Context: an optimization exercise on an open-source flow, tuned for small area. The choices shown serve that exercise and are no tape-out recipe.
In this exercise RTL edits were held to simulation tests only and were not proved equivalent to the original.
Not every run is shown, and edits may drop behaviour that the tests do not exercise.

$ cat design/flow/config.mk
export PLATFORM = sky130hd
export DESIGN_NAME = morse
export DESIGN_NICKNAME = morse
export VERILOG_FILES = /design/flow/design.v
export SDC_FILE = /design/flow/constraint.sdc
export NUM_CORES = 4
export LEC_CHECK = 0
export CAP_MARGIN = 20
export CORE_MARGIN = 2
export CORE_UTILIZATION = 40
export SLEW_MARGIN = 20
$ cat design/flow/constraint.sdc
create_clock -name core_clock -period 10.0 [get_ports {clk}]
set_input_delay 2.0000 -clock core_clock [delete_from_list [all_inputs] [get_ports {clk}]]
set_output_delay 2.0000 -clock core_clock [all_outputs]
set_load 0.01 [all_outputs]
$ cat design/flow/design.v
`default_nettype none
module clock #(
    parameter integer COUNTER_WIDTH = 13,
    parameter [COUNTER_WIDTH-1:0] MAX_COUNT = 624
) (
    input wire i_clk,
    input wire i_rst,
    output reg o_clk,
    output wire o_rise
);
    reg [COUNTER_WIDTH-1:0] counter;
    assign o_rise = (counter == MAX_COUNT) && !o_clk;
    always @ (posedge i_clk, posedge i_rst) begin
        if (i_rst) begin
            counter <= 0;
            o_clk <= 0;
        end else if (counter == MAX_COUNT) begin
            counter <= 0;
            o_clk <= ~o_clk;
        end else begin
            counter <= counter + 1;
        end
    end
endmodule
`default_nettype none
module receiver(
    i_clk,
    i_rx,
    i_rst,
    o_data,
    ready
);
    input wire i_clk;
    input wire i_rx;
    input wire i_rst;
    output reg ready;
    output reg[7:0] o_data;
    reg continue_rx;
    reg prev;
    reg rx_steady_val;
    reg [1:0] steady;
    reg[7:0] s_data;
    reg[3:0] bit_counter;
    wire baud_clk;
    wire baud_tick;
    wire internal_clk;
    wire internal_tick;
    clock #(
        .MAX_COUNT(78),
        .COUNTER_WIDTH(7)
    ) internal_clk_gen (
        .i_clk(i_clk),
        .i_rst(i_rst),
        .o_clk(internal_clk),
        .o_rise(internal_tick)
    );
    clock baud_gen(
        .i_clk(i_clk),
        .i_rst(i_rst),
        .o_clk(baud_clk),
        .o_rise(baud_tick)
    );
    always @ (posedge i_clk, posedge i_rst) begin
        if (i_rst) begin
            prev <= 1;
            steady <= 0;
            rx_steady_val <= 1;
        end else if (internal_tick) begin
            if (steady == 2'b11) begin
                rx_steady_val <= prev;
                steady <= 0;
            end else if (prev == i_rx) begin
                steady <= steady + 1;
            end else begin
                steady <= 0;
                prev <= i_rx;
            end
        end
    end
    always @ (posedge i_clk, posedge i_rst) begin
        if (i_rst) begin
            continue_rx <= 0;
            bit_counter <= 0;
            s_data <= 0;
            o_data <= 0;
            ready <= 0;
        end else if (baud_tick) begin
            if (continue_rx) begin
                if (bit_counter < 8) begin
                    s_data <= {rx_steady_val, s_data[7:1]};
                    bit_counter <= bit_counter + 1;
                    ready <= 0;
                end else begin
                    continue_rx <= 0;
                    o_data <= s_data;
                    ready <= 1;
                end
            end else if (~rx_steady_val) begin
                continue_rx <= 1;
                bit_counter <= 0;
                s_data <= 0;
                ready <= 0;
            end
        end
    end
endmodule
`default_nettype none
module translator (
    input wire[7:0] in_ascii,
    output reg[19:0] out
);
    localparam reg [3:0] DASH = 4'b1110;
    localparam reg [1:0] DOT = 2'b10;
    always @ (in_ascii) begin
        casez (in_ascii)
            8'b00110000: out = { 5{DASH}};                           
            8'b00110001: out = { {1{DOT}}, {4{DASH}}, {2'b0} };      
            8'b00110010: out = { {2{DOT}}, {3{DASH}}, {4'b0} };      
            8'b00110011: out = { {3{DOT}}, {2{DASH}}, {6'b0} };      
            8'b00110100: out = { {4{DOT}}, {1{DASH}}, {8'b0} };      
            8'b00110101: out = { {5{DOT}}, {0{DASH}}, {10'b0} };     
            8'b00110110: out = { {1{DASH}}, {4{DOT}}, {8'b0} };      
            8'b00110111: out = { {2{DASH}}, {3{DOT}}, {6'b0} };      
            8'b00111000: out = { {3{DASH}}, {2{DOT}}, {4'b0} };      
            8'b00111001: out = { {4{DASH}}, {1{DOT}}, {2'b0} };      
            8'b01?00001: out = { DOT, DASH, 14'b0 };
            8'b01?00010: out = { DASH, {3{DOT}}, 10'b0 };
            8'b01?00011: out = { {2{DASH, DOT}}, 8'b0 };
            8'b01?00100: out = { DASH, {2{DOT}}, 12'b0};
            8'b01?00101: out = { DOT, 18'b0 };
            8'b01?00110: out = { {2{DOT}}, DASH, DOT, 10'b0 };
            8'b01?00111: out = { {2{DASH}}, DOT, 10'b0 };
            8'b01?01000: out = { {4{DOT}}, 12'b0 };
            8'b01?01001: out = { {2{DOT}}, 16'b0 };
            8'b01?01010: out = { DOT, {3{DASH}}, 6'b0 };
            8'b01?01011: out = { DASH, DOT, DASH, 10'b0 };
            8'b01?01100: out = { DOT, DASH, {2{DOT}}, 10'b0};
            8'b01?01101: out = { {2{DASH}}, 12'b0 };
            8'b01?01110: out = { DASH, DOT, 14'b0 };
            8'b01?01111: out = { {3{DASH}}, 8'b0 };
            8'b01?10000: out = { DOT, DASH, DASH, DOT, 8'b0 };
            8'b01?10001: out = { {2{DASH}}, DOT, DASH, 6'b0};
            8'b01?10010: out = { DOT, DASH, DOT, 12'b0 };
            8'b01?10011: out = { DOT, DOT, DOT, 14'b0 };
            8'b01?10100: out = { DASH, 16'b0 };
            8'b01?10101: out = { DOT, DOT, DASH, 12'b0 };
            8'b01?10110: out = { {3{DOT}}, DASH, 10'b0 };
            8'b01?10111: out = { DOT, DASH, DASH, 10'b0 };
            8'b01?11000: out = { DASH, DOT, DOT, DASH, 8'b0 };
            8'b01?11001: out = { DASH, DOT, {2{DASH}}, 6'b0 };
            8'b01?11010: out = { {2{DASH}}, {2{DOT}}, 8'b0 };
            default : out = 0;
        endcase
    end
endmodule
`default_nettype none
module buffer(
    input wire i_clk,
    input wire i_rst,
    input wire [19:0] i_w_data,
    input wire i_r_next,
    output wire [19:0] o_r_data,
    output reg buff_warn
);
    integer i;
    reg [3:0] r_addr;
    reg [3:0] w_addr;
    reg r_next_q;
    reg [19:0] memory [0:9];
    assign o_r_data = memory[r_addr];
    always @ (posedge i_clk) begin
        buff_warn <= 0;
        if (i_rst) begin
            w_addr <= 0;
            for (i=0; i<10; i=i+1) memory[i] <= 0;
        end else if (i_w_data != memory[w_addr]) begin
            if (w_addr == 9) begin
                if (r_addr == 0) begin
                    buff_warn <= 1;
                end else begin
                    memory[0] <= i_w_data;
                    w_addr <= 0;
                end
            end else begin
                if (r_addr == w_addr + 1) begin
                    buff_warn <= 1;
                end else begin
                    memory[w_addr + 1] <= i_w_data;
                    w_addr <= w_addr + 1;
                end
            end
        end
    end
    always @ (posedge i_clk) begin
        r_next_q <= i_r_next;
        if (i_rst) begin
            r_addr <= 0;
        end else if (i_r_next && !r_next_q && r_addr != w_addr) begin
            if (r_addr == 9) begin
                r_addr <= 0;
            end else begin
                r_addr <= r_addr + 1;
            end
        end
    end
endmodule
`default_nettype none
module blinker(
    input wire[19:0] morse_code,
    input wire i_clk,
    input wire i_rst,
    input wire i_read,
    output wire LED_B,
    output reg ready
);
    wire blinker_clk;
    wire blinker_tick;
    reg[19:0] blink_data;
    assign LED_B = blink_data[19];
    clock #(
        .MAX_COUNT(2999),
        .COUNTER_WIDTH(12)
    ) blinker_clk_gen(
        .i_clk(i_clk),
        .i_rst(i_rst),
        .o_clk(blinker_clk),
        .o_rise(blinker_tick)
    );
    always @ (posedge i_clk, posedge i_rst) begin
        if (i_rst) begin
            blink_data <= 0;
            ready <= 1;
        end else if (blinker_tick) begin
            if (~ready) begin
                ready <= 0;
                blink_data <= blink_data << 1;
                if (~(blink_data[18] || blink_data[17])) begin
                    ready <= 1;
                end
            end else if (i_read) begin
                blink_data <= morse_code;
                ready <= 0;
            end
        end
    end
endmodule
`default_nettype none
module morse (
    input wire clk,
    input wire RX,
    input wire[3:0] SW,  
    output wire LED_R,
    output wire LED_G,
    output wire LED_B
);
    wire LED_B_inv;
    wire LED_R_inv;
    wire uart_ready;
    wire blinker_ready;
    wire [7:0] rx_ascii;
    wire [19:0] morse_data;
    wire [19:0] morse_data_buff;
    assign LED_B = ~LED_B_inv;
    assign LED_R = ~LED_R_inv;
    assign LED_G = ~blinker_ready;
    receiver uart_rx(
        .i_clk(clk),
        .i_rx(RX),
        .i_rst(~SW[0]),
        .o_data(rx_ascii),
        .ready(uart_ready)
    );
    translator morse_trsltr (
        .in_ascii(rx_ascii),
        .out(morse_data)
    );
    buffer morse_buffer (
        .i_clk(clk),
        .i_rst(~SW[0]),
        .i_w_data(morse_data),
        .i_r_next(blinker_ready),
        .o_r_data(morse_data_buff),
        .buff_warn(LED_R_inv)
    );
    blinker morse_blinker (
        .morse_code(morse_data_buff),
        .i_clk(clk),
        .i_rst(~SW[0]),
        .i_read(blinker_ready),
        .LED_B(LED_B_inv),
        .ready(blinker_ready)
    );
endmodule
$ cat design/flow/run.sh
#!/bin/bash
# synth_recipe.tcl (not shown) runs the flow's synth.tcl, then flattens the netlist and writes it again
# the make line also repeats each setting of config.mk as NAME=value (left out here)
make -C /OpenROAD-flow-scripts/flow DESIGN_CONFIG=/design/flow/config.mk WORK_HOME=/design/flow/orfs CLKGATE_MAP_FILE= SYNTH_SCRIPT=/design/flow/synth_recipe.tcl finish
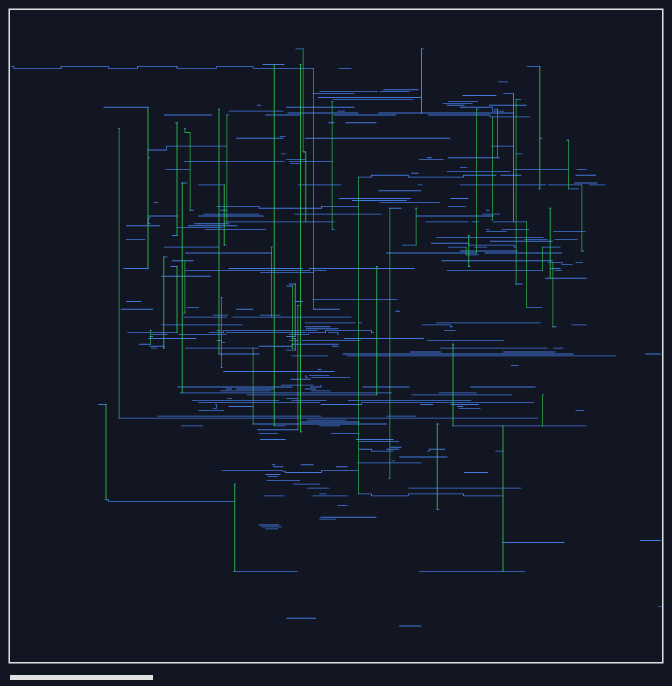
Figure 1: run 1, signal wires by layer.
Scale bar: 50 µm. Only two layers are drawn.
legend:
  blue:
    layer: metal 3
    wire_length: 4350 µm
  green:
    layer: metal 4
    wire_length: 2000 µm
gr usage total: 0.212
DR vias: 12896
WL per Instance: 26.1 µm
Detailed Route WL: 54.7 mm

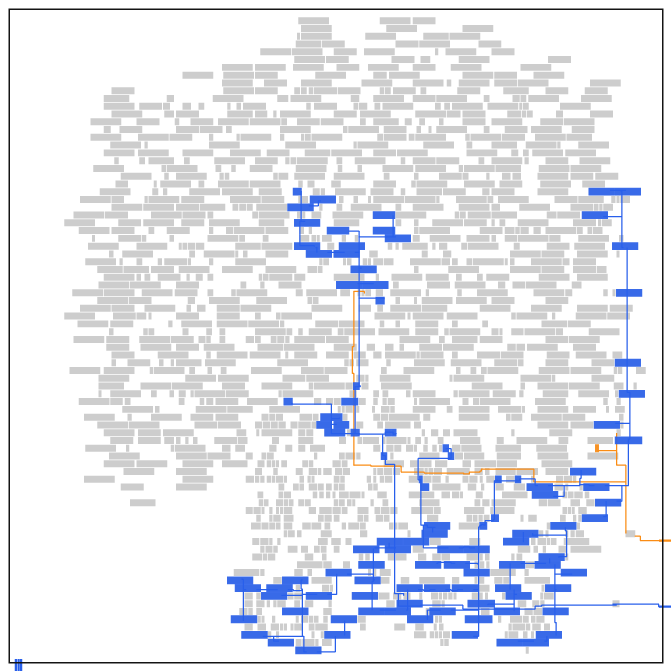
Figure 2: run 1, I/O nets highlighted.
legend:
  blue:
    port: SW
    bits: 4
    direction: input
    edge: 3 bottom, 1 right
    end_cells: 104
    buffers: 2
    wire: 1020 µm
  orange:
    port: LED_G
    bits: 1
    direction: output
    edge: right
    end_cells: 1
    buffers: 1
    wire: 226 µm

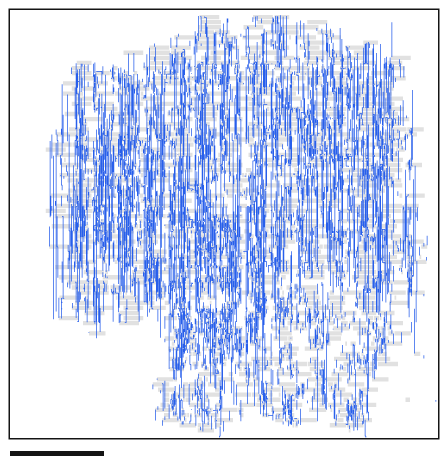
Figure 3: run 1, met2 routing.
Scale bar: 50 µm.
nets with wire on the layer: 1234
share of all routed wire: 47%
wire length on this layer: 25.9 mm
main direction: vertical
longest straight run: 105 µm
met2 Usage GRT: 0.339

==> run 1: routing by layer <==
metal  vias to the layer above  share of wire  GRT usage
met4                         0          0.037     0.0760
met3                       122          0.080     0.0479
li1                       5581              -          -
met2                       588           0.47      0.339
met5                         -              0          0
met1                      6605           0.41      0.284
==> run 1: final timing paths <==
path	start	to	slack (ns)	depth (start not counted)
min reg2reg	uart_rx.baud_gen.o_clk	uart_rx.baud_gen.o_clk	0.46	1
max	flop	morse_buffer.memory[10][8]	4.30	10
min	uart_rx.baud_gen.o_clk	uart_rx.baud_gen.o_clk	0.46	1
min in group asynchronous	SW[0]	morse_blinker.blink_data[9]	1.42	1
max in group asynchronous	SW[0]	morse_blinker.blink_data[17]	7.27	2
max reg2reg	flop	morse_buffer.memory[10][8]	4.30	10
==> run 1: cell usage in the layout, fill, tap and decap left out, types with 5 or more instances in the layout <==
| master | instances |
|---|---|
| dfxtp_1 | 12 |
| and2_1 | 8 |
| nand2_1 | 47 |
| nor3b_1 | 14 |
| nand4_1 | 5 |
| mux4_2 | 162 |
| mux2_2 | 14 |
| clkinv_1 | 8 |
| inv_1 | 17 |
| clkbuf_1 | 8 |
| xnor2_1 | 31 |
| bufinv_16 | 6 |
| and3_1 | 8 |
| nor2_1 | 93 |
| ha_1 | 9 |
| clkbuf_16 | 43 |
| o21ai_0 | 19 |
| dfrtp_1 | 77 |
| nor3_1 | 87 |
| nor4_1 | 85 |
| buf_4 | 53 |
| o21ai_2 | 5 |
| nand3_1 | 38 |
| nor2b_1 | 19 |
| nand2b_1 | 14 |
| xor2_1 | 21 |
| a22oi_1 | 13 |
| edfxtp_1 | 288 |
| mux2i_1 | 34 |
| a21oi_1 | 35 |
| nand3b_1 | 5 |
| o31ai_1 | 5 |
| nor4_2 | 9 |
| a22o_1 | 11 |
==> run 1: worst max-delay path: cells and delay by family (launching register included) <==
kind	cells	cell delay (ns)
AND/OR/NAND/NOR	3	0.82
AO/OA/AOI/OAI	3	1.17
buffers and inverters	3	1.89
multiplexers	1	0.62
flip-flops	1	0.79
==> run 1: sequential cells by signal, indices dropped and copies added, names as in the netlist, 7 cells and up, named ones only <==
name and flops:
uart_rx.baud_gen.counter 13, morse_blinker.blink_data 19, uart_rx.internal_clk_gen.counter 7, morse_buffer.memory 288, uart_rx.s_data 8, morse_blinker.blinker_clk_gen.counter 12, uart_rx.o_data 8
==> run 1: cell families after synthesis <==
family / count (synthesis) / synth area share
AO/OA/AOI/OAI: 141 / 0.0488
XOR/XNOR: 53 / 0.0238
adder cells (fa/ha/maj): 9 / 0.00560
buffers and inverters: 153 / 0.0395
flip-flops: 386 / 0.548
multiplexers: 210 / 0.206
AND/OR/NAND/NOR: 469 / 0.128
==> run 1: final cells by class <==
cell class | instances | share of cell area
inverter | 17 | 0.00287
multi-input combinational | 882 | 0.380
tap | 672 | 0.0378
clock inverter | 23 | 0.0122
sequential | 386 | 0.496
clock buffer | 54 | 0.0516
timing repair buffer | 58 | 0.0202
==> flow_metrics.env, run 1 <==
export IMPL_fin_area_mm2=0.0223
export IMPL_finalCritPeriodShare=0.570
export IMPL_synthTopCellsByCount="edfxtp_1 (288), mux4_2 (162), nor2_1 (93)"
export IMPL_dieWidth_um=228
export IMPL_yosys_most_used_dff="edfxtp_1"
export IMPL_crit_fanout=62
export IMPL_setup_tns_ns=0
export IMPL_vias_per_cell=6.16
export IMPL_finalCoreUtilization=0.446
export IMPL_layoutNonFillerInstCount=2092
export IMPL_synth_top_area_frac=0.430
export IMPL_place_area_mm2=0.0208
export IMPL_drv_cap=0
export IMPL_synthTopCellsByArea="edfxtp_1 (43%), mux4_2 (18%), dfrtp_1 (9.6%)"
export IMPL_worstHoldPathType="reg -> reg"
export IMPL_final_max_slew_viol_count=0
export IMPL_cts_tree="done"
export IMPL_cp_slowest_stage_delay_ns=0.79
export IMPL_clock_latency_ns=0.57
export IMPL_tightest_slew_ns=1.08
export IMPL_multiInputGateArea_mm2=0.00845
export IMPL_mappedNetlistArea_mm2=0.0201
export IMPL_synth_edf_count=288
export IMPL_place_ws_ns=4.30
export IMPL_cts_resized=0
export IMPL_slew_headroom=0.278
export IMPL_max_freq_mhz=175
export IMPL_required_ns=10.26
export IMPL_cts_htree_levels=2
export IMPL_fp_coreArea_mm2=0.0499
export IMPL_die_area_mm2=0.0521
export IMPL_grt_pass1_vias=12899
export IMPL_cts_num_sinks=386
export IMPL_setup_ws_ns=4.30
export IMPL_synth_most_common_cell="edfxtp_1"
export IMPL_dr_pass1_iters=6
export IMPL_avgSynthCellArea_um2=14.1
export IMPL_endpoint_kind="flop"
export IMPL_num_fill_cells=4433
export IMPL_status="finished clean"
export IMPL_drc=0
export IMPL_netlist_instances=1421
export IMPL_clock_skew_ns=0.0197
export IMPL_finalHoldViolCount=0
export IMPL_period_needed_ns=5.70
export IMPL_yosysWarnings=7
export IMPL_ctsLongestPathBuffers=3
export IMPL_setup_worst_path_start_class="flop"
export IMPL_ioPinCount=9
export IMPL_drt_iter0_drc=1340
export IMPL_chipHeight_um=228
Figure 4. Gate families picked out (run 1).
Scale bar: 50 µm.
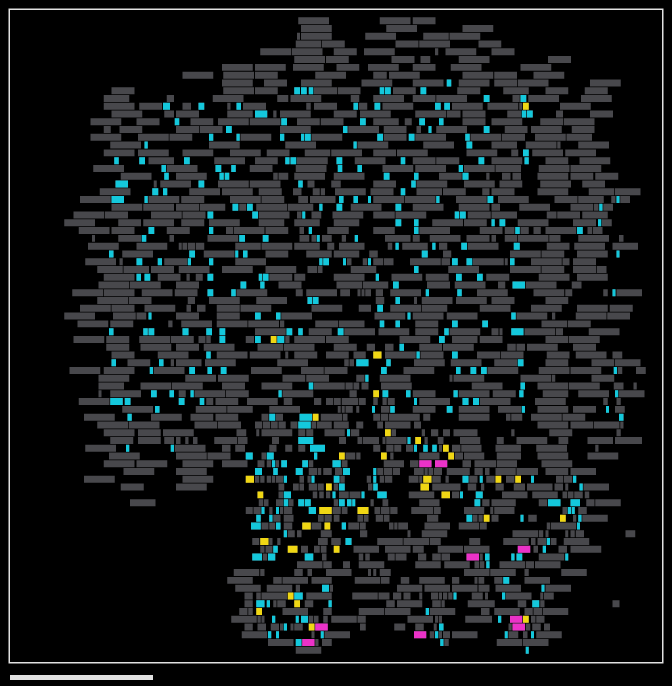

==> inputs of run 2 (changes only) <==
==> design/flow/design.v (replaced) <==
`default_nettype none
module morse (
    input wire clk,
    input wire RX,
    input wire[3:0] SW,  
    output wire LED_R,
    output wire LED_G,
    output wire LED_B
);
    wire rst = ~SW[0];
    reg [6:0] fc;
    reg       ft;
    wire fwrap = fc[6] & fc[3] & fc[2] & fc[1];       
    wire ftick = fwrap & ~ft;
    always @(posedge clk) begin
        if (rst) begin
            fc <= 0;
            ft <= 0;
        end else if (fwrap) begin
            fc <= 0;
            ft <= ~ft;
        end else begin
            fc <= fc + 1'b1;
        end
    end
    reg [6:0] pc;
    reg [2:0] q5;
    reg [5:0] q48;
    wire pwrap = &pc[6:2];                            
    wire q5wrap = q5[2];                              
    wire q48wrap = q48[5] & (&q48[3:0]);              
    wire btick = pwrap & q5wrap & ~q48[0];
    wire ltick = pwrap & q48wrap;
    always @(posedge clk) begin
        if (rst) begin
            pc <= 0;
            q5 <= 0;
            q48 <= 6'd24;
        end else if (pwrap) begin
            pc <= 0;
            q5 <= q5wrap ? 3'd0 : q5 + 1'b1;
            q48 <= q48wrap ? 6'd0 : q48 + 1'b1;
        end else begin
            pc <= pc + 1'b1;
        end
    end
    reg prev;
    reg rxv;
    reg [1:0] steady;
    always @(posedge clk) begin
        if (rst) begin
            prev <= 1;
            steady <= 0;
            rxv <= 1;
        end else if (ftick) begin
            if (steady == 2'b11) begin
                rxv <= prev;
                steady <= 0;
            end else if (prev == RX) begin
                steady <= steady + 1'b1;
            end else begin
                steady <= 0;
                prev <= RX;
            end
        end
    end
    reg [8:0] sr;
    reg [5:0] cur;
    wire idle = ~|sr;
    always @(posedge clk) begin
        if (rst) begin
            sr <= 0;
            cur <= 0;
        end else if (btick) begin
            if (sr[0]) begin
                sr <= 0;
                cur <= tr(sr[8:1]);
            end else begin
                sr <= {rxv ^ idle, sr[8:1]};
            end
        end
    end
    reg [4:0] w_addr;
    reg [4:0] r_addr;
    reg [4:0] phase;
    reg [5:0] last;
    reg warn;
    reg tick_d;
    reg rdy;
    reg [59:0] ring;
    reg [5:0] bcode;
    wire [4:0] w_next = {w_addr[3:0], ~w_addr[4]};
    wire [4:0] r_next = {r_addr[3:0], ~r_addr[4]};
    wire full = (w_next == r_addr);
    wire pend = (cur != last);
    wire we = pend & ~full;
    wire [5:0] port = ring[59:54];
    always @(posedge clk) begin
        warn <= pend & full;
        tick_d <= ltick;
        if (rst) begin
            w_addr <= 0;
            last <= 0;
        end else if (we) begin
            w_addr <= w_next;
            last <= cur;
        end
        if (rst)
            r_addr <= 0;
        else if (tick_d & rdy & (r_addr != w_addr))
            r_addr <= r_next;
        if (rst)
            phase <= 0;
        else
            phase <= {phase[3:0], ~phase[4]};
        ring <= {ring[53:0], (phase == w_addr) ? last : port};
    end
    reg [1:0] ph;
    wire elem = bcode[0];
    wire islast = ~|bcode[5:2];
    wire empty = ~|bcode[5:1];
    wire [1:0] ph_n = (ph == 2'd0 && !elem) ? 2'd3 : ph + 1'b1;
    always @(posedge clk) begin
        if (rst) begin
            rdy <= 1;
        end else if (ltick) begin
            if (rdy) begin
                rdy <= 0;
                ph <= 0;
            end else if (ph_n == 2'd3 && islast) begin
                rdy <= 1;
            end else begin
                ph <= ph_n;
                if (ph == 2'd3) bcode <= bcode >> 1;
            end
        end
        if (rdy && phase == r_addr)
            bcode <= port;
    end
    assign LED_B = ~(~rdy & ~empty & (ph != 2'd3));
    assign LED_G = ~rdy;
    assign LED_R = ~warn;
    function [5:0] tr(input [7:0] a);
        begin
            tr[0] = TR0[a];
            tr[1] = TR1[a];
            tr[2] = TR2[a];
            tr[3] = TR3[a];
            tr[4] = TR4[a];
            tr[5] = TR5[a];
        end
    endfunction
    localparam [255:0] TR0 = 256'h000000000000000000000000000000000712e89c0712e89c03c1000000000000;
    localparam [255:0] TR1 = 256'h000000000000000000000000000000000497b4a20497b4a20383000000000000;
    localparam [255:0] TR2 = 256'h0000000000000000000000000000000002a1ee4a02a1ee4a0307000000000000;
    localparam [255:0] TR3 = 256'h0000000000000000000000000000000003ee8c9003ee8c90020f000000000000;
    localparam [255:0] TR4 = 256'h000000000000000000000000000000000743154c0743154c001f000000000000;
    localparam [255:0] TR5 = 256'h00000000000000000000000000000000000000000000000003ff000000000000;
endmodule
--- a/design/flow/config.mk
+++ b/design/flow/config.mk
@@ -10,2 +10,5 @@
 export CORE_UTILIZATION = 40
+export CTS_BUF_LIST = sky130_fd_sc_hd__clkbuf_4
+export CTS_CLUSTER_DIAMETER = 100
+export CTS_CLUSTER_SIZE = 40
 export SLEW_MARGIN = 20
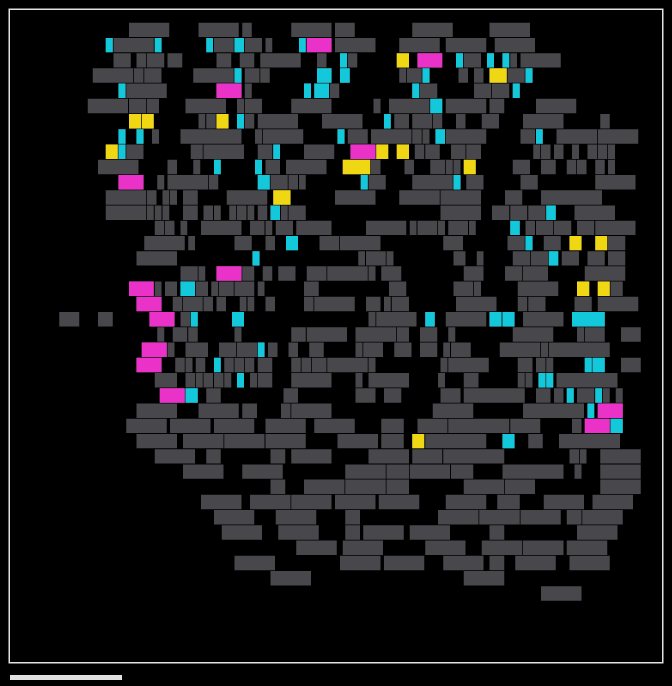
Figure 5: run 2, gate families picked out.
Scale bar: 20 µm.
legend:
  magenta:
    family: adder and majority cells
    cells: 14
  cyan:
    family: NOR gates
    cells: 61
  yellow:
    family: AND and OR gates
    cells: 16
most common cell after layout, fill and taps aside: dfxtp_1
final non-filler cell total: 672
fraction of area in multi-input gates: 0.375

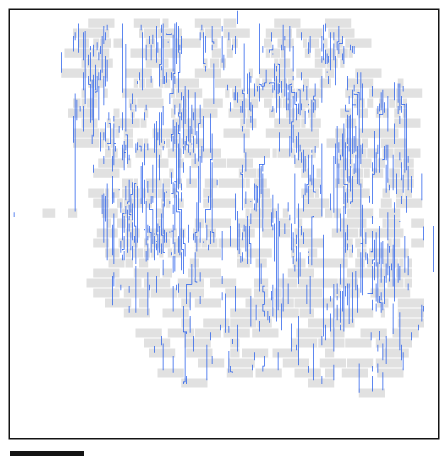
Figure 6: run 2, met2 routing.
Scale bar: 20 µm.
nets with wire on the layer: 421
wire length on this layer: 3670 µm
main direction: vertical
share of all routed wire: 46%
Detailed Route WL: 8.05 mm
met2 Usage GRT: 0.203
DR vias: 3193

==> flow_metrics.env, run 2 <==
export IMPL_status="finished clean"
export IMPL_clock_latency_ns=0.52
export IMPL_final_max_slew_viol_count=0
export IMPL_tightest_slew_ns=0.800
export IMPL_cp_slowest_stage_delay_ns=0.53
export IMPL_grt_pass1_vias=3015
export IMPL_synthTopCellsByCount="dfxtp_1 (127), nand2_1 (54), nor2_1 (40)"
export IMPL_max_freq_mhz=243
export IMPL_slew_headroom=0.466
export IMPL_drc=0
export IMPL_chipHeight_um=116
export IMPL_synth_most_common_cell="dfxtp_1"
export IMPL_dieWidth_um=116
export IMPL_ioPinCount=9
export IMPL_cts_resized=0
export IMPL_fp_coreArea_mm2=0.0125
export IMPL_largest_register_ffs=60
export IMPL_wl_per_cell_um=12.0
export IMPL_clock_skew_ns=0.0107
export IMPL_synthTopCellsByArea="dfxtp_1 (50%), edfxtp_1 (4.8%), nand2_1 (4.0%)"
export IMPL_synth_top_area_frac=0.503
export IMPL_period_needed_ns=4.11
export IMPL_path_delay_family="buffers and inverters"
export IMPL_ctsLongestPathBuffers=2
export IMPL_grt_util_all_layers=0.129
export IMPL_setup_tns_ns=0
export IMPL_avgSynthCellArea_um2=10.4
export IMPL_finalHoldViolCount=0
export IMPL_dr_pass1_iters=5
export IMPL_finalCritPeriodShare=0.411
export IMPL_cts_tree="done"
export IMPL_synth_edf_count=8
export IMPL_vias_per_cell=4.75
export IMPL_setup_worst_path_start_class="flop"
export IMPL_layout_common_cells="dfxtp_1 (127), nand2_1 (54), nor2_1 (39)"
export IMPL_drt_iter0_drc=187
export IMPL_cts_num_sinks=135
export IMPL_crit_fanout=2
export IMPL_yosysWarnings=1
export IMPL_mappedNetlistArea_mm2=0.00506
-- run 2: cell types whose count changed after synthesis, sizes merged, moves of 63 or more --
cell	delta
edfxtp	-280
mux4	-162
dfxtp	+109
nor4	-92
nor3	-79
dfrtp	-77
buf	-63
-- run 2: cell type report --
cell class / count / area, µm²
Fill cell: 1227 / 6990
Sequential cell: 135 / 2780
Multi-Input combinational cell: 311 / 2050
Tap cell: 172 / 215
Clock buffer: 21 / 158
Clock inverter: 11 / 149
Inverter: 16 / 60.1
Timing Repair Buffer: 6 / 57.6
-- run 2: stage by stage --
step	area [µm²]	worst slack, ns	utilization	std cells	hold WS, ns
floorplan	5060	6.84	-	486	0.310
global placement	5160	6.16	0.414	640	0.310
detailed placement	5160	6.12	0.414	640	0.312
CTS	5470	5.86	0.439	672	0.338
global route	5470	5.72	0.439	672	0.332
finish	5470	5.89	0.439	672	0.334
-- run 2: worst reg2reg max path, delay by kind of cell, from the launching register on --
family / cells / cell delay, ns
AOI/OAI and AO/OA: 1 / 0.49
DFF: 1 / 0.39
and+or+nand+nor: 4 / 1.06
-- run 2: logic make-up (layout without fill, tap and decap cells) --
group,count (synthesis),in the layout,share of synthesized area
and+or+nand+nor,160,160,0.155
DFF,135,135,0.550
AOI/OAI and AO/OA,71,71,0.0886
buffers and inverters,40,54,0.0443
xor gates and xnor gates,39,39,0.0676
muxes,27,27,0.0594
adders and majority gates,14,14,0.0346
-- run 2: worst paths after layout --
check	startpoint	end	slack, ns	cells past startpoint
setup / recovery	bcode[5]	LED_B	5.89	3
hold reg to reg	ring[35]	ring[41]	0.33	0
setup reg to reg	pc[2]	bcode[4]	7.73	5
hold / removal	ring[35]	ring[41]	0.33	0
-- run 2: layer usage --
layer / up-vias / global-route usage / wire (µm)
met3: 10 / 0.0576 / 253
met4: 0 / 0.0524 / 121
met2: 35 / 0.203 / 3670
met5: - / 0 / 0
li1: 1646 / - / -
met1: 1502 / 0.154 / 4010
Figure 7. I/O nets highlighted (run 2).
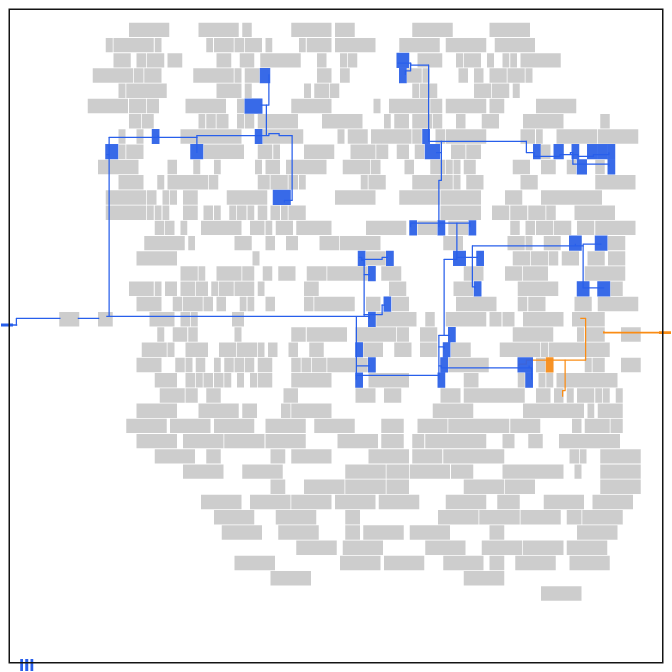

==> inputs of run 3 (changes only) <==
==> design/flow/flow/run.sh (new file) <==
#!/bin/bash
# The standard layout, with one change: synthesis maps the logic with an
# area-only ABC script (flow/abc_area.script, used through ABC_AREA 1) in
# place of ORFS's, which also buffers and sizes for speed. Everything else,
# register mapping included, is ORFS's own.
set -euo pipefail
here=$(pwd)
mkdir -p scripts
for f in "$FLOW_HOME"/scripts/*; do
  ln -sf "$f" scripts/
done
rm -f scripts/abc_area.script
cp flow/abc_area.script scripts/abc_area.script
export SCRIPTS_DIR="$here/scripts"
bash standard.sh > "$here/standard.log" 2>&1
==> design/flow/flow/abc_area.script (new file) <==
strash
&get -n
&st
&dch
&nf -R 1000
&put
==> design/flow/standard.sh (new file) <==
#!/bin/bash
# synth_recipe.tcl (not shown) runs the flow's synth.tcl, then flattens the netlist and writes it again
# the make line also repeats each setting of config.mk as NAME=value (left out here)
make -C /OpenROAD-flow-scripts/flow DESIGN_CONFIG=/design/flow/config.mk WORK_HOME=/design/flow/orfs CLKGATE_MAP_FILE= SYNTH_SCRIPT=/design/flow/synth_recipe.tcl "${@:-finish}"
--- a/design/flow/config.mk
+++ b/design/flow/config.mk
@@ -7,2 +7,3 @@
 export LEC_CHECK = 0
+export ABC_AREA = 1
 export CAP_MARGIN = 20
@@ -10,3 +11,3 @@
 export CORE_UTILIZATION = 40
-export CTS_BUF_LIST = sky130_fd_sc_hd__clkbuf_4
+export CTS_BUF_LIST = sky130_fd_sc_hd__clkbuf_8
 export CTS_CLUSTER_DIAMETER = 100
removed: design/flow/run.sh
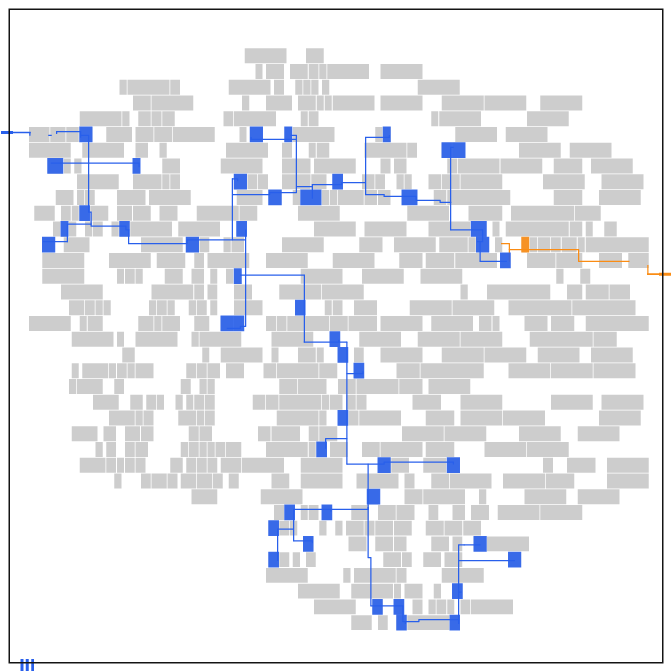
Figure 8: run 3, I/O nets highlighted.
legend:
  orange:
    port: LED_G
    bits: 1
    direction: output
    edge: right
    end_cells: 1
    buffers: 1
    wire: 30.8 µm
  blue:
    bits: 4
    direction: input
    edge: 3 bottom, 1 left
    end_cells: 46
    buffers: 2
    wire: 404 µm

==> flow_metrics.env, run 3 <==
export IMPL_ctsLongestPathBuffers=2
export IMPL_fp_coreArea_mm2=0.0115
export IMPL_drc=0
export IMPL_grt_util_all_layers=0.132
export IMPL_vias_per_cell=4.97
export IMPL_wl_per_cell_um=12.1
export IMPL_slew_headroom=0.487
export IMPL_regArea_mm2=0.00278
export IMPL_place_ws_ns=5.90
export IMPL_cts_resized=0
export IMPL_setup_ws_ns=5.94
export IMPL_status="finished clean"
export IMPL_avgSynthCellArea_um2=10.3
export IMPL_vias=3174
export IMPL_dr_pass1_iters=4
export IMPL_cp_slowest_stage_delay_ns=0.56
export IMPL_yosysWarnings=1
export IMPL_dp_cells=607
export IMPL_synthTopCellsByArea="dfxtp_1 (54%), edfxtp_1 (5.1%), a21oi_1 (3.7%)"
export IMPL_drt_iter0_drc=180
export IMPL_max_freq_mhz=246
export IMPL_grt_pass1_vias=2953
export IMPL_cts_tree="done"
export IMPL_synth_edf_count=8
export IMPL_ioPinCount=9
export IMPL_layoutNonFillerInstCount=639
export IMPL_wl_mm=7.74
export IMPL_synth_most_common_cell="dfxtp_1"
export IMPL_place_area_mm2=0.00496
export IMPL_chipHeight_um=113
export IMPL_num_fill_cells=1059
export IMPL_fin_area_mm2=0.00537
export IMPL_setup_tns_ns=0
export IMPL_final_max_slew_viol_count=0
export IMPL_clock_latency_ns=0.42
export IMPL_tightest_slew_ns=0.761
export IMPL_finalCoreUtilization=0.468
export IMPL_period_needed_ns=4.06
export IMPL_finalHoldViolCount=0
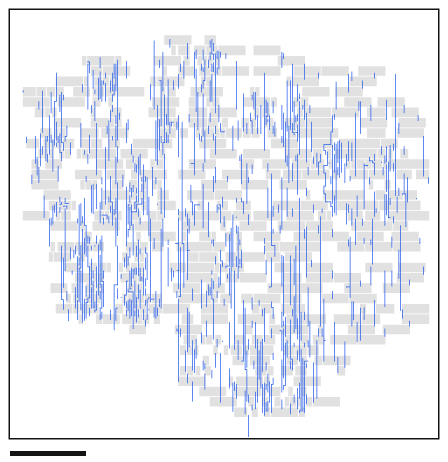
Figure 9: run 3, met2 routing.
Scale bar: 20 µm.
wire length on this layer: 3510 µm
main direction: vertical
share of all routed wire: 45%
nets with wire on the layer: 405

run 3: cell type report:
type	instances	share of cell area
Tap cell	143	0.0333
Sequential cell	135	0.518
Timing Repair Buffer	6	0.0107
Clock inverter	13	0.0263
Multi-Input combinational cell	297	0.344
Inverter	26	0.0182
Clock buffer	19	0.0487
run 3: worst paths after layout:
check | startpoint | depth (start not counted) | slack [ns] | endpoint
worst max register to register | pc[3] | 5 | 7.72 | bcode[5]
worst min-delay path | ring[53] | 0 | 0.33 | ring[59]
worst min register to register | ring[53] | 0 | 0.33 | ring[59]
worst max-delay path | bcode[5] | 3 | 5.94 | LED_B
run 3: cell families (layout without fill, tap and decap cells):
logic type,Yosys count,in the layout,synth area share
AO/OA/AOI/OAI,99,99,0.122
XOR/XNOR,34,34,0.0631
adder cells (fa/ha/maj),14,14,0.0371
buffers and inverters,26,64,0.0207
flip-flops,135,135,0.590
multiplexers,11,11,0.0262
AND/OR/NAND/NOR,139,139,0.142
run 3: worst register-to-register path, stage by stage, from the launching register on:
cell     delay (ns)
dfxtp_1        0.37
nand2_1        0.08
nor2_1         0.17
and2_0         0.36
nand4_1        0.26
o41ai_2        0.67
run 3: metal layers:
layer,global-route usage,vias up,wire length (µm)
met1,0.177,1468,3900
met2,0.198,44,3510
met4,0.0496,0,61
met3,0.0470,5,257
met5,0,-,0
li1,-,1657,-
Figure 10. Signal wires by layer (run 3).
Scale bar: 20 µm. Only two layers are drawn.
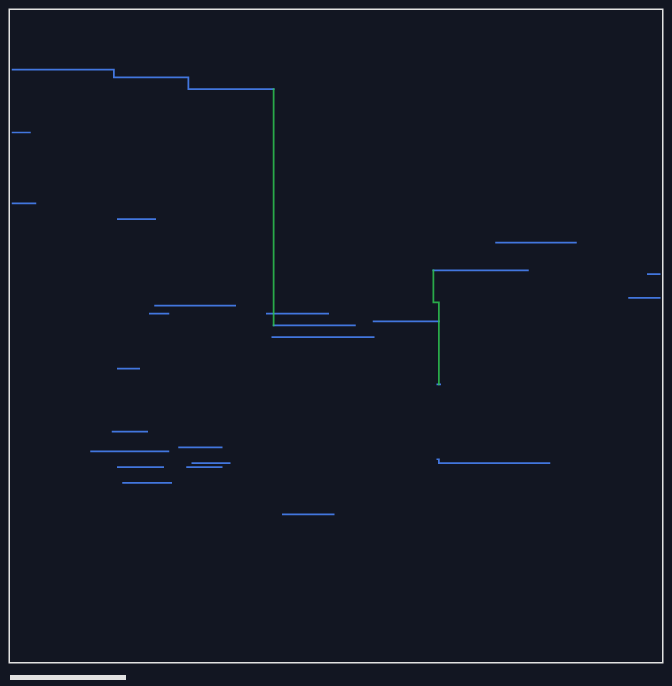

==> inputs of run 4 (changes only) <==
--- a/design/flow/flow/run.sh
+++ b/design/flow/flow/run.sh
@@ -14,2 +14,3 @@
 export SCRIPTS_DIR="$here/scripts"
+export CTS_ARGS="-repair_clock_nets -buf_list sky130_fd_sc_hd__clkbuf_4 -dont_use_dummy_load"
 bash standard.sh > "$here/standard.log" 2>&1
--- a/design/flow/config.mk
+++ b/design/flow/config.mk
@@ -11,5 +11,5 @@
 export CORE_UTILIZATION = 40
-export CTS_BUF_LIST = sky130_fd_sc_hd__clkbuf_8
-export CTS_CLUSTER_DIAMETER = 100
-export CTS_CLUSTER_SIZE = 40
+export CTS_BUF_LIST = sky130_fd_sc_hd__clkbuf_4
+export CTS_CLUSTER_DIAMETER = 60
+export CTS_CLUSTER_SIZE = 20
 export SLEW_MARGIN = 20
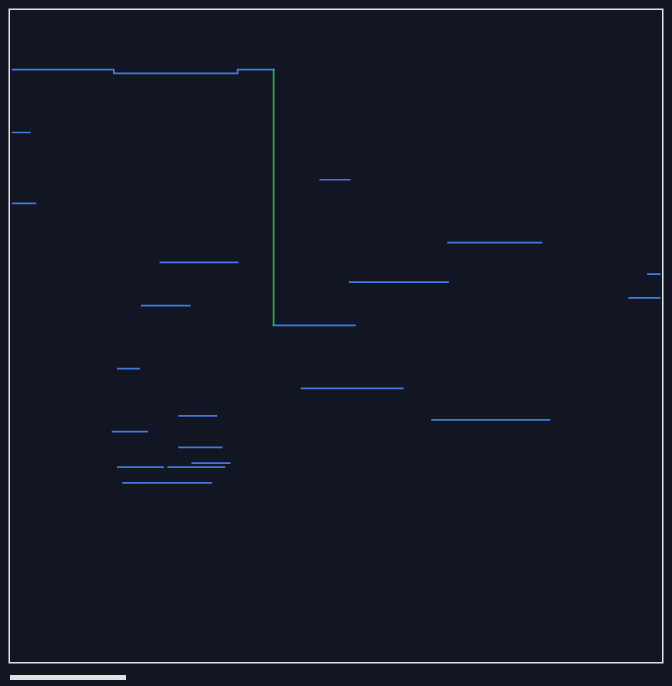
Figure 11: run 4, signal wires by layer.
Scale bar: 20 µm. Only two layers are drawn.
legend:
  blue:
    layer: metal 3
    wire_length: 235 µm
  green:
    layer: metal 4
    wire_length: 44.2 µm

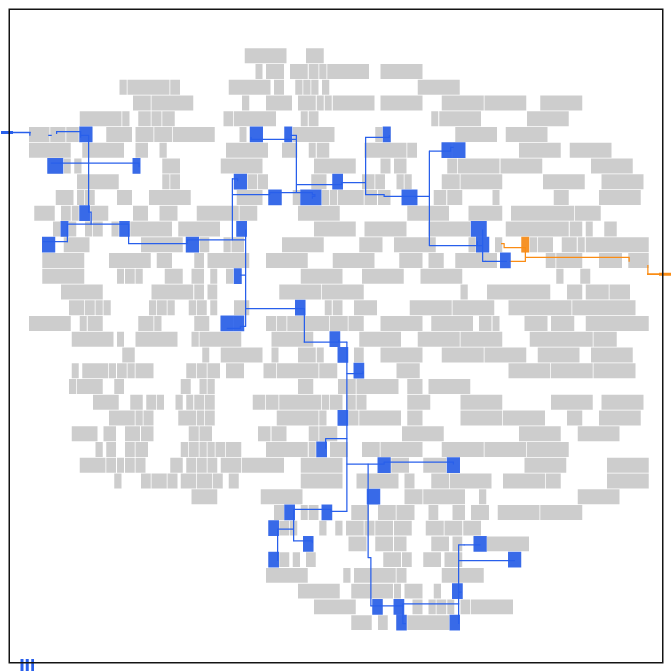
Figure 12: run 4, I/O nets highlighted.
legend:
  blue:
    bits: 4
    direction: input
    edge: 3 bottom, 1 left
    end_cells: 46
    buffers: 2
    wire: 410 µm
  orange:
    port: LED_G
    bits: 1
    direction: output
    edge: right
    end_cells: 1
    buffers: 1
    wire: 32.2 µm

==> flow_metrics.env, run 4 <==
export IMPL_status="finished clean"
export IMPL_clock_latency_ns=0.48
export IMPL_layoutNonFillerInstCount=624
export IMPL_dr_pass1_iters=4
export IMPL_cts_resized=0
export IMPL_post_cts_setup_buffers=0
export IMPL_regToRegSetupSlack_ns=7.71
export IMPL_rsz0062_at_grt="no"
export IMPL_min_from="ring[23]"
export IMPL_drt_iter0_drc=169
export IMPL_finalHoldViolCount=0
export IMPL_tightest_slew_ns=0.764
export IMPL_wl_per_cell_um=12.3
export IMPL_grt_pass1_wl_mm=13.4
export IMPL_crit_type="reg -> out"
export IMPL_yosysTopAreaCell="dfxtp_1"
export IMPL_drv_cap=0
export IMPL_worstHoldPathType="reg -> reg"
export IMPL_setup_tns_ns=0
export IMPL_synth_edf_count=8
export IMPL_drc=0
export IMPL_cts_tree="done"
export IMPL_slew_headroom=0.485
export IMPL_cts_hold_buf=0
export IMPL_cp_slowest_stage_delay_ns=0.56
export IMPL_yosysWarnings=1
export IMPL_grt_util_all_layers=0.132
export IMPL_fp_coreArea_mm2=0.0115
export IMPL_chipHeight_um=113
export IMPL_vias=3134
export IMPL_period_needed_ns=4.12
export IMPL_largest_register_ffs=60
export IMPL_regToRegStartpoint="pc[3]"
export IMPL_vias_per_cell=5.02
export IMPL_wl_mm=7.68
export IMPL_crit_start="bcode[5]"
export IMPL_synthTopCellsByArea="dfxtp_1 (54%), edfxtp_1 (5.1%), a21oi_1 (3.7%)"
export IMPL_grt_pass1_vias=2943
export IMPL_ioPinCount=9
export IMPL_antenna_found_initial=0
export IMPL_avgSynthCellArea_um2=10.3
export IMPL_ctsLongestPathBuffers=2
export IMPL_synth_most_common_cell="dfxtp_1"
export IMPL_dp_cells=607
export IMPL_max_freq_mhz=243
export IMPL_final_max_slew_viol_count=0
==> run 4: cell counts after synthesis <==
Identical to the previous run, type by type.
==> run 4: cell families after synthesis <==
group	Yosys count	synth area share
simple gates	139	0.142
flops	135	0.590
compound gates	99	0.122
xor+xnor	34	0.0631
buf+inv	26	0.0207
fa+ha+maj	14	0.0371
mux	11	0.0262
==> run 4: final timing paths <==
check | to | cells past startpoint
worst max register to register | bcode[5] | 5
worst min register to register | ring[29] | 0
worst min-delay path | ring[29] | 0
worst max-delay path | LED_B | 3
==> run 4: critical path: cells and delay by family, from the launching register on <==
family                 cells  cell delay [ns]
AO/OA/AOI/OAI              1             0.17
AND/OR/NAND/NOR            1             0.55
buffers and inverters      1             0.56
flip-flops                 1             0.38
==> run 4: routing by layer <==
metal | track usage | part of all wire | vias to the layer above
met3 | 0.0470 | 0.030 | 2
met4 | 0.0520 | 0.0057 | 0
met2 | 0.195 | 0.45 | 38
li1 | - | - | 1644
met1 | 0.176 | 0.51 | 1450
met5 | 0 | 0 | -
==> run 4: per-stage QoR <==
stage	instance area, µm²	hold slack (ns)	setup WS, ns	utilization
floorplan	4720	0.310	6.75	-
global placement	4960	0.310	5.54	0.432
detailed placement	4960	0.312	5.90	0.433
CTS	5090	0.316	5.81	0.444
global route	5090	0.327	5.72	0.444
finish	5090	0.315	5.88	0.444
==> run 4: layout make-up <==
| class | count | area (µm²) |
|---|---|---|
| Inverter | 26 | 97.6 |
| Timing Repair Buffer | 6 | 57.6 |
| Multi-Input combinational cell | 297 | 1850 |
| Clock buffer | 17 | 128 |
| Tap cell | 143 | 179 |
| Fill cell | 1085 | 6370 |
| Sequential cell | 135 | 2780 |
==> inputs of run 5 (changes only) <==
--- a/design/flow/flow/run.sh
+++ b/design/flow/flow/run.sh
@@ -14,3 +14,3 @@
 export SCRIPTS_DIR="$here/scripts"
-export CTS_ARGS="-repair_clock_nets -buf_list sky130_fd_sc_hd__clkbuf_4 -dont_use_dummy_load"
+export CTS_ARGS="-sink_clustering_enable -repair_clock_nets -buf_list sky130_fd_sc_hd__clkbuf_4 -sink_clustering_size 12 -sink_clustering_max_diameter 50 -dont_use_dummy_load"
 bash standard.sh > "$here/standard.log" 2>&1
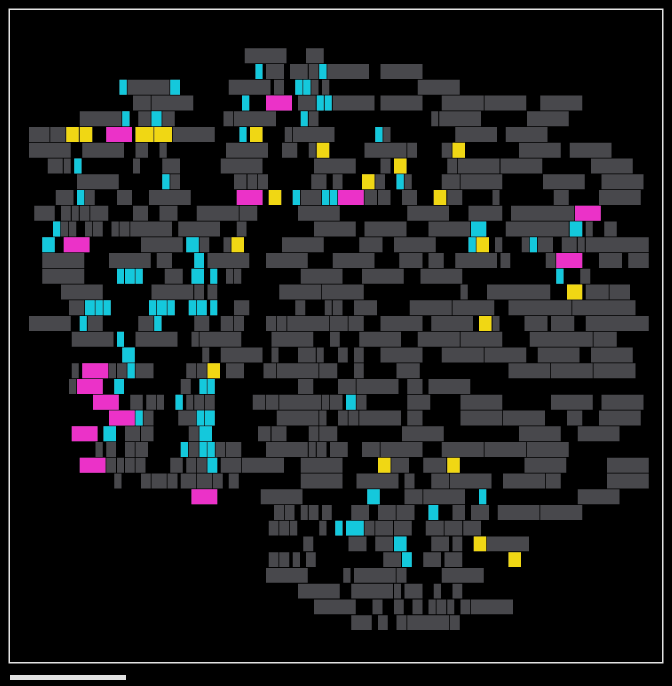
Figure 13: run 5, gate families picked out.
Scale bar: 20 µm.
legend:
  yellow:
    family: AND and OR gates
    cells: 20
  cyan:
    family: NOR gates
    cells: 70
  magenta:
    family: adder and majority cells
    cells: 14
final non-filler cell total: 624
fraction of area in multi-input gates: 0.363

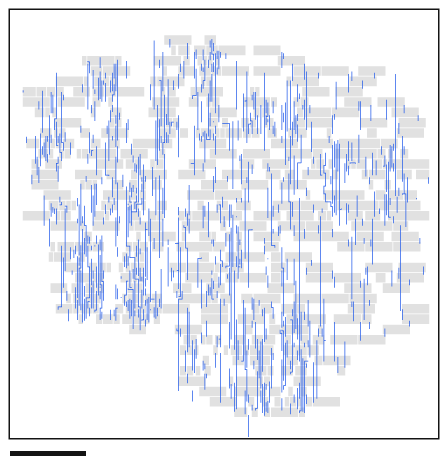
Figure 14: run 5, met2 routing.
Scale bar: 20 µm.
share of all routed wire: 45%
nets with wire on the layer: 402
wire length on this layer: 3460 µm

==> flow_metrics.env, run 5 <==
export IMPL_max_freq_mhz=243
export IMPL_period_needed_ns=4.12
export IMPL_finalHoldViolCount=0
export IMPL_synth_top_family_by_area="simple AND/OR/NAND/NOR gates"
export IMPL_largest_register_ffs=60
export IMPL_crit_buf_inv=1
export IMPL_tightest_slew_ns=0.764
export IMPL_cts_resized=0
export IMPL_ctsLongestPathBuffers=2
export IMPL_grt_pass1_wl_mm=13.4
export IMPL_avgSynthCellArea_um2=10.3
export IMPL_setup_tns_ns=0
export IMPL_antenna_found_initial=0
export IMPL_wl_mm=7.68
export IMPL_synth_edf_count=8
export IMPL_synth_xor_area_frac=0.0631
export IMPL_grt_pass1_vias=2943
export IMPL_final_max_slew_viol_count=0
export IMPL_status="finished clean"
export IMPL_drv_cap=0
export IMPL_dr_pass1_iters=4
export IMPL_fp_coreArea_mm2=0.0115
export IMPL_vias_per_cell=5.02
export IMPL_muxShareOfSynthArea=0.0262
export IMPL_synthTopCellsByArea="dfxtp_1 (54%), edfxtp_1 (5.1%), a21oi_1 (3.7%)"
export IMPL_ioPinCount=9
export IMPL_vias=3134
export IMPL_grt_util_all_layers=0.132
export IMPL_place_area_mm2=0.00496
-- run 5: worst reg2reg max path: cells and delay by family, from the launching register on --
family | cells | cell delay, ns
AO/OA/AOI/OAI | 1 | 0.67
AND/OR/NAND/NOR | 4 | 0.87
flip-flops | 1 | 0.38
-- run 5: area by class of cell --
type | count | area (µm²)
clock buffers | 17 | 128
fillers | 1085 | 6370
inverters | 26 | 97.6
multi-input cells | 297 | 1850
flip-flops and latches | 135 | 2780
well taps | 143 | 179
repair buffers | 6 | 57.6
-- run 5: worst paths after layout --
| kind | start | endpoint | slack (ns) | cells past startpoint |
|---|---|---|---|---|
| setup / recovery | bcode[5] | LED_B | 5.88 | 3 |
| hold / removal | ring[23] | ring[29] | 0.31 | 0 |
| setup reg to reg | pc[3] | bcode[5] | 7.71 | 5 |
| hold reg to reg | ring[23] | ring[29] | 0.31 | 0 |
-- run 5: logic make-up after synthesis --
kind of cell | after synthesis
buffers and inverters | 26
XOR/XNOR | 34
AND/OR/NAND/NOR | 139
flip-flops | 135
adder cells (fa/ha/maj) | 14
AO/OA/AOI/OAI | 99
multiplexers | 11
-- run 5: layer usage --
layer / vias up / wire, µm / GRT usage / part of all wire
li1: 1644 / - / - / -
met1: 1450 / 3940 / 0.176 / 0.51
met2: 38 / 3460 / 0.195 / 0.45
met3: 2 / 234 / 0.0470 / 0.030
met4: 0 / 44 / 0.0520 / 0.0057
met5: - / 0 / 0 / 0
-- run 5: per-stage QoR --
step	worst slack [ns]	instances	util	hold WS [ns]
2_1_floorplan	6.75	458	-	0.310
3_3_place_gp	5.54	607	0.432	0.310
3_5_place_dp	5.90	607	0.433	0.312
4_1_cts	5.81	624	0.444	0.316
5_1_grt	5.72	624	0.444	0.327
6_report	5.88	624	0.444	0.315
Figure 15. Congestion heat map (run 5).
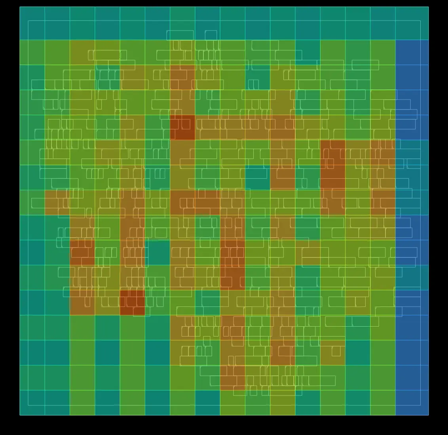

==> inputs of run 6 (changes only) <==
--- a/design/flow/flow/run.sh
+++ b/design/flow/flow/run.sh
@@ -14,3 +14,3 @@
 export SCRIPTS_DIR="$here/scripts"
-export CTS_ARGS="-sink_clustering_enable -repair_clock_nets -buf_list sky130_fd_sc_hd__clkbuf_4 -sink_clustering_size 12 -sink_clustering_max_diameter 50 -dont_use_dummy_load"
+export CTS_ARGS="-sink_clustering_enable -repair_clock_nets -buf_list {sky130_fd_sc_hd__clkbuf_4 sky130_fd_sc_hd__clkbuf_8} -root_buf sky130_fd_sc_hd__clkbuf_8 -sink_clustering_size 20 -sink_clustering_max_diameter 60 -dont_use_dummy_load"
 bash standard.sh > "$here/standard.log" 2>&1
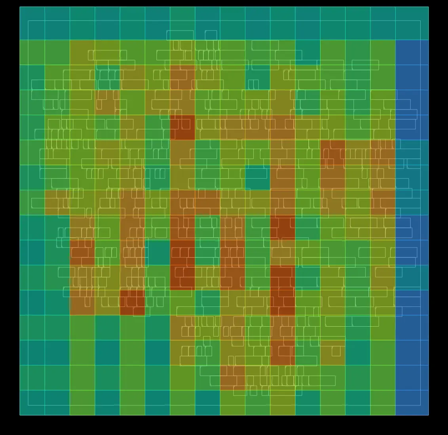
Figure 16: run 6, congestion heat map.
gr busiest metal: met2
WL per Instance: 12.4 µm
Final Core Density: 0.453
met2 Usage GRT: 0.197
GRT met3 Usage: 0.0470

==> flow_metrics.env, run 6 <==
export IMPL_vias=3145
export IMPL_setup_tns_ns=0
export IMPL_fp_coreArea_mm2=0.0115
export IMPL_cts_tree="done"
export IMPL_final_max_slew_viol_count=0
export IMPL_avgSynthCellArea_um2=10.3
export IMPL_crit_slowest_cell="clkdlybuf4s50_1"
export IMPL_status="finished clean"
export IMPL_nets=503
export IMPL_die_area_mm2=0.0127
export IMPL_grt_pass1_wl_mm=13.5
export IMPL_clock_latency_ns=0.41
export IMPL_required_ns=8.00
export IMPL_holdPathStages=0
export IMPL_cts_resized=0
export IMPL_ctsLongestPathBuffers=2
export IMPL_vias_per_cell=5.04
export IMPL_dr_pass1_iters=5
export IMPL_yosysTopAreaCell="dfxtp_1"
export IMPL_cp_depth=3
export IMPL_synth_top_family_by_area="simple AND/OR/NAND/NOR gates"
export IMPL_wl_mm=7.73
export IMPL_yosysWarnings=1
export IMPL_timing_critical_path_cells="or4_1, o21ai_0, clkdlybuf4s50_1"
export IMPL_largest_register="ring"
export IMPL_finalHoldViolCount=0
export IMPL_drc=0
export IMPL_dpl_hpwl_mm=5.26
export IMPL_period_needed_ns=4.05
export IMPL_antenna_found_initial=0
export IMPL_cts_clk_slew_worst_paths_ns=0.06
export IMPL_rr_worst_depth=5
export IMPL_syn_nets=478
export IMPL_grt_pass1_vias=2952
export IMPL_layout_common_cells="dfxtp_1 (127), nor2_1 (46), o21ai_0 (35), a21oi_1 (35), clkinv_1 (26)"
export IMPL_max_freq_mhz=247
export IMPL_muxShareOfSynthArea=0.0262
export IMPL_rows=39
export IMPL_seq_area_frac_synth=0.590
export IMPL_crit_buf_inv=1
export IMPL_grt_util_all_layers=0.132
export IMPL_tightest_slew_ns=0.758
export IMPL_synthTopCellsByArea="dfxtp_1 (54%), edfxtp_1 (5.1%), a21oi_1 (3.7%)"
export IMPL_drv_cap=0
export IMPL_synth_xor_area_frac=0.0631
export IMPL_largest_register_ffs=60
export IMPL_synth_most_common_cell="dfxtp_1"
export IMPL_synthTopCellsByCount="dfxtp_1 (127), nor2_1 (46), a21oi_1 (35), o21ai_0 (35), clkinv_1 (26)"
export IMPL_synth_edf_count=8
export IMPL_num_fill_cells=1072
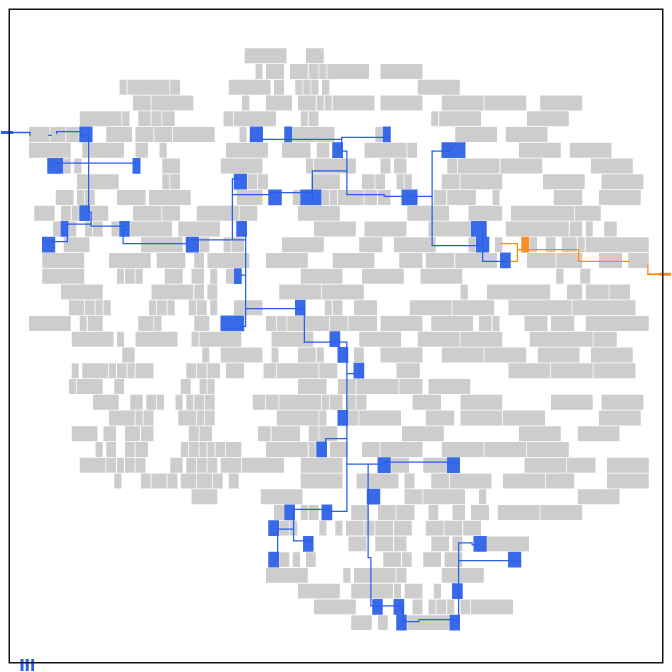
Figure 17: run 6, I/O nets highlighted.
legend:
  blue:
    bits: 4
    direction: input
    edge: 3 bottom, 1 left
    end_cells: 46
    buffers: 2
    wire: 413 µm
  orange:
    port: LED_G
    bits: 1
    direction: output
    edge: right
    end_cells: 1
    buffers: 1
    wire: 32.1 µm
# port buffers: 5
number of top-level pins: 9

-- run 6: cell count changes in the layout (fill, tap and decap cells not counted) --
cell and delta:
clkbuf_8 +17, clkbuf_4 -17
-- run 6: worst register-to-register path, delay by kind of cell, from the launching register on --
family | cells | cell delay (ns)
AO/OA/AOI/OAI | 1 | 0.67
flip-flops | 1 | 0.37
AND/OR/NAND/NOR | 4 | 0.88
-- run 6: area by class of cell --
class / count / area (µm²) / share of cell area
clock buffers: 17 / 234 / 0.0450
repair buffers: 6 / 57.6 / 0.0111
well taps: 143 / 179 / 0.0344
inverters: 26 / 97.6 / 0.0188
flip-flops and latches: 135 / 2780 / 0.535
multi-input cells: 297 / 1850 / 0.356
-- run 6: path summary, 6_finish.rpt --
kind	startpoint	end	slack, ns
max	bcode[5]	LED_B	5.95
min	ring[23]	ring[29]	0.31
max reg2reg	pc[3]	bcode[5]	7.69
min reg2reg	ring[23]	ring[29]	0.31
-- run 6: cells by family (layout without fill, tap and decap cells) --
kind of cell               count (synthesis)  count (layout)
and+or+nand+nor                          139             139
DFF                                      135             135
AOI/OAI and AO/OA                         99              99
xor gates and xnor gates                  34              34
buffers and inverters                     26              49
adders and majority gates                 14              14
muxes                                     11              11
-- run 6: through the flow --
stage | instance area [µm²] | setup slack [ns] | hold WS (ns) | std cells | util
after floorplan | 4720 | 6.75 | 0.310 | 458 | -
after global placement | 4960 | 5.54 | 0.310 | 607 | 0.432
after detailed placement | 4960 | 5.90 | 0.312 | 607 | 0.433
after CTS | 5200 | 5.91 | 0.315 | 624 | 0.453
after global routing | 5200 | 5.83 | 0.324 | 624 | 0.453
final | 5200 | 5.95 | 0.315 | 624 | 0.453
-- run 6: metal layers --
metal | up-vias | track usage | part of all wire
met3 | 13 | 0.0470 | 0.040
li1 | 1632 | - | -
met1 | 1460 | 0.176 | 0.51
met5 | - | 0 | 0
met4 | 0 | 0.0496 | 0.014
met2 | 40 | 0.197 | 0.44
==> inputs of run 7 (changes only) <==
--- a/design/flow/flow/run.sh
+++ b/design/flow/flow/run.sh
@@ -14,3 +14,3 @@
 export SCRIPTS_DIR="$here/scripts"
-export CTS_ARGS="-sink_clustering_enable -repair_clock_nets -buf_list {sky130_fd_sc_hd__clkbuf_4 sky130_fd_sc_hd__clkbuf_8} -root_buf sky130_fd_sc_hd__clkbuf_8 -sink_clustering_size 20 -sink_clustering_max_diameter 60 -dont_use_dummy_load"
+export CTS_ARGS="-sink_clustering_enable -repair_clock_nets -buf_list {sky130_fd_sc_hd__clkbuf_4 sky130_fd_sc_hd__clkbuf_8} -sink_clustering_size 30 -sink_clustering_max_diameter 120 -sink_clustering_levels 1 -dont_use_dummy_load"
 bash standard.sh > "$here/standard.log" 2>&1
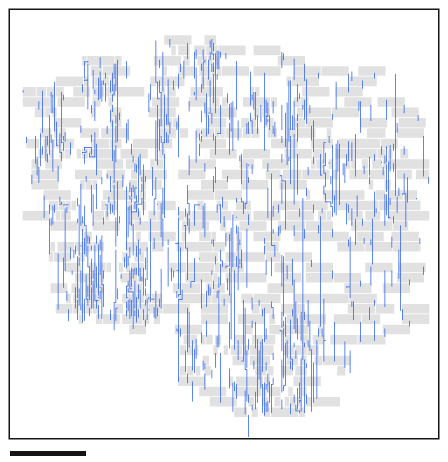
Figure 18: run 7, met2 routing.
Scale bar: 20 µm.
nets with wire on the layer: 403
share of all routed wire: 44%
wire length on this layer: 3410 µm

==> flow_metrics.env, run 7 <==
export IMPL_largest_register="ring"
export IMPL_largest_register_ffs=60
export IMPL_status="finished clean"
export IMPL_tightest_slew_ns=0.758
export IMPL_drv_cap=0
export IMPL_grt_util_all_layers=0.132
export IMPL_clock_latency_ns=0.41
export IMPL_nets=503
export IMPL_rr_worst_depth=5
export IMPL_max_freq_mhz=247
export IMPL_worstHoldEndpoint="ring[29]"
export IMPL_muxShareOfSynthArea=0.0262
export IMPL_min_from="ring[23]"
export IMPL_die_area_mm2=0.0127
export IMPL_synth_most_common_cell="dfxtp_1"
export IMPL_wl_mm=7.73
export IMPL_seq_area_frac_synth=0.590
export IMPL_dr_pass1_iters=5
export IMPL_period_needed_ns=4.05
export IMPL_dpl_hpwl_mm=5.26
export IMPL_finalHoldViolCount=0
export IMPL_synthTopCellsByCount="dfxtp_1 (127), nor2_1 (46), a21oi_1 (35), o21ai_0 (35), clkinv_1 (26)"
export IMPL_grt_pass1_vias=2952
export IMPL_dp_cells=607
export IMPL_cts_resized=0
export IMPL_grt_pass1_wl_mm=13.5
export IMPL_synth_edf_count=8
export IMPL_yosysTopAreaCell="dfxtp_1"
export IMPL_regToRegSetupSlack_ns=7.69
export IMPL_cts_clk_slew_worst_paths_ns=0.06
export IMPL_antenna_found_initial=0
export IMPL_setup_tns_ns=0
export IMPL_rows=39
export IMPL_layoutNonFillerInstCount=624
export IMPL_synth_top_family_by_area="simple AND/OR/NAND/NOR gates"
export IMPL_cts_tree="done"
export IMPL_ioPinCount=9
export IMPL_required_ns=8.00
export IMPL_vias=3145
export IMPL_final_max_slew_viol_count=0
export IMPL_holdPathStages=0
export IMPL_port_buffers=5
export IMPL_r2r_end="bcode[5]"
export IMPL_synthTopCellsByArea="dfxtp_1 (54%), edfxtp_1 (5.1%), a21oi_1 (3.7%)"
export IMPL_finalCoreUtilization=0.453
export IMPL_vias_per_cell=5.04
export IMPL_regToRegStartpoint="pc[3]"
export IMPL_ctsLongestPathBuffers=2
export IMPL_layout_common_cells="dfxtp_1 (127), nor2_1 (46), o21ai_0 (35), a21oi_1 (35), clkinv_1 (26)"
export IMPL_syn_nets=478
export IMPL_synth_xor_area_frac=0.0631
export IMPL_endpoint_kind="output port"
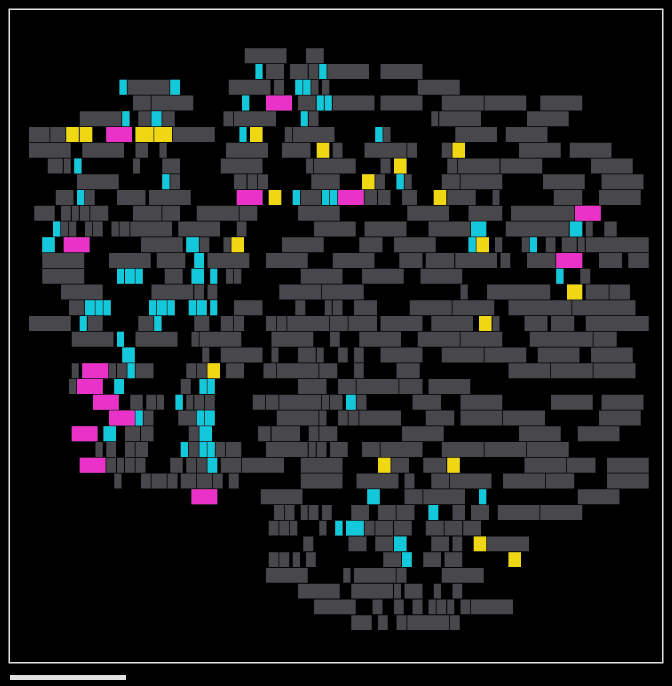
Figure 19: run 7, gate families picked out.
Scale bar: 20 µm.
legend:
  magenta:
    family: adder and majority cells
    cells: 14
  yellow:
    family: AND and OR gates
    cells: 20
  cyan:
    family: NOR gates
    cells: 70
fraction of area in multi-input gates: 0.356

-- run 7: cell counts in the layout (fill, tap and decap cells not counted) --
No cell type changed its count.
-- run 7: final cells by class --
class / instances / area, µm² / share of cell area
clock buffer: 17 / 234 / 0.0450
inverter: 26 / 97.6 / 0.0188
multi-input combinational: 297 / 1850 / 0.356
sequential: 135 / 2780 / 0.535
tap: 143 / 179 / 0.0344
timing repair buffer: 6 / 57.6 / 0.0111
-- run 7: worst max path at each step --
stage	endpoint	startpoint	slack, ns	depth (start not counted)
final	LED_B	bcode[5]	5.95	3
after global routing	LED_B	bcode[5]	5.83	3
after CTS	LED_B	bcode[5]	5.91	3
after detailed placement	bcode[0]	SW[0]	5.90	4
after global placement	bcode[1]	SW[0]	5.54	4
after floorplan	bcode[0]	SW[0]	6.75	2
-- run 7: cells by family after synthesis --
logic type / after synthesis
xor gates and xnor gates: 34
adders and majority gates: 14
AOI/OAI and AO/OA: 99
buffers and inverters: 26
muxes: 11
DFF: 135
and+or+nand+nor: 139
-- run 7: per-stage QoR --
stage               worst slack (ns)  hold slack, ns
finish                          5.95           0.315
global route                    5.83           0.324
CTS                             5.91           0.315
detailed placement              5.90           0.312
global placement                5.54           0.310
floorplan                       6.75           0.310
-- run 7: metal layers --
layer | part of all wire | GRT usage | wire, µm
met5 | 0 | 0 | 0
met4 | 0.014 | 0.0496 | 105
met3 | 0.040 | 0.0470 | 310
met2 | 0.44 | 0.197 | 3410
met1 | 0.51 | 0.176 | 3900
-- run 7: worst max-delay path: stages, from the launching register on --
cell and delay [ns]:
edfxtp_1 0.37, or4_1 0.55, o21ai_0 0.17, clkdlybuf4s50_1 0.56
Figure 20. Signal wires by layer (run 7).
Scale bar: 20 µm. Only two layers are drawn.
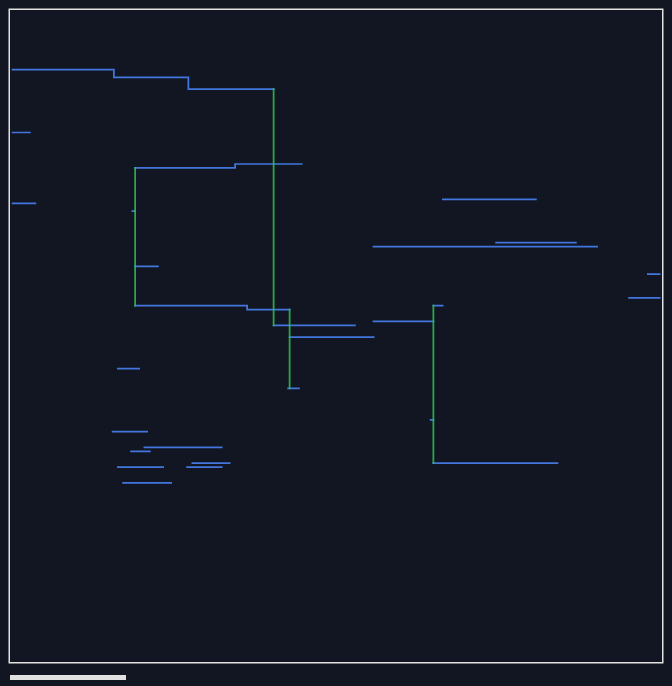

==> inputs of run 8 (changes only) <==
--- a/design/flow/design.v
+++ b/design/flow/design.v
@@ -84,3 +84,2 @@
     reg [4:0] r_addr;
-    reg [4:0] phase;
     reg [5:0] last;
@@ -89,6 +88,7 @@
     reg rdy;
-    reg [59:0] ring;
-    reg [5:0] bcode;
+    reg [5:0] mem0, mem1, mem2, mem3, mem4, mem5, mem6, mem7, mem8, mem9;
     wire [4:0] w_next = {w_addr[3:0], ~w_addr[4]};
     wire [4:0] r_next = {r_addr[3:0], ~r_addr[4]};
+    wire [9:0] ws = jdec(w_next);
+    wire [9:0] rs = jdec(r_addr);
     wire full = (w_next == r_addr);
@@ -96,3 +96,2 @@
     wire we = pend & ~full;
-    wire [5:0] port = ring[59:54];
     always @(posedge clk) begin
@@ -103,2 +102,3 @@
             last <= 0;
+            mem0 <= 0;
         end else if (we) begin
@@ -106,2 +106,3 @@
             last <= cur;
+            if (ws[0]) mem0 <= cur;
         end
@@ -111,12 +112,26 @@
             r_addr <= r_next;
-        if (rst)
-            phase <= 0;
-        else
-            phase <= {phase[3:0], ~phase[4]};
-        ring <= {ring[53:0], (phase == w_addr) ? last : port};
     end
+    always @(posedge clk) begin
+        if (we) begin
+            if (ws[1]) mem1 <= cur;
+            if (ws[2]) mem2 <= cur;
+            if (ws[3]) mem3 <= cur;
+            if (ws[4]) mem4 <= cur;
+            if (ws[5]) mem5 <= cur;
+            if (ws[6]) mem6 <= cur;
+            if (ws[7]) mem7 <= cur;
+            if (ws[8]) mem8 <= cur;
+            if (ws[9]) mem9 <= cur;
+        end
+    end
+    wire [5:0] code =
+        ({6{rs[0]}} & mem0) | ({6{rs[1]}} & mem1) | ({6{rs[2]}} & mem2) |
+        ({6{rs[3]}} & mem3) | ({6{rs[4]}} & mem4) | ({6{rs[5]}} & mem5) |
+        ({6{rs[6]}} & mem6) | ({6{rs[7]}} & mem7) | ({6{rs[8]}} & mem8) |
+        ({6{rs[9]}} & mem9);
+    reg [2:0] j;
     reg [1:0] ph;
-    wire elem = bcode[0];
-    wire islast = ~|bcode[5:2];
-    wire empty = ~|bcode[5:1];
+    wire elem = code[j];
+    wire islast = ((code >> 2) >> j) == 0;               
+    wire empty = ~|code[5:1];
     wire [1:0] ph_n = (ph == 2'd0 && !elem) ? 2'd3 : ph + 1'b1;
@@ -128,2 +143,3 @@
                 rdy <= 0;
+                j <= 0;
                 ph <= 0;
@@ -133,7 +149,5 @@
                 ph <= ph_n;
-                if (ph == 2'd3) bcode <= bcode >> 1;
+                if (ph == 2'd3) j <= j + 1'b1;
             end
         end
-        if (rdy && phase == r_addr)
-            bcode <= port;
     end
@@ -142,2 +156,16 @@
     assign LED_R = ~warn;
+    function [9:0] jdec(input [4:0] x);
+        begin
+            jdec[0] = ~x[4] & ~x[0];
+            jdec[1] =  x[0] & ~x[1];
+            jdec[2] =  x[1] & ~x[2];
+            jdec[3] =  x[2] & ~x[3];
+            jdec[4] =  x[3] & ~x[4];
+            jdec[5] =  x[4] &  x[0];
+            jdec[6] = ~x[0] &  x[1];
+            jdec[7] = ~x[1] &  x[2];
+            jdec[8] = ~x[2] &  x[3];
+            jdec[9] = ~x[3] &  x[4];
+        end
+    endfunction
     function [5:0] tr(input [7:0] a);
==> design/flow/run.sh (new file) <==
#!/bin/bash
# synth_recipe.tcl (not shown) runs the flow's synth.tcl, then flattens the netlist and writes it again
# the make line also repeats each setting of config.mk as NAME=value (left out here)
make -C /OpenROAD-flow-scripts/flow DESIGN_CONFIG=/design/flow/config.mk WORK_HOME=/design/flow/orfs CLKGATE_MAP_FILE= SYNTH_SCRIPT=/design/flow/synth_recipe.tcl finish
--- a/design/flow/config.mk
+++ b/design/flow/config.mk
@@ -10,6 +10,3 @@
 export CORE_MARGIN = 2
-export CORE_UTILIZATION = 40
-export CTS_BUF_LIST = sky130_fd_sc_hd__clkbuf_4
-export CTS_CLUSTER_DIAMETER = 60
-export CTS_CLUSTER_SIZE = 20
+export CORE_UTILIZATION = 75
 export SLEW_MARGIN = 20
removed: design/flow/flow/run.sh
removed: design/flow/flow/abc_area.script
removed: design/flow/standard.sh
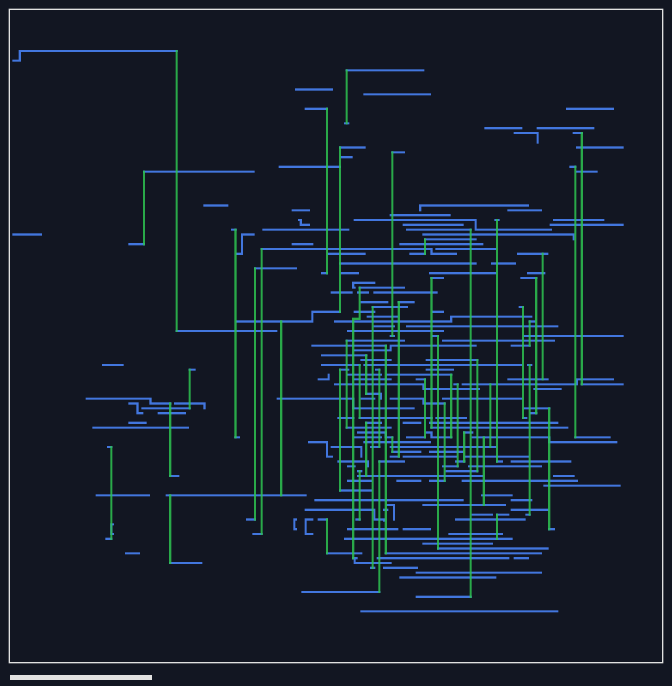
Figure 21: run 8, signal wires by layer.
Scale bar: 20 µm. Only two layers are drawn.
legend:
  green:
    layer: metal 4
    wire_length: 903 µm
  blue:
    layer: metal 3
    wire_length: 1400 µm
DR vias: 4903
gr usage total: 0.362
Detailed Route WL: 14.4 mm

==> flow_metrics.env, run 8 <==
export IMPL_dp_cells=741
export IMPL_cp_slowest_stage_delay_ns=0.69
export IMPL_crit_slowest_cell="dfxtp_1"
export IMPL_max_freq_mhz=202
export IMPL_clock_latency_ns=0.52
export IMPL_endpoint_kind="output port"
export IMPL_timing_critical_path_cells="inv_1, nand3_1, nand2_1, nor2_1, nand3b_1, nor2_1, nand4_1, nand2_1, clkdlybuf4s50_1"
export IMPL_nets=679
export IMPL_crit_buf_inv=2
export IMPL_r2r_end="mem8[4]"
export IMPL_seq_area_frac_synth=0.542
export IMPL_status="finished clean"
export IMPL_synth_edf_count=59
export IMPL_syn_nets=672
export IMPL_grt_pass1_vias=4760
export IMPL_synthTopCellsByArea="edfxtp_1 (31%), dfxtp_1 (24%), nand2_1 (7.5%)"
export IMPL_grt_pass1_wl_mm=23.4
export IMPL_setup_tns_ns=0
export IMPL_rows=32
export IMPL_holdPathStages=1
export IMPL_port_buffers=5
export IMPL_path_delay_family="simple AND/OR/NAND/NOR gates"
export IMPL_cts_clk_slew_worst_paths_ns=0.06
export IMPL_layout_common_cells="nand2_1 (116), nor2_1 (74), dfxtp_1 (68)"
export IMPL_finalCoreUtilization=0.852
export IMPL_final_max_slew_viol_count=0
export IMPL_dpl_hpwl_mm=8.53
export IMPL_ioPinCount=9
export IMPL_worstHoldEndpoint="fc[0]"
export IMPL_vias_per_cell=6.34
export IMPL_hold_slack_ns=0.445
export IMPL_required_ns=8.00
export IMPL_regToRegSetupSlack_ns=6.73
export IMPL_min_from="fc[0]"
export IMPL_synth_most_common_cell="nand2_1"
export IMPL_cts_tree="done"
export IMPL_layoutNonFillerInstCount=773
export IMPL_tightest_slew_ns=1.14
export IMPL_yosysTopAreaCell="edfxtp_1"
export IMPL_largest_register_ffs=9
export IMPL_period_needed_ns=4.95
export IMPL_dr_pass1_iters=19
export IMPL_place_ws_ns=5.55
export IMPL_finalHoldViolCount=0
export IMPL_ctsLongestPathBuffers=2
export IMPL_regToRegStartpoint="r_addr[3]"
export IMPL_setup_ws_ns=5.05
export IMPL_cts_resized=0
export IMPL_rr_worst_depth=8
export IMPL_die_area_mm2=0.00842
export IMPL_largest_register="sr"
export IMPL_ys_ff_latch=127
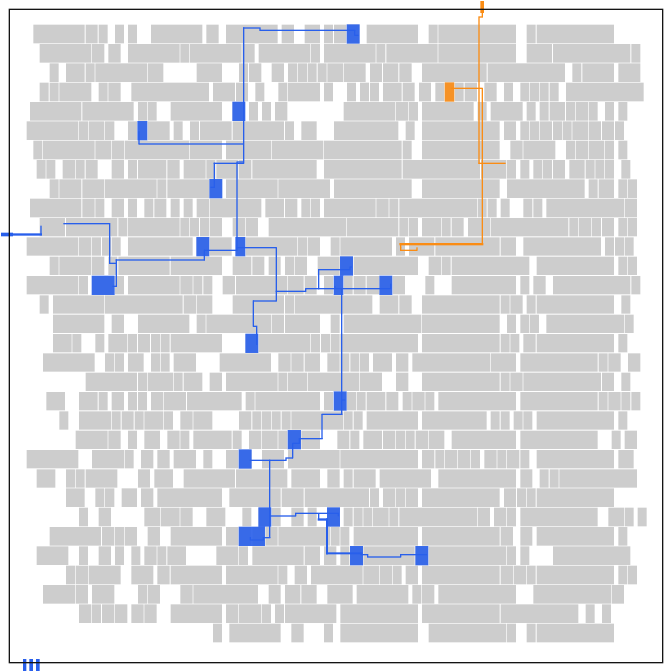
Figure 22: run 8, I/O nets highlighted.
legend:
  blue:
    bits: 4
    direction: input
    edge: 3 bottom, 1 left
    end_cells: 20
    buffers: 1
    wire: 246 µm
  orange:
    port: LED_G
    bits: 1
    direction: output
    edge: top
    end_cells: 1
    buffers: 1
    wire: 66.7 µm

[run 8: changes by cell type after synthesis, moves of 28 or more]
cell      change
nand2_1      +92
dfxtp_1      -59
nor2_1       +28
nand3_1      +49
edfxtp_1     +51
inv_1        +65
[run 8: worst max-delay path by stage]
stage                         start  slack, ns     end  cells past startpoint
after detailed placement      SW[0]       5.55    j[2]                      5
after CTS                 r_addr[4]       5.18   LED_B                      9
after global placement        SW[0]       5.60  cur[0]                      5
final                     r_addr[1]       5.05   LED_B                      9
after global routing      r_addr[0]       4.97   LED_B                      9
after floorplan           r_addr[2]       6.83   LED_B                      7
[run 8: per-layer routing]
layer  vias up  global-route usage  part of all wire
met5         -                   0                 0
met4         0               0.203             0.062
met3       106              0.0830             0.097
met2       346               0.623              0.48
met1      2215               0.416              0.36
li1       2236                   -                 -
[run 8: worst reg2reg max path: cells and delay by family, from the launching register on]
| family | cells | cell delay (ns) |
|---|---|---|
| buffers and inverters | 2 | 0.54 |
| AOI/OAI and AO/OA | 1 | 0.35 |
| DFF | 1 | 0.71 |
| and+or+nand+nor | 5 | 1.30 |
[run 8: cells by family after synthesis]
group,after synthesis,synth area share
AOI/OAI and AO/OA,118,0.119
xor gates and xnor gates,12,0.0182
adders and majority gates,15,0.0325
buffers and inverters,87,0.0602
DFF,127,0.542
and+or+nand+nor,292,0.228
[run 8: final cells by class]
class,instances,area [µm²],share of cell area
Clock inverter,14,193,0.0297
Clock buffer,18,418,0.0644
Timing Repair Buffer,5,50.0,0.00772
Inverter,70,265,0.0409
Multi-Input combinational cell,437,2300,0.354
Sequential cell,127,3130,0.483
Tap cell,102,128,0.0197
Figure 23. Met2 routing (run 8).
Scale bar: 20 µm.
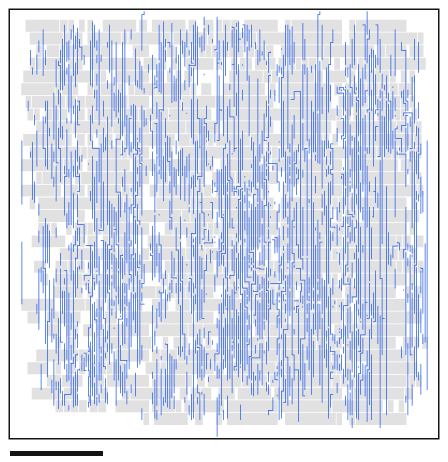

==> inputs of run 9 (changes only) <==
--- a/design/flow/config.mk
+++ b/design/flow/config.mk
@@ -7,6 +7,5 @@
 export LEC_CHECK = 0
-export ABC_AREA = 1
 export CAP_MARGIN = 20
 export CORE_MARGIN = 2
-export CORE_UTILIZATION = 75
+export CORE_UTILIZATION = 40
 export SLEW_MARGIN = 20
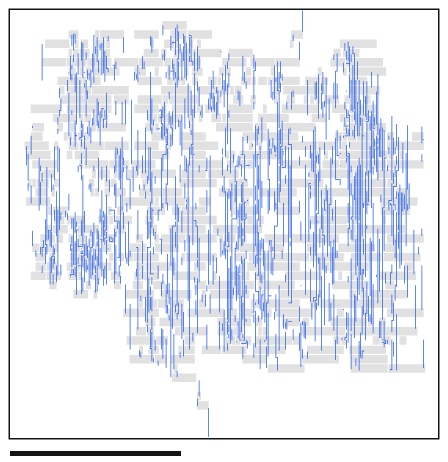
Figure 24: run 9, met2 routing.
Scale bar: 50 µm.
share of all routed wire: 47%
main direction: vertical
wire length on this layer: 5770 µm
nets with wire on the layer: 469
longest straight run: 46.4 µm

==> flow_metrics.env, run 9 <==
export IMPL_crit_fanout=17
export IMPL_period_needed_ns=5.15
export IMPL_ctsLongestPathBuffers=2
export IMPL_required_ns=8.00
export IMPL_vias_per_cell=5.30
export IMPL_synthTopCellsByArea="edfxtp_1 (30%), dfxtp_1 (23%), nor2_1 (5.5%)"
export IMPL_grt_util_all_layers=0.162
export IMPL_timing_critical_path_cells="inv_1, a22oi_1, o221a_2, nand4_1, o31ai_1, clkdlybuf4s50_1"
export IMPL_final_max_slew_viol_count=0
export IMPL_grt_pass1_wl_mm=20.1
export IMPL_drc=0
export IMPL_path_delay_family="buffers and inverters"
export IMPL_detail_route_antenna_nets=0
export IMPL_endpoint_kind="output port"
export IMPL_max_freq_mhz=194
export IMPL_syn_nets=583
export IMPL_overflow=0
export IMPL_layout_common_cells="nor2_1 (86), dfxtp_1 (68), edfxtp_1 (59)"
export IMPL_avgSynthCellArea_um2=10.5
export IMPL_finalHoldViolCount=0
export IMPL_synth_most_common_cell="nor2_1"
export IMPL_fin_area_mm2=0.00658
export IMPL_crit_buf_inv=2
export IMPL_vias=3999
export IMPL_setup_tns_ns=0
export IMPL_drt_iter0_drc=362
export IMPL_dr_pass1_iters=4
export IMPL_tightest_slew_ns=1.03
export IMPL_wl_mm=12.2
export IMPL_cts_resized=0
export IMPL_ys_ff_latch=127
export IMPL_status="finished clean"
export IMPL_grt_pass1_vias=3946
export IMPL_cts_hold_buf=0
export IMPL_rows=44
export IMPL_fp_coreArea_mm2=0.0145
export IMPL_synth_edf_count=59
export IMPL_crit_slowest_cell="dfxtp_1"
export IMPL_rsz0062_at_grt="no"
export IMPL_clock_latency_ns=0.42
export IMPL_worst_ep_arrival_time_ns=3.15
export IMPL_dpl_hpwl_mm=8.09
export IMPL_root_buffer="clkbuf_16"
export IMPL_die_area_mm2=0.0158
export IMPL_crit_type="reg -> out"
export IMPL_port_buffers=5
export IMPL_ioPinCount=9
export IMPL_largest_register_ffs=9
export IMPL_nets=579
export IMPL_drv_cap=0
export IMPL_yosysTopAreaCell="edfxtp_1"
export IMPL_seq_area_frac_synth=0.531
export IMPL_largest_register="sr"
export IMPL_cts_clk_slew_worst_paths_ns=0.06
export IMPL_n_antenna_cell=0
export IMPL_cts_num_sinks=127
export IMPL_cts_tree="done"
export IMPL_cp_slowest_stage_delay_ns=0.84
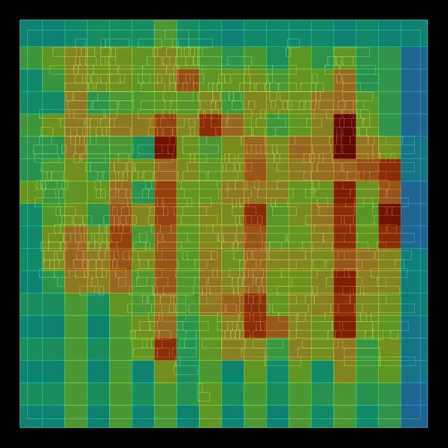
Figure 25: run 9, congestion heat map.
met2 Usage GRT: 0.261
WL per Instance: 16.2 µm

-- run 9: cell count changes after synthesis, sizes merged, moves of 13 or more --
cell | previous run | this run
nand2b | 0 | 17
a22oi | 1 | 14
nor2b | 0 | 14
a21oi | 52 | 31
nand3 | 66 | 13
nand2 | 120 | 38
o21ai | 34 | 15
mux2i | 0 | 20
inv | 69 | 20
-- run 9: metal layers --
layer  track usage  part of all wire
met5             0                 0
met1         0.210              0.48
met3        0.0471             0.039
met2         0.261              0.47
met4        0.0556             0.014
-- run 9: final cells by class --
| class | count | area, µm² |
|---|---|---|
| sequential | 127 | 3130 |
| tap | 184 | 230 |
| multi-input combinational | 386 | 2520 |
| clock buffer | 20 | 437 |
| fill | 1320 | 7900 |
| clock inverter | 12 | 120 |
| timing repair buffer | 6 | 57.6 |
| inverter | 20 | 75.1 |
-- run 9: worst paths after layout --
path	slack, ns	end	cells past startpoint	startpoint
setup reg to reg	7.13	ph[1]	7	r_addr[1]
setup / recovery	4.85	LED_B	6	r_addr[1]
hold reg to reg	0.45	pc[0]	1	pc[0]
hold / removal	0.45	pc[0]	1	pc[0]
-- run 9: logic make-up after synthesis --
group                      synth area share
buffers and inverters                0.0419
and+or+nand+nor                       0.178
DFF                                   0.531
muxes                                0.0339
adders and majority gates            0.0318
AOI/OAI and AO/OA                     0.135
xor gates and xnor gates             0.0487
-- run 9: stage by stage --
step	hold slack (ns)	util	cells	worst slack, ns
after floorplan	0.418	-	562	6.49
after global placement	0.436	0.416	723	5.28
after detailed placement	0.442	0.416	723	5.29
after CTS	0.451	0.454	755	4.84
after global routing	0.478	0.454	755	4.66
final	0.451	0.454	755	4.85
-- run 9: worst reg2reg max path: cells and delay by family (launching register included) --
kind / cells / cell delay (ns)
DFF: 1 / 0.84
AOI/OAI and AO/OA: 5 / 1.25
and+or+nand+nor: 1 / 0.22
buffers and inverters: 1 / 0.30
Figure 26. Signal wires by layer (run 9).
Scale bar: 50 µm. Only two layers are drawn.
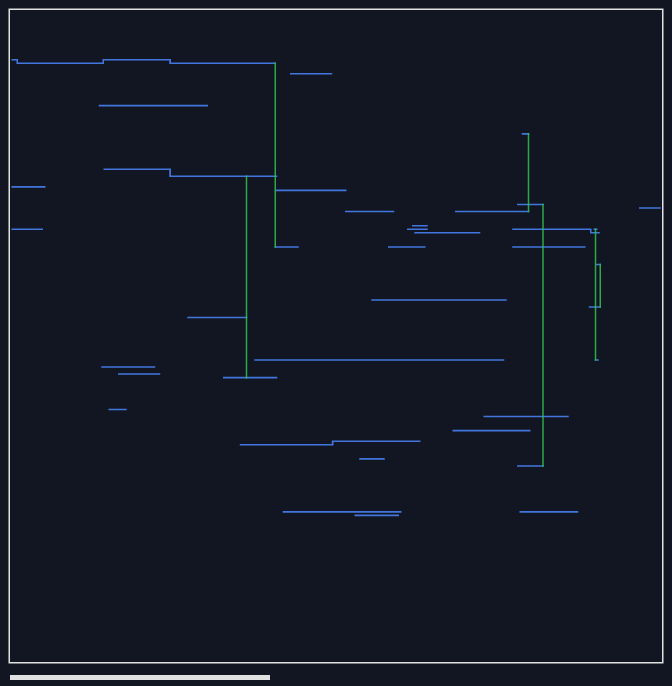

==> inputs of run 10 (changes only) <==
--- a/design/flow/config.mk
+++ b/design/flow/config.mk
@@ -10,2 +10,5 @@
 export CORE_UTILIZATION = 40
+export CTS_BUF_LIST = sky130_fd_sc_hd__clkbuf_4
+export CTS_CLUSTER_DIAMETER = 100
+export CTS_CLUSTER_SIZE = 40
 export SLEW_MARGIN = 20
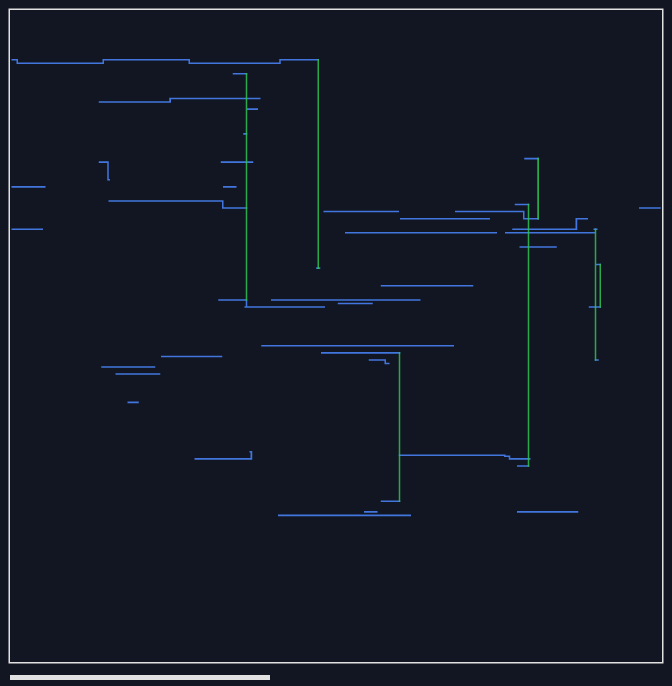
Figure 27: run 10, signal wires by layer.
Scale bar: 50 µm. Only two layers are drawn.
legend:
  green:
    layer: metal 4
    wire_length: 207 µm
  blue:
    layer: metal 3
    wire_length: 526 µm
Detailed Route WL: 12.1 mm
gr usage total: 0.161
DR vias: 4031
WL per Instance: 16.0 µm

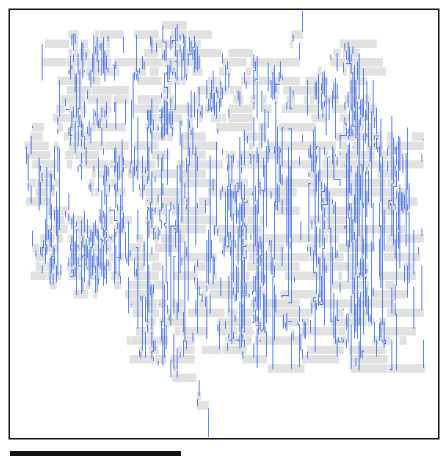
Figure 28: run 10, met2 routing.
Scale bar: 50 µm.
longest straight run: 51.0 µm
main direction: vertical
nets with wire on the layer: 470

==> flow_metrics.env, run 10 <==
export IMPL_routed_top_layer="met4"
export IMPL_max_freq_mhz=189
export IMPL_largest_register_ffs=9
export IMPL_largest_register="sr"
export IMPL_grt_pass1_vias=3936
export IMPL_rr_worst_depth=7
export IMPL_regToRegStartpoint="r_addr[3]"
export IMPL_die_area_mm2=0.0158
export IMPL_cts_num_sinks=127
export IMPL_grt_pass1_wl_mm=19.9
export IMPL_ys_ff_latch=127
export IMPL_period_needed_ns=5.28
export IMPL_tightest_slew_ns=1.03
export IMPL_finalCoreUtilization=0.434
export IMPL_setup_tns_ns=0
export IMPL_nets=579
export IMPL_cts_clk_slew_worst_paths_ns=0.11
export IMPL_cts_hold_buf=0
export IMPL_finalHoldViolCount=0
export IMPL_worst_ep_arrival_time_ns=3.28
export IMPL_timing_critical_path_cells="inv_2, a221oi_1, o2111a_1, nand2_1, o31ai_1, clkdlybuf4s50_1"
export IMPL_endpoint_kind="output port"
export IMPL_holdPathStages=1
export IMPL_drc=0
export IMPL_rsz0062_at_grt="no"
export IMPL_clock_latency_ns=0.55
export IMPL_dr_wl_met3_um=525
export IMPL_vias_per_cell=5.34
export IMPL_r2r_end="j[2]"
export IMPL_status="finished clean"
export IMPL_crit_type="reg -> out"
export IMPL_drt_iter0_drc=300
export IMPL_syn_nets=583
export IMPL_cp_slowest_stage_delay_ns=0.71
export IMPL_synth_most_common_cell="nor2_1"
export IMPL_rows=44
export IMPL_regToRegSetupSlack_ns=7.08
export IMPL_synth_edf_count=59
export IMPL_detail_route_antenna_nets=0
export IMPL_synthTopCellsByArea="edfxtp_1 (30%), dfxtp_1 (23%), nor2_1 (5.5%)"
export IMPL_layout_common_cells="nor2_1 (86), dfxtp_1 (68), edfxtp_1 (59)"
export IMPL_worstHoldEndpoint="pc[0]"
==> run 10: cell counts after synthesis <==
No cell type changed its count.
==> run 10: cells by family after synthesis <==
group	share of synthesized area
AND/OR/NAND/NOR	0.178
multiplexers	0.0339
buffers and inverters	0.0419
adder cells (fa/ha/maj)	0.0318
flip-flops	0.531
XOR/XNOR	0.0487
AO/OA/AOI/OAI	0.135
==> run 10: area by class of cell <==
type / count / area [µm²]
inverter: 20 / 75.1
clock inverter: 12 / 120
clock buffer: 20 / 150
sequential: 127 / 3130
tap: 184 / 230
timing repair buffer: 6 / 57.6
fill: 1348 / 8190
multi-input combinational: 386 / 2520
==> run 10: per-stage QoR <==
| step | hold slack (ns) | instances | setup slack [ns] |
|---|---|---|---|
| after detailed placement | 0.442 | 723 | 5.29 |
| final | 0.459 | 755 | 4.72 |
| after floorplan | 0.418 | 562 | 6.49 |
| after global routing | 0.488 | 755 | 4.50 |
| after CTS | 0.460 | 755 | 4.67 |
| after global placement | 0.436 | 723 | 5.28 |
==> run 10: worst max-delay path, delay by kind of cell (launching register included) <==
kind / cells / cell delay [ns]
flip-flops: 1 / 0.71
AND/OR/NAND/NOR: 1 / 0.08
buffers and inverters: 2 / 0.83
AO/OA/AOI/OAI: 3 / 1.11
==> run 10: worst max-delay path by stage <==
stage	start	end	cells after the start
after floorplan	r_addr[4]	LED_B	5
after detailed placement	r_addr[1]	LED_B	6
final	r_addr[4]	LED_B	6
after global routing	r_addr[1]	LED_B	6
after CTS	r_addr[1]	LED_B	6
after global placement	r_addr[1]	LED_B	6
==> run 10: routing by layer <==
layer | vias to the layer above | global-route usage
li1 | 2005 | -
met1 | 1931 | 0.209
met2 | 78 | 0.259
met3 | 17 | 0.0394
met4 | 0 | 0.0614
met5 | - | 0
Figure 29. Gate families picked out (run 10).
Scale bar: 50 µm.
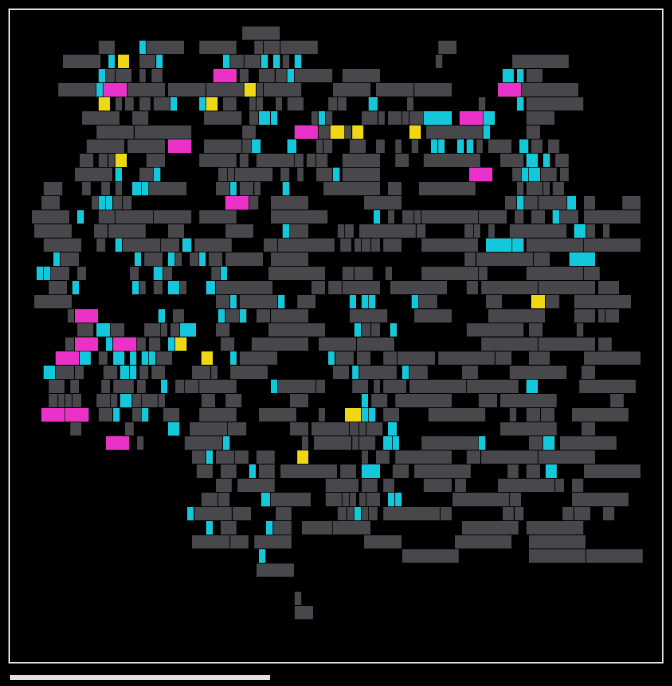

==> inputs of run 11 (changes only) <==
==> design/flow/design.v (replaced) <==
`default_nettype none
module morse (
    input wire clk,
    input wire RX,
    input wire[3:0] SW,  
    output wire LED_R,
    output wire LED_G,
    output wire LED_B
);
    wire rst = ~SW[0];
    reg [6:0] fc;
    reg       ft;
    wire fwrap = (fc == 7'b1001001);
    wire ftick = fwrap & ~ft;
    always @(posedge clk) begin
        if (rst | fwrap)
            fc <= 0;
        else
            fc <= {fc[5:0], ~(fc[6] ^ fc[5])};
        if (rst)
            ft <= 0;
        else if (fwrap)
            ft <= ~ft;
    end
    reg [4:0] phase;
    reg [4:0] A;
    reg [2:0] B5;
    reg [4:0] B24;
    wire ph9 = phase[4] & ~phase[3];                  
    wire ph4 = ~phase[4] & phase[3];                  
    wire Awrap = A[4] & A[3];                         
    wire A12 = ~A[4] & A[3] & A[2] & ~A[1] & ~A[0];   
    wire B5wrap = B5[2];                              
    wire B24wrap = B24[4] & B24[2] & B24[1] & B24[0];  
    wire btick = ph4 & A12 & B5wrap;
    wire ltick = ph9 & Awrap & B24wrap;
    always @(posedge clk) begin
        if (rst) begin
            phase <= 0;
            A <= 0;
            B5 <= 3'd2;
            B24 <= 5'd12;
        end else begin
            phase <= {phase[3:0], ~phase[4]};
            if (ph9) begin
                A <= Awrap ? 5'd0 : A + 1'b1;
                if (Awrap) begin
                    B5 <= B5wrap ? 3'd0 : B5 + 1'b1;
                    B24 <= B24wrap ? 5'd0 : B24 + 1'b1;
                end
            end
        end
    end
    reg prev;
    reg rxv;
    reg [1:0] steady;
    always @(posedge clk) begin
        if (rst) begin
            prev <= 1;
            steady <= 0;
            rxv <= 1;
        end else if (ftick) begin
            if (steady == 2'b11) begin
                rxv <= prev;
                steady <= 0;
            end else if (prev == RX) begin
                steady <= steady + 1'b1;
            end else begin
                steady <= 0;
                prev <= RX;
            end
        end
    end
    reg [8:0] sr;
    reg [5:0] cur;
    wire idle = ~|sr;
    always @(posedge clk) begin
        if (rst) begin
            sr <= 0;
            cur <= 0;
        end else if (btick) begin
            if (sr[0]) begin
                sr <= 0;
                cur <= qc(sr[8:1]);
            end else begin
                sr <= {rxv ^ idle, sr[8:1]};
            end
        end
    end
    reg [4:0] w_addr;
    reg [4:0] r_addr;
    reg [5:0] last;
    reg warn;
    reg tick_d;
    reg rdy;
    reg [59:0] ring;
    reg [5:0] bcode;
    wire [4:0] w_next = {w_addr[3:0], ~w_addr[4]};
    wire [4:0] r_next = {r_addr[3:0], ~r_addr[4]};
    wire full = (w_next == r_addr);
    wire pend = (cur != last);
    wire we = pend & ~full;
    wire [5:0] port = ring[59:54];
    always @(posedge clk) begin
        warn <= pend & full;
        tick_d <= ltick;
        if (rst) begin
            w_addr <= 0;
            last <= 0;
        end else if (we) begin
            w_addr <= w_next;
            last <= cur;
        end
        if (rst)
            r_addr <= 0;
        else if (tick_d & rdy & (r_addr != w_addr))
            r_addr <= r_next;
        ring <= {ring[53:0], (phase == w_addr) ? last : port};
    end
    reg [1:0] ph;
    wire elem = bcode[0];
    wire islast = ~|bcode[5:2];
    wire empty = ~|bcode[5:1];
    wire [1:0] ph_n = (ph == 2'd0 && !elem) ? 2'd3 : ph + 1'b1;
    always @(posedge clk) begin
        if (rst) begin
            rdy <= 1;
        end else if (ltick) begin
            if (rdy) begin
                rdy <= 0;
                ph <= 0;
            end else if (ph_n == 2'd3 && islast) begin
                rdy <= 1;
            end else begin
                ph <= ph_n;
                if (ph == 2'd3) bcode <= bcode >> 1;
            end
        end
        if (rdy && phase == r_addr)
            bcode <= tr2(port);
    end
    assign LED_B = ~(~rdy & ~empty & (ph != 2'd3));
    assign LED_G = ~rdy;
    assign LED_R = ~warn;
    function [5:0] qc(input [7:0] a);
        reg letter, digit;
        begin
            letter = (a[7:6] == 2'b01) && (a[4:0] != 5'd0) && (a[4:0] <= 5'd26);
            digit = (a[7:4] == 4'b0011) && (a[3:0] <= 4'd9);
            qc = {digit, (letter | digit) ? a[4:0] : 5'd0};
        end
    endfunction
    function [5:0] tr2(input [5:0] q);
        begin
            tr2[0] = TB0[q];
            tr2[1] = TB1[q];
            tr2[2] = TB2[q];
            tr2[3] = TB3[q];
            tr2[4] = TB4[q];
            tr2[5] = TB5[q];
        end
    endfunction
    localparam [63:0] TB0 = 64'h03c100000712e89c;
    localparam [63:0] TB1 = 64'h038300000497b4a2;
    localparam [63:0] TB2 = 64'h0307000002a1ee4a;
    localparam [63:0] TB3 = 64'h020f000003ee8c90;
    localparam [63:0] TB4 = 64'h001f00000743154c;
    localparam [63:0] TB5 = 64'h03ff000000000000;
endmodule
--- a/design/flow/config.mk
+++ b/design/flow/config.mk
@@ -10,3 +10,3 @@
 export CORE_UTILIZATION = 40
-export CTS_BUF_LIST = sky130_fd_sc_hd__clkbuf_4
+export CTS_BUF_LIST = sky130_fd_sc_hd__clkbuf_8
 export CTS_CLUSTER_DIAMETER = 100
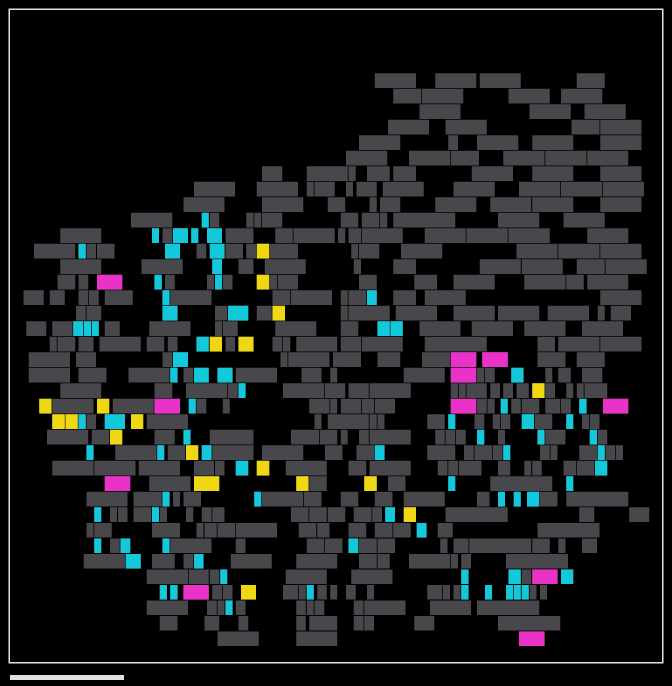
Figure 30: run 11, gate families picked out.
Scale bar: 20 µm.
legend:
  yellow:
    family: AND and OR gates
    cells: 19
  magenta:
    family: adder and majority cells
    cells: 11
  cyan:
    family: NOR gates
    cells: 77
final non-filler cell total: 645
fraction of area in multi-input gates: 0.370

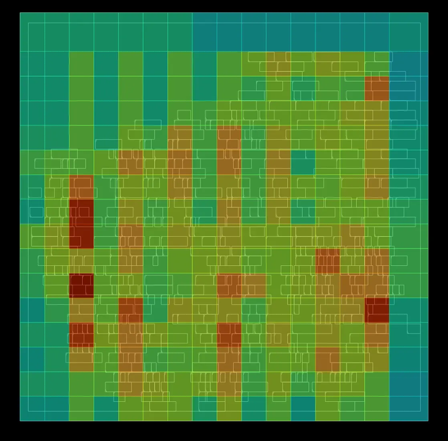
Figure 31: run 11, congestion heat map.
met1 Usage GRT: 0.167
gr usage total: 0.137
Final Core Density: 0.454
GRT met3 Usage: 0.0508
WL per Instance: 12.4 µm

==> flow_metrics.env, run 11 <==
export IMPL_finalHoldViolCount=0
export IMPL_fp_coreArea_mm2=0.0120
export IMPL_die_area_mm2=0.0131
export IMPL_detail_route_antenna_nets=0
export IMPL_setup_worst_path_start_class="flop"
export IMPL_largest_register="ring"
export IMPL_layout_common_cells="dfxtp_1 (124), nor2_1 (46), nand2_1 (45)"
export IMPL_regToRegStartpoint="phase[4]"
export IMPL_ys_ff_latch=132
export IMPL_status="finished clean"
export IMPL_synthTopCellsByArea="dfxtp_1 (51%), edfxtp_1 (4.9%), nor2_1 (3.6%)"
export IMPL_clock_latency_ns=0.44
export IMPL_wl_mm=7.98
export IMPL_nets=502
export IMPL_syn_nets=502
export IMPL_period_needed_ns=3.93
export IMPL_synth_most_common_cell="dfxtp_1"
export IMPL_n_antenna_cell=0
export IMPL_tightest_slew_ns=0.781
export IMPL_setup_tns_ns=0
export IMPL_synth_compound_area_frac=0.105
export IMPL_vias=3169
export IMPL_crit_start="bcode[5]"
export IMPL_drt_iter0_drc=207
export IMPL_synth_edf_count=8
export IMPL_cts_clk_slew_worst_paths_ns=0.08
export IMPL_worstSetupEndpoint="LED_B"
export IMPL_r2r_end="bcode[5]"
export IMPL_gp_congestion=0.847
export IMPL_rsz0062_at_grt="no"
export IMPL_yosys_area_share_adder=0.0282
export IMPL_largest_register_ffs=60
export IMPL_regToRegSetupSlack_ns=7.42
export IMPL_endpoint_kind="output port"
export IMPL_crit_type="reg -> out"
export IMPL_worst_ep_arrival_time_ns=1.93
export IMPL_max_freq_mhz=254
export IMPL_finalCritPeriodShare=0.393
export IMPL_synthSimpleGateAreaFrac=0.168
export IMPL_drc=0
export IMPL_cts_num_sinks=132
export IMPL_rows=40
export IMPL_clock_skew_ns=0.00966
export IMPL_cts_hold_buf=0
export IMPL_muxShareOfSynthArea=0.0490
export IMPL_synth_top_family_by_area="simple AND/OR/NAND/NOR gates"
==> run 11: changes by cell type after synthesis, moves of 7 or more <==
| cell | delta |
|---|---|
| a22oi_1 | -11 |
| and2_1 | +9 |
| buf_6 | -7 |
| clkbuf_1 | +10 |
| dfxtp_1 | +56 |
| edfxtp_1 | -51 |
| mux2_2 | +7 |
| nand2_1 | +7 |
| nand2b_1 | -15 |
| nor2_1 | -39 |
| nor3b_1 | +8 |
==> run 11: worst min path at each step <==
stage | from | endpoint | slack, ns | cells past startpoint
floorplan | ring[4] | ring[10] | 0.31 | 0
global placement | ring[10] | ring[16] | 0.31 | 0
detailed placement | ring[53] | ring[59] | 0.31 | 0
CTS | ring[36] | ring[42] | 0.32 | 0
global route | ring[19] | ring[25] | 0.33 | 0
finish | ring[36] | ring[42] | 0.32 | 0
==> run 11: logic make-up (layout without fill, tap and decap cells) <==
kind of cell    Yosys count  count (layout)
simple gates            166             166
fa+ha+maj                11              11
compound gates           81              81
buf+inv                  38              51
flops                   132             132
mux                      23              23
xor+xnor                 34              34
==> run 11: per-layer routing <==
layer,track usage,vias to the layer above,wire [µm]
li1,-,1670,-
met1,0.167,1457,3970
met2,0.209,28,3580
met3,0.0508,14,247
met4,0.0748,0,183
met5,0,-,0
==> run 11: area by class of cell <==
class | instances | area [µm²]
sequential | 132 | 2720
tap | 147 | 184
clock buffer | 18 | 248
fill | 1128 | 6530
multi-input combinational | 315 | 2010
clock inverter | 14 | 161
inverter | 12 | 45.0
timing repair buffer | 7 | 65.1
==> run 11: per-stage QoR <==
| stage | std cells | hold WS [ns] | worst slack [ns] | area (µm²) | utilization |
|---|---|---|---|---|---|
| floorplan | 485 | 0.310 | 6.65 | 4870 | - |
| global placement | 613 | 0.310 | 6.13 | 5020 | 0.420 |
| detailed placement | 613 | 0.312 | 6.05 | 5020 | 0.420 |
| CTS | 645 | 0.324 | 6.00 | 5430 | 0.454 |
| global route | 645 | 0.330 | 5.92 | 5440 | 0.454 |
| finish | 645 | 0.324 | 6.07 | 5440 | 0.454 |
==> run 11: critical path, cell delays in order, from the launching register on <==
cell and delay [ns]:
edfxtp_1 0.39, nor4_1 0.37, a211o_1 0.19, clkdlybuf4s50_1 0.53
Figure 32. Met2 routing (run 11).
Scale bar: 20 µm.
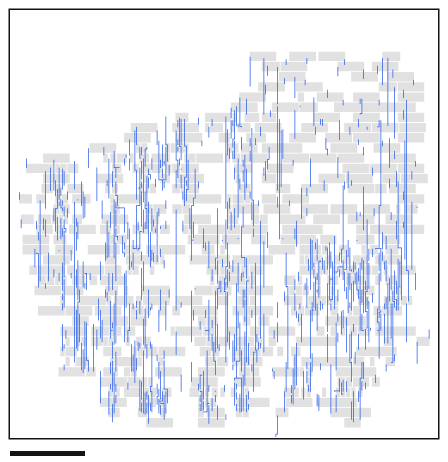

==> inputs of run 12 (changes only) <==
--- a/design/flow/design.v
+++ b/design/flow/design.v
@@ -12,13 +12,14 @@
     reg       ft;
-    wire fwrap = (fc == 7'b1001001);
+    wire fwrap = fc[6] & fc[3] & fc[2] & fc[1];       
     wire ftick = fwrap & ~ft;
     always @(posedge clk) begin
-        if (rst | fwrap)
+        if (rst) begin
             fc <= 0;
-        else
-            fc <= {fc[5:0], ~(fc[6] ^ fc[5])};
-        if (rst)
             ft <= 0;
-        else if (fwrap)
+        end else if (fwrap) begin
+            fc <= 0;
             ft <= ~ft;
+        end else begin
+            fc <= fc + 1'b1;
+        end
     end
==> design/flow/flow/run.sh (new file) <==
#!/bin/bash
# The standard layout (standard.sh, ORFS's own scripts), with two changes:
# - synthesis maps the logic with an area-only ABC script
#   (flow/abc_area.script, picked up through ABC_AREA 1) in place of ORFS's,
#   which also buffers and sizes for speed; register mapping is unchanged;
# - clock tree synthesis inserts no dummy loads (CTS_ARGS).
# ORFS's logs stay under orfs/logs; standard.sh's output goes to standard.log.
set -euo pipefail
here=$(pwd)
mkdir -p scripts
for f in "$FLOW_HOME"/scripts/*; do
  ln -sf "$f" scripts/
done
rm -f scripts/abc_area.script
cp flow/abc_area.script scripts/abc_area.script
export SCRIPTS_DIR="$here/scripts"
export CTS_ARGS="-sink_clustering_enable -repair_clock_nets -buf_list sky130_fd_sc_hd__clkbuf_4 -sink_clustering_size 12 -sink_clustering_max_diameter 50 -dont_use_dummy_load"
bash standard.sh > "$here/standard.log" 2>&1
==> design/flow/flow/abc_area.script (new file) <==
strash
&get -n
&st
&dch
&nf -R 1000
&put
==> design/flow/standard.sh (new file) <==
#!/bin/bash
# synth_recipe.tcl (not shown) runs the flow's synth.tcl, then flattens the netlist and writes it again
# the make line also repeats each setting of config.mk as NAME=value (left out here)
make -C /OpenROAD-flow-scripts/flow DESIGN_CONFIG=/design/flow/config.mk WORK_HOME=/design/flow/orfs CLKGATE_MAP_FILE= SYNTH_SCRIPT=/design/flow/synth_recipe.tcl "${@:-finish}"
--- a/design/flow/config.mk
+++ b/design/flow/config.mk
@@ -7,2 +7,3 @@
 export LEC_CHECK = 0
+export ABC_AREA = 1
 export CAP_MARGIN = 20
@@ -10,5 +11,5 @@
 export CORE_UTILIZATION = 40
-export CTS_BUF_LIST = sky130_fd_sc_hd__clkbuf_8
-export CTS_CLUSTER_DIAMETER = 100
-export CTS_CLUSTER_SIZE = 40
+export CTS_BUF_LIST = sky130_fd_sc_hd__clkbuf_4
+export CTS_CLUSTER_DIAMETER = 60
+export CTS_CLUSTER_SIZE = 20
 export SLEW_MARGIN = 20
removed: design/flow/run.sh
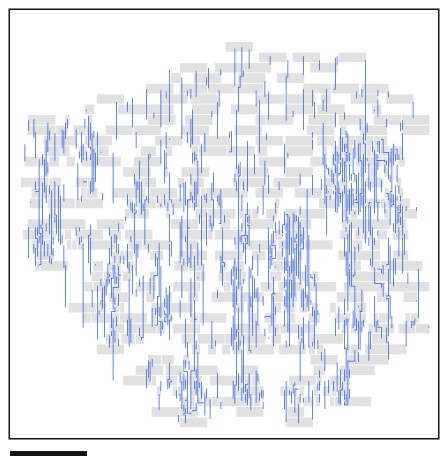
Figure 33: run 12, met2 routing.
Scale bar: 20 µm.
share of all routed wire: 45%
nets with wire on the layer: 420
wire length on this layer: 3450 µm
longest straight run: 29.4 µm
main direction: vertical
DR vias: 3213
Detailed Route WL: 7.60 mm
met2 Usage GRT: 0.204

==> flow_metrics.env, run 12 <==
export IMPL_status="finished clean"
export IMPL_max_freq_mhz=239
export IMPL_cts_num_sinks=132
export IMPL_finalCritPeriodShare=0.418
export IMPL_rows=39
export IMPL_layout_common_cells="dfxtp_1 (124), nand2_1 (41), a21oi_1 (40)"
export IMPL_cp_slowest_stage_delay_ns=0.55
export IMPL_nets=499
export IMPL_ys_ff_latch=132
export IMPL_crit_slowest_cell="or4_1"
export IMPL_synthTopCellsByCount="dfxtp_1 (124), nand2_1 (41), a21oi_1 (40)"
export IMPL_drc=0
export IMPL_grt_pass1_wl_mm=13.4
export IMPL_synthTopCellsByArea="dfxtp_1 (54%), edfxtp_1 (5.2%), a21oi_1 (4.3%)"
export IMPL_largest_register="ring"
export IMPL_die_area_mm2=0.0125
export IMPL_clock_latency_ns=0.51
export IMPL_n_antenna_cell=0
export IMPL_detail_route_antenna_nets=0
export IMPL_timing_critical_path_cells="or4_1, o21ai_0, clkdlybuf4s50_1"
export IMPL_fp_coreArea_mm2=0.0114
export IMPL_cts_clk_slew_worst_paths_ns=0.11
export IMPL_drt_iter0_drc=212
export IMPL_synth_top_area_frac=0.536
export IMPL_rsz0062_at_grt="no"
export IMPL_port_buffers=5
export IMPL_worst_ep_arrival_time_ns=2.18
export IMPL_syn_nets=474
export IMPL_grt_util_all_layers=0.133
export IMPL_cts_hold_buf=0
export IMPL_setup_tns_ns=0
export IMPL_hold_slack_ns=0.311
export IMPL_crit_type="reg -> out"
export IMPL_period_needed_ns=4.18
export IMPL_finalHoldViolCount=0
export IMPL_post_cts_setup_buffers=0
export IMPL_ctsLongestPathBuffers=2
export IMPL_gp_congestion=0.824
export IMPL_required_ns=8.00
export IMPL_synth_edf_count=8
export IMPL_antenna_found_initial=0
export IMPL_drv_cap=0
export IMPL_largest_register_ffs=60
export IMPL_ys_types=44
export IMPL_synth_most_common_cell="dfxtp_1"
export IMPL_wl_per_cell_um=12.2
export IMPL_tightest_slew_ns=0.909
export IMPL_setup_worst_path_start_class="flop"
export IMPL_endpoint_kind="output port"
export IMPL_clock_skew_ns=0.0316
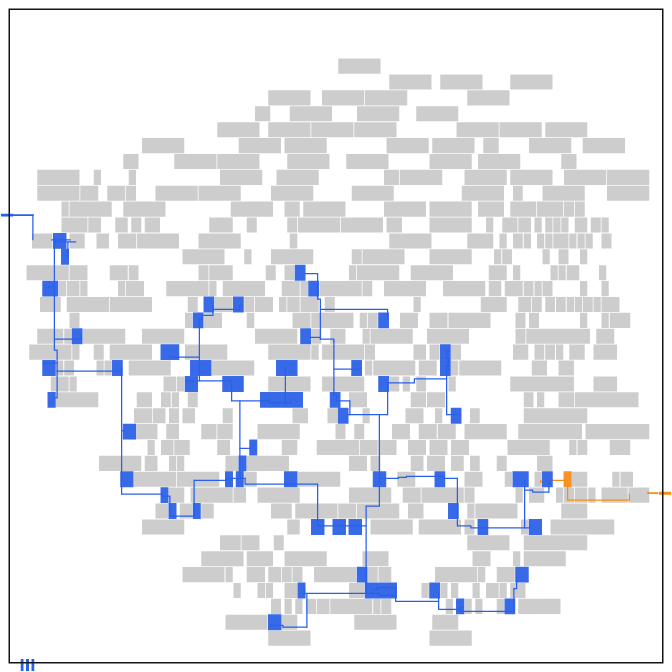
Figure 34: run 12, I/O nets highlighted.
legend:
  orange:
    port: LED_G
    bits: 1
    direction: output
    edge: right
    end_cells: 1
    buffers: 1
    wire: 21.4 µm
  blue:
    bits: 4
    direction: input
    edge: 3 bottom, 1 left
    end_cells: 57
    buffers: 2
    wire: 459 µm

run 12: worst paths after layout:
kind	from	endpoint	slack, ns	depth (start not counted)
max	bcode[4]	LED_B	5.82	3
min	ring[23]	ring[29]	0.31	0
max reg2reg	phase[4]	bcode[1]	7.03	6
min reg2reg	ring[23]	ring[29]	0.31	0
run 12: kinds of logic (layout without fill, tap and decap cells):
| kind of cell | after synthesis | count (layout) | share of synthesized area |
|---|---|---|---|
| mux | 5 | 5 | 0.0119 |
| buf+inv | 27 | 50 | 0.0219 |
| fa+ha+maj | 12 | 12 | 0.0324 |
| flops | 132 | 132 | 0.588 |
| compound gates | 109 | 109 | 0.141 |
| simple gates | 140 | 140 | 0.147 |
| xor+xnor | 31 | 31 | 0.0586 |
run 12: through the flow:
stage	cells	worst slack (ns)	cell area (µm²)	util
final	622	5.82	5000	0.440
after global routing	622	5.68	5000	0.440
after CTS	622	5.75	5000	0.439
after detailed placement	605	5.83	4870	0.428
after global placement	605	5.86	4870	0.428
after floorplan	456	6.82	4630	-
run 12: area by class of cell:
class | count | area [µm²]
inverter | 27 | 101
fill | 1106 | 6370
tap | 143 | 179
multi-input combinational | 297 | 1810
sequential | 132 | 2720
timing repair buffer | 6 | 57.6
clock buffer | 17 | 128
run 12: worst max-delay path: cells and delay by family, from the launching register on:
kind,cells,cell delay (ns)
simple gates,1,0.55
buf+inv,1,0.55
flops,1,0.41
compound gates,1,0.16
run 12: per-layer routing:
metal,global-route usage,wire length [µm],up-vias
li1,-,-,1648
met2,0.204,3450,44
met3,0.0484,263,18
met4,0.0765,177,0
met1,0.162,3710,1503
met5,0,0,-

==> screenshots <==
Congestion heat map.
picture 1
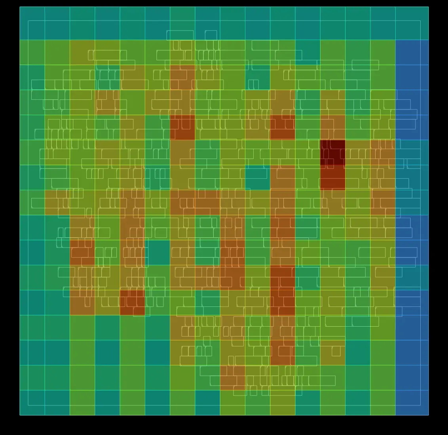
picture 2
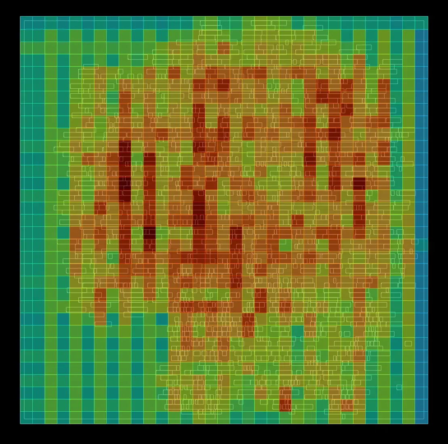
picture 3
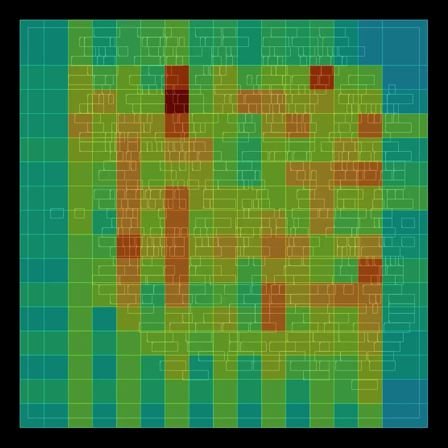
picture 4
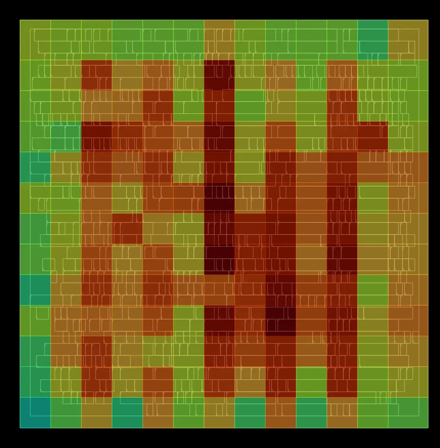
picture 5
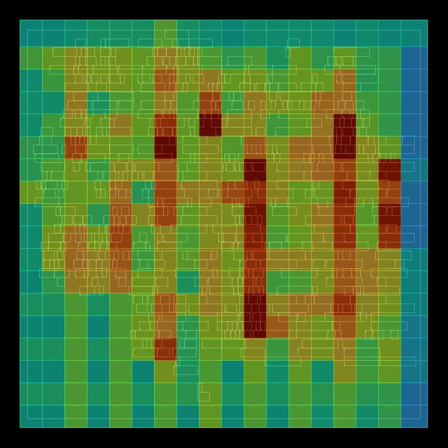
- run 2 = picture 3
- run 3 = picture 1
- run 1 = picture 2
- run 10 = picture 5
- run 8 = picture 4


## Gallery

I/O nets highlighted.
image #1
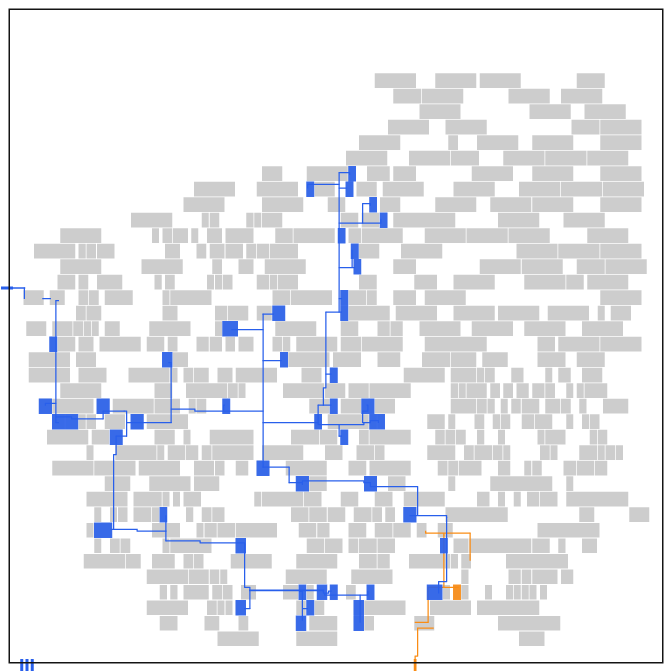
image #2
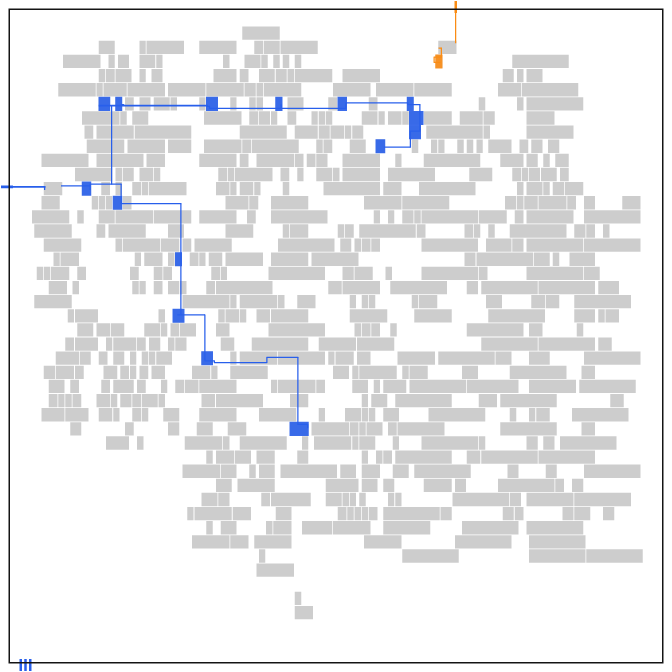
Run 9 is image #2.
Run 11 is image #1.
- most cells: image #2

-- separate check: timing with driven ports --
How much do the figures lean on ideal ports? The routed layouts below were timed once more, with nothing changed but the port constraints. Step 1 sets driving cells, clkbuf_16 on the clock port and buf_2 on the other inputs (assumed; they add their load-dependent delay and slew). Step 2 adds t to the input delays and takes it off the output delays; t is the mean of the earliest and latest rising clock arrival at the registers after step 1. Input paths then give back, and output paths get back, about the clock's delay inside the block. a / b / c = ideal ports / drivers / drivers and shift; a / b = the first two.
| run | t, ns | slack for setup (ns) | worst hold slack (ns) | latest minus earliest clock arrival (ns) | worst slew at a driven data input, ns |
|---|---|---|---|---|---|
| run 1 | 0.619 | 4.297 / 4.297 / 4.297 | 0.457 / 0.457 / 0.457 | 0.020 / 0.020 | 0.04 |
| run 2 | 0.549 | 5.893 / 5.857 / 6.134 | 0.334 / 0.334 / 0.334 | 0.012 / 0.012 | 0.03 |
| run 3 | 0.442 | 5.940 / 5.907 / 5.905 | 0.326 / 0.326 / 0.326 | 0.014 / 0.015 | 0.03 |
| run 4 | 0.496 | 5.885 / 5.853 / 5.902 | 0.315 / 0.315 / 0.315 | 0.048 / 0.048 | 0.03 |
| run 5 | 0.496 | 5.885 / 5.853 / 5.902 | 0.315 / 0.315 / 0.315 | 0.048 / 0.048 | 0.03 |
| run 6 | 0.438 | 5.950 / 5.916 / 5.904 | 0.315 / 0.315 / 0.315 | 0.030 / 0.029 | 0.03 |
| run 7 | 0.438 | 5.950 / 5.916 / 5.904 | 0.315 / 0.315 / 0.315 | 0.030 / 0.029 | 0.03 |
| run 8 | 0.547 | 5.045 / 5.013 / 5.438 | 0.445 / 0.445 / 0.445 | 0.012 / 0.012 | 0.03 |
| run 9 | 0.451 | 4.852 / 4.814 / 5.265 | 0.451 / 0.451 / 0.451 | 0.012 / 0.011 | 0.03 |
| run 10 | 0.569 | 4.716 / 4.682 / 5.251 | 0.459 / 0.459 / 0.459 | 0.022 / 0.022 | 0.03 |
| run 11 | 0.468 | 6.070 / 6.038 / 6.093 | 0.324 / 0.324 / 0.324 | 0.010 / 0.010 | 0.03 |
| run 12 | 0.530 | 5.824 / 5.793 / 5.794 | 0.311 / 0.311 / 0.311 | 0.031 / 0.031 | 0.03 |
After both steps setup and hold are still met in every run listed.
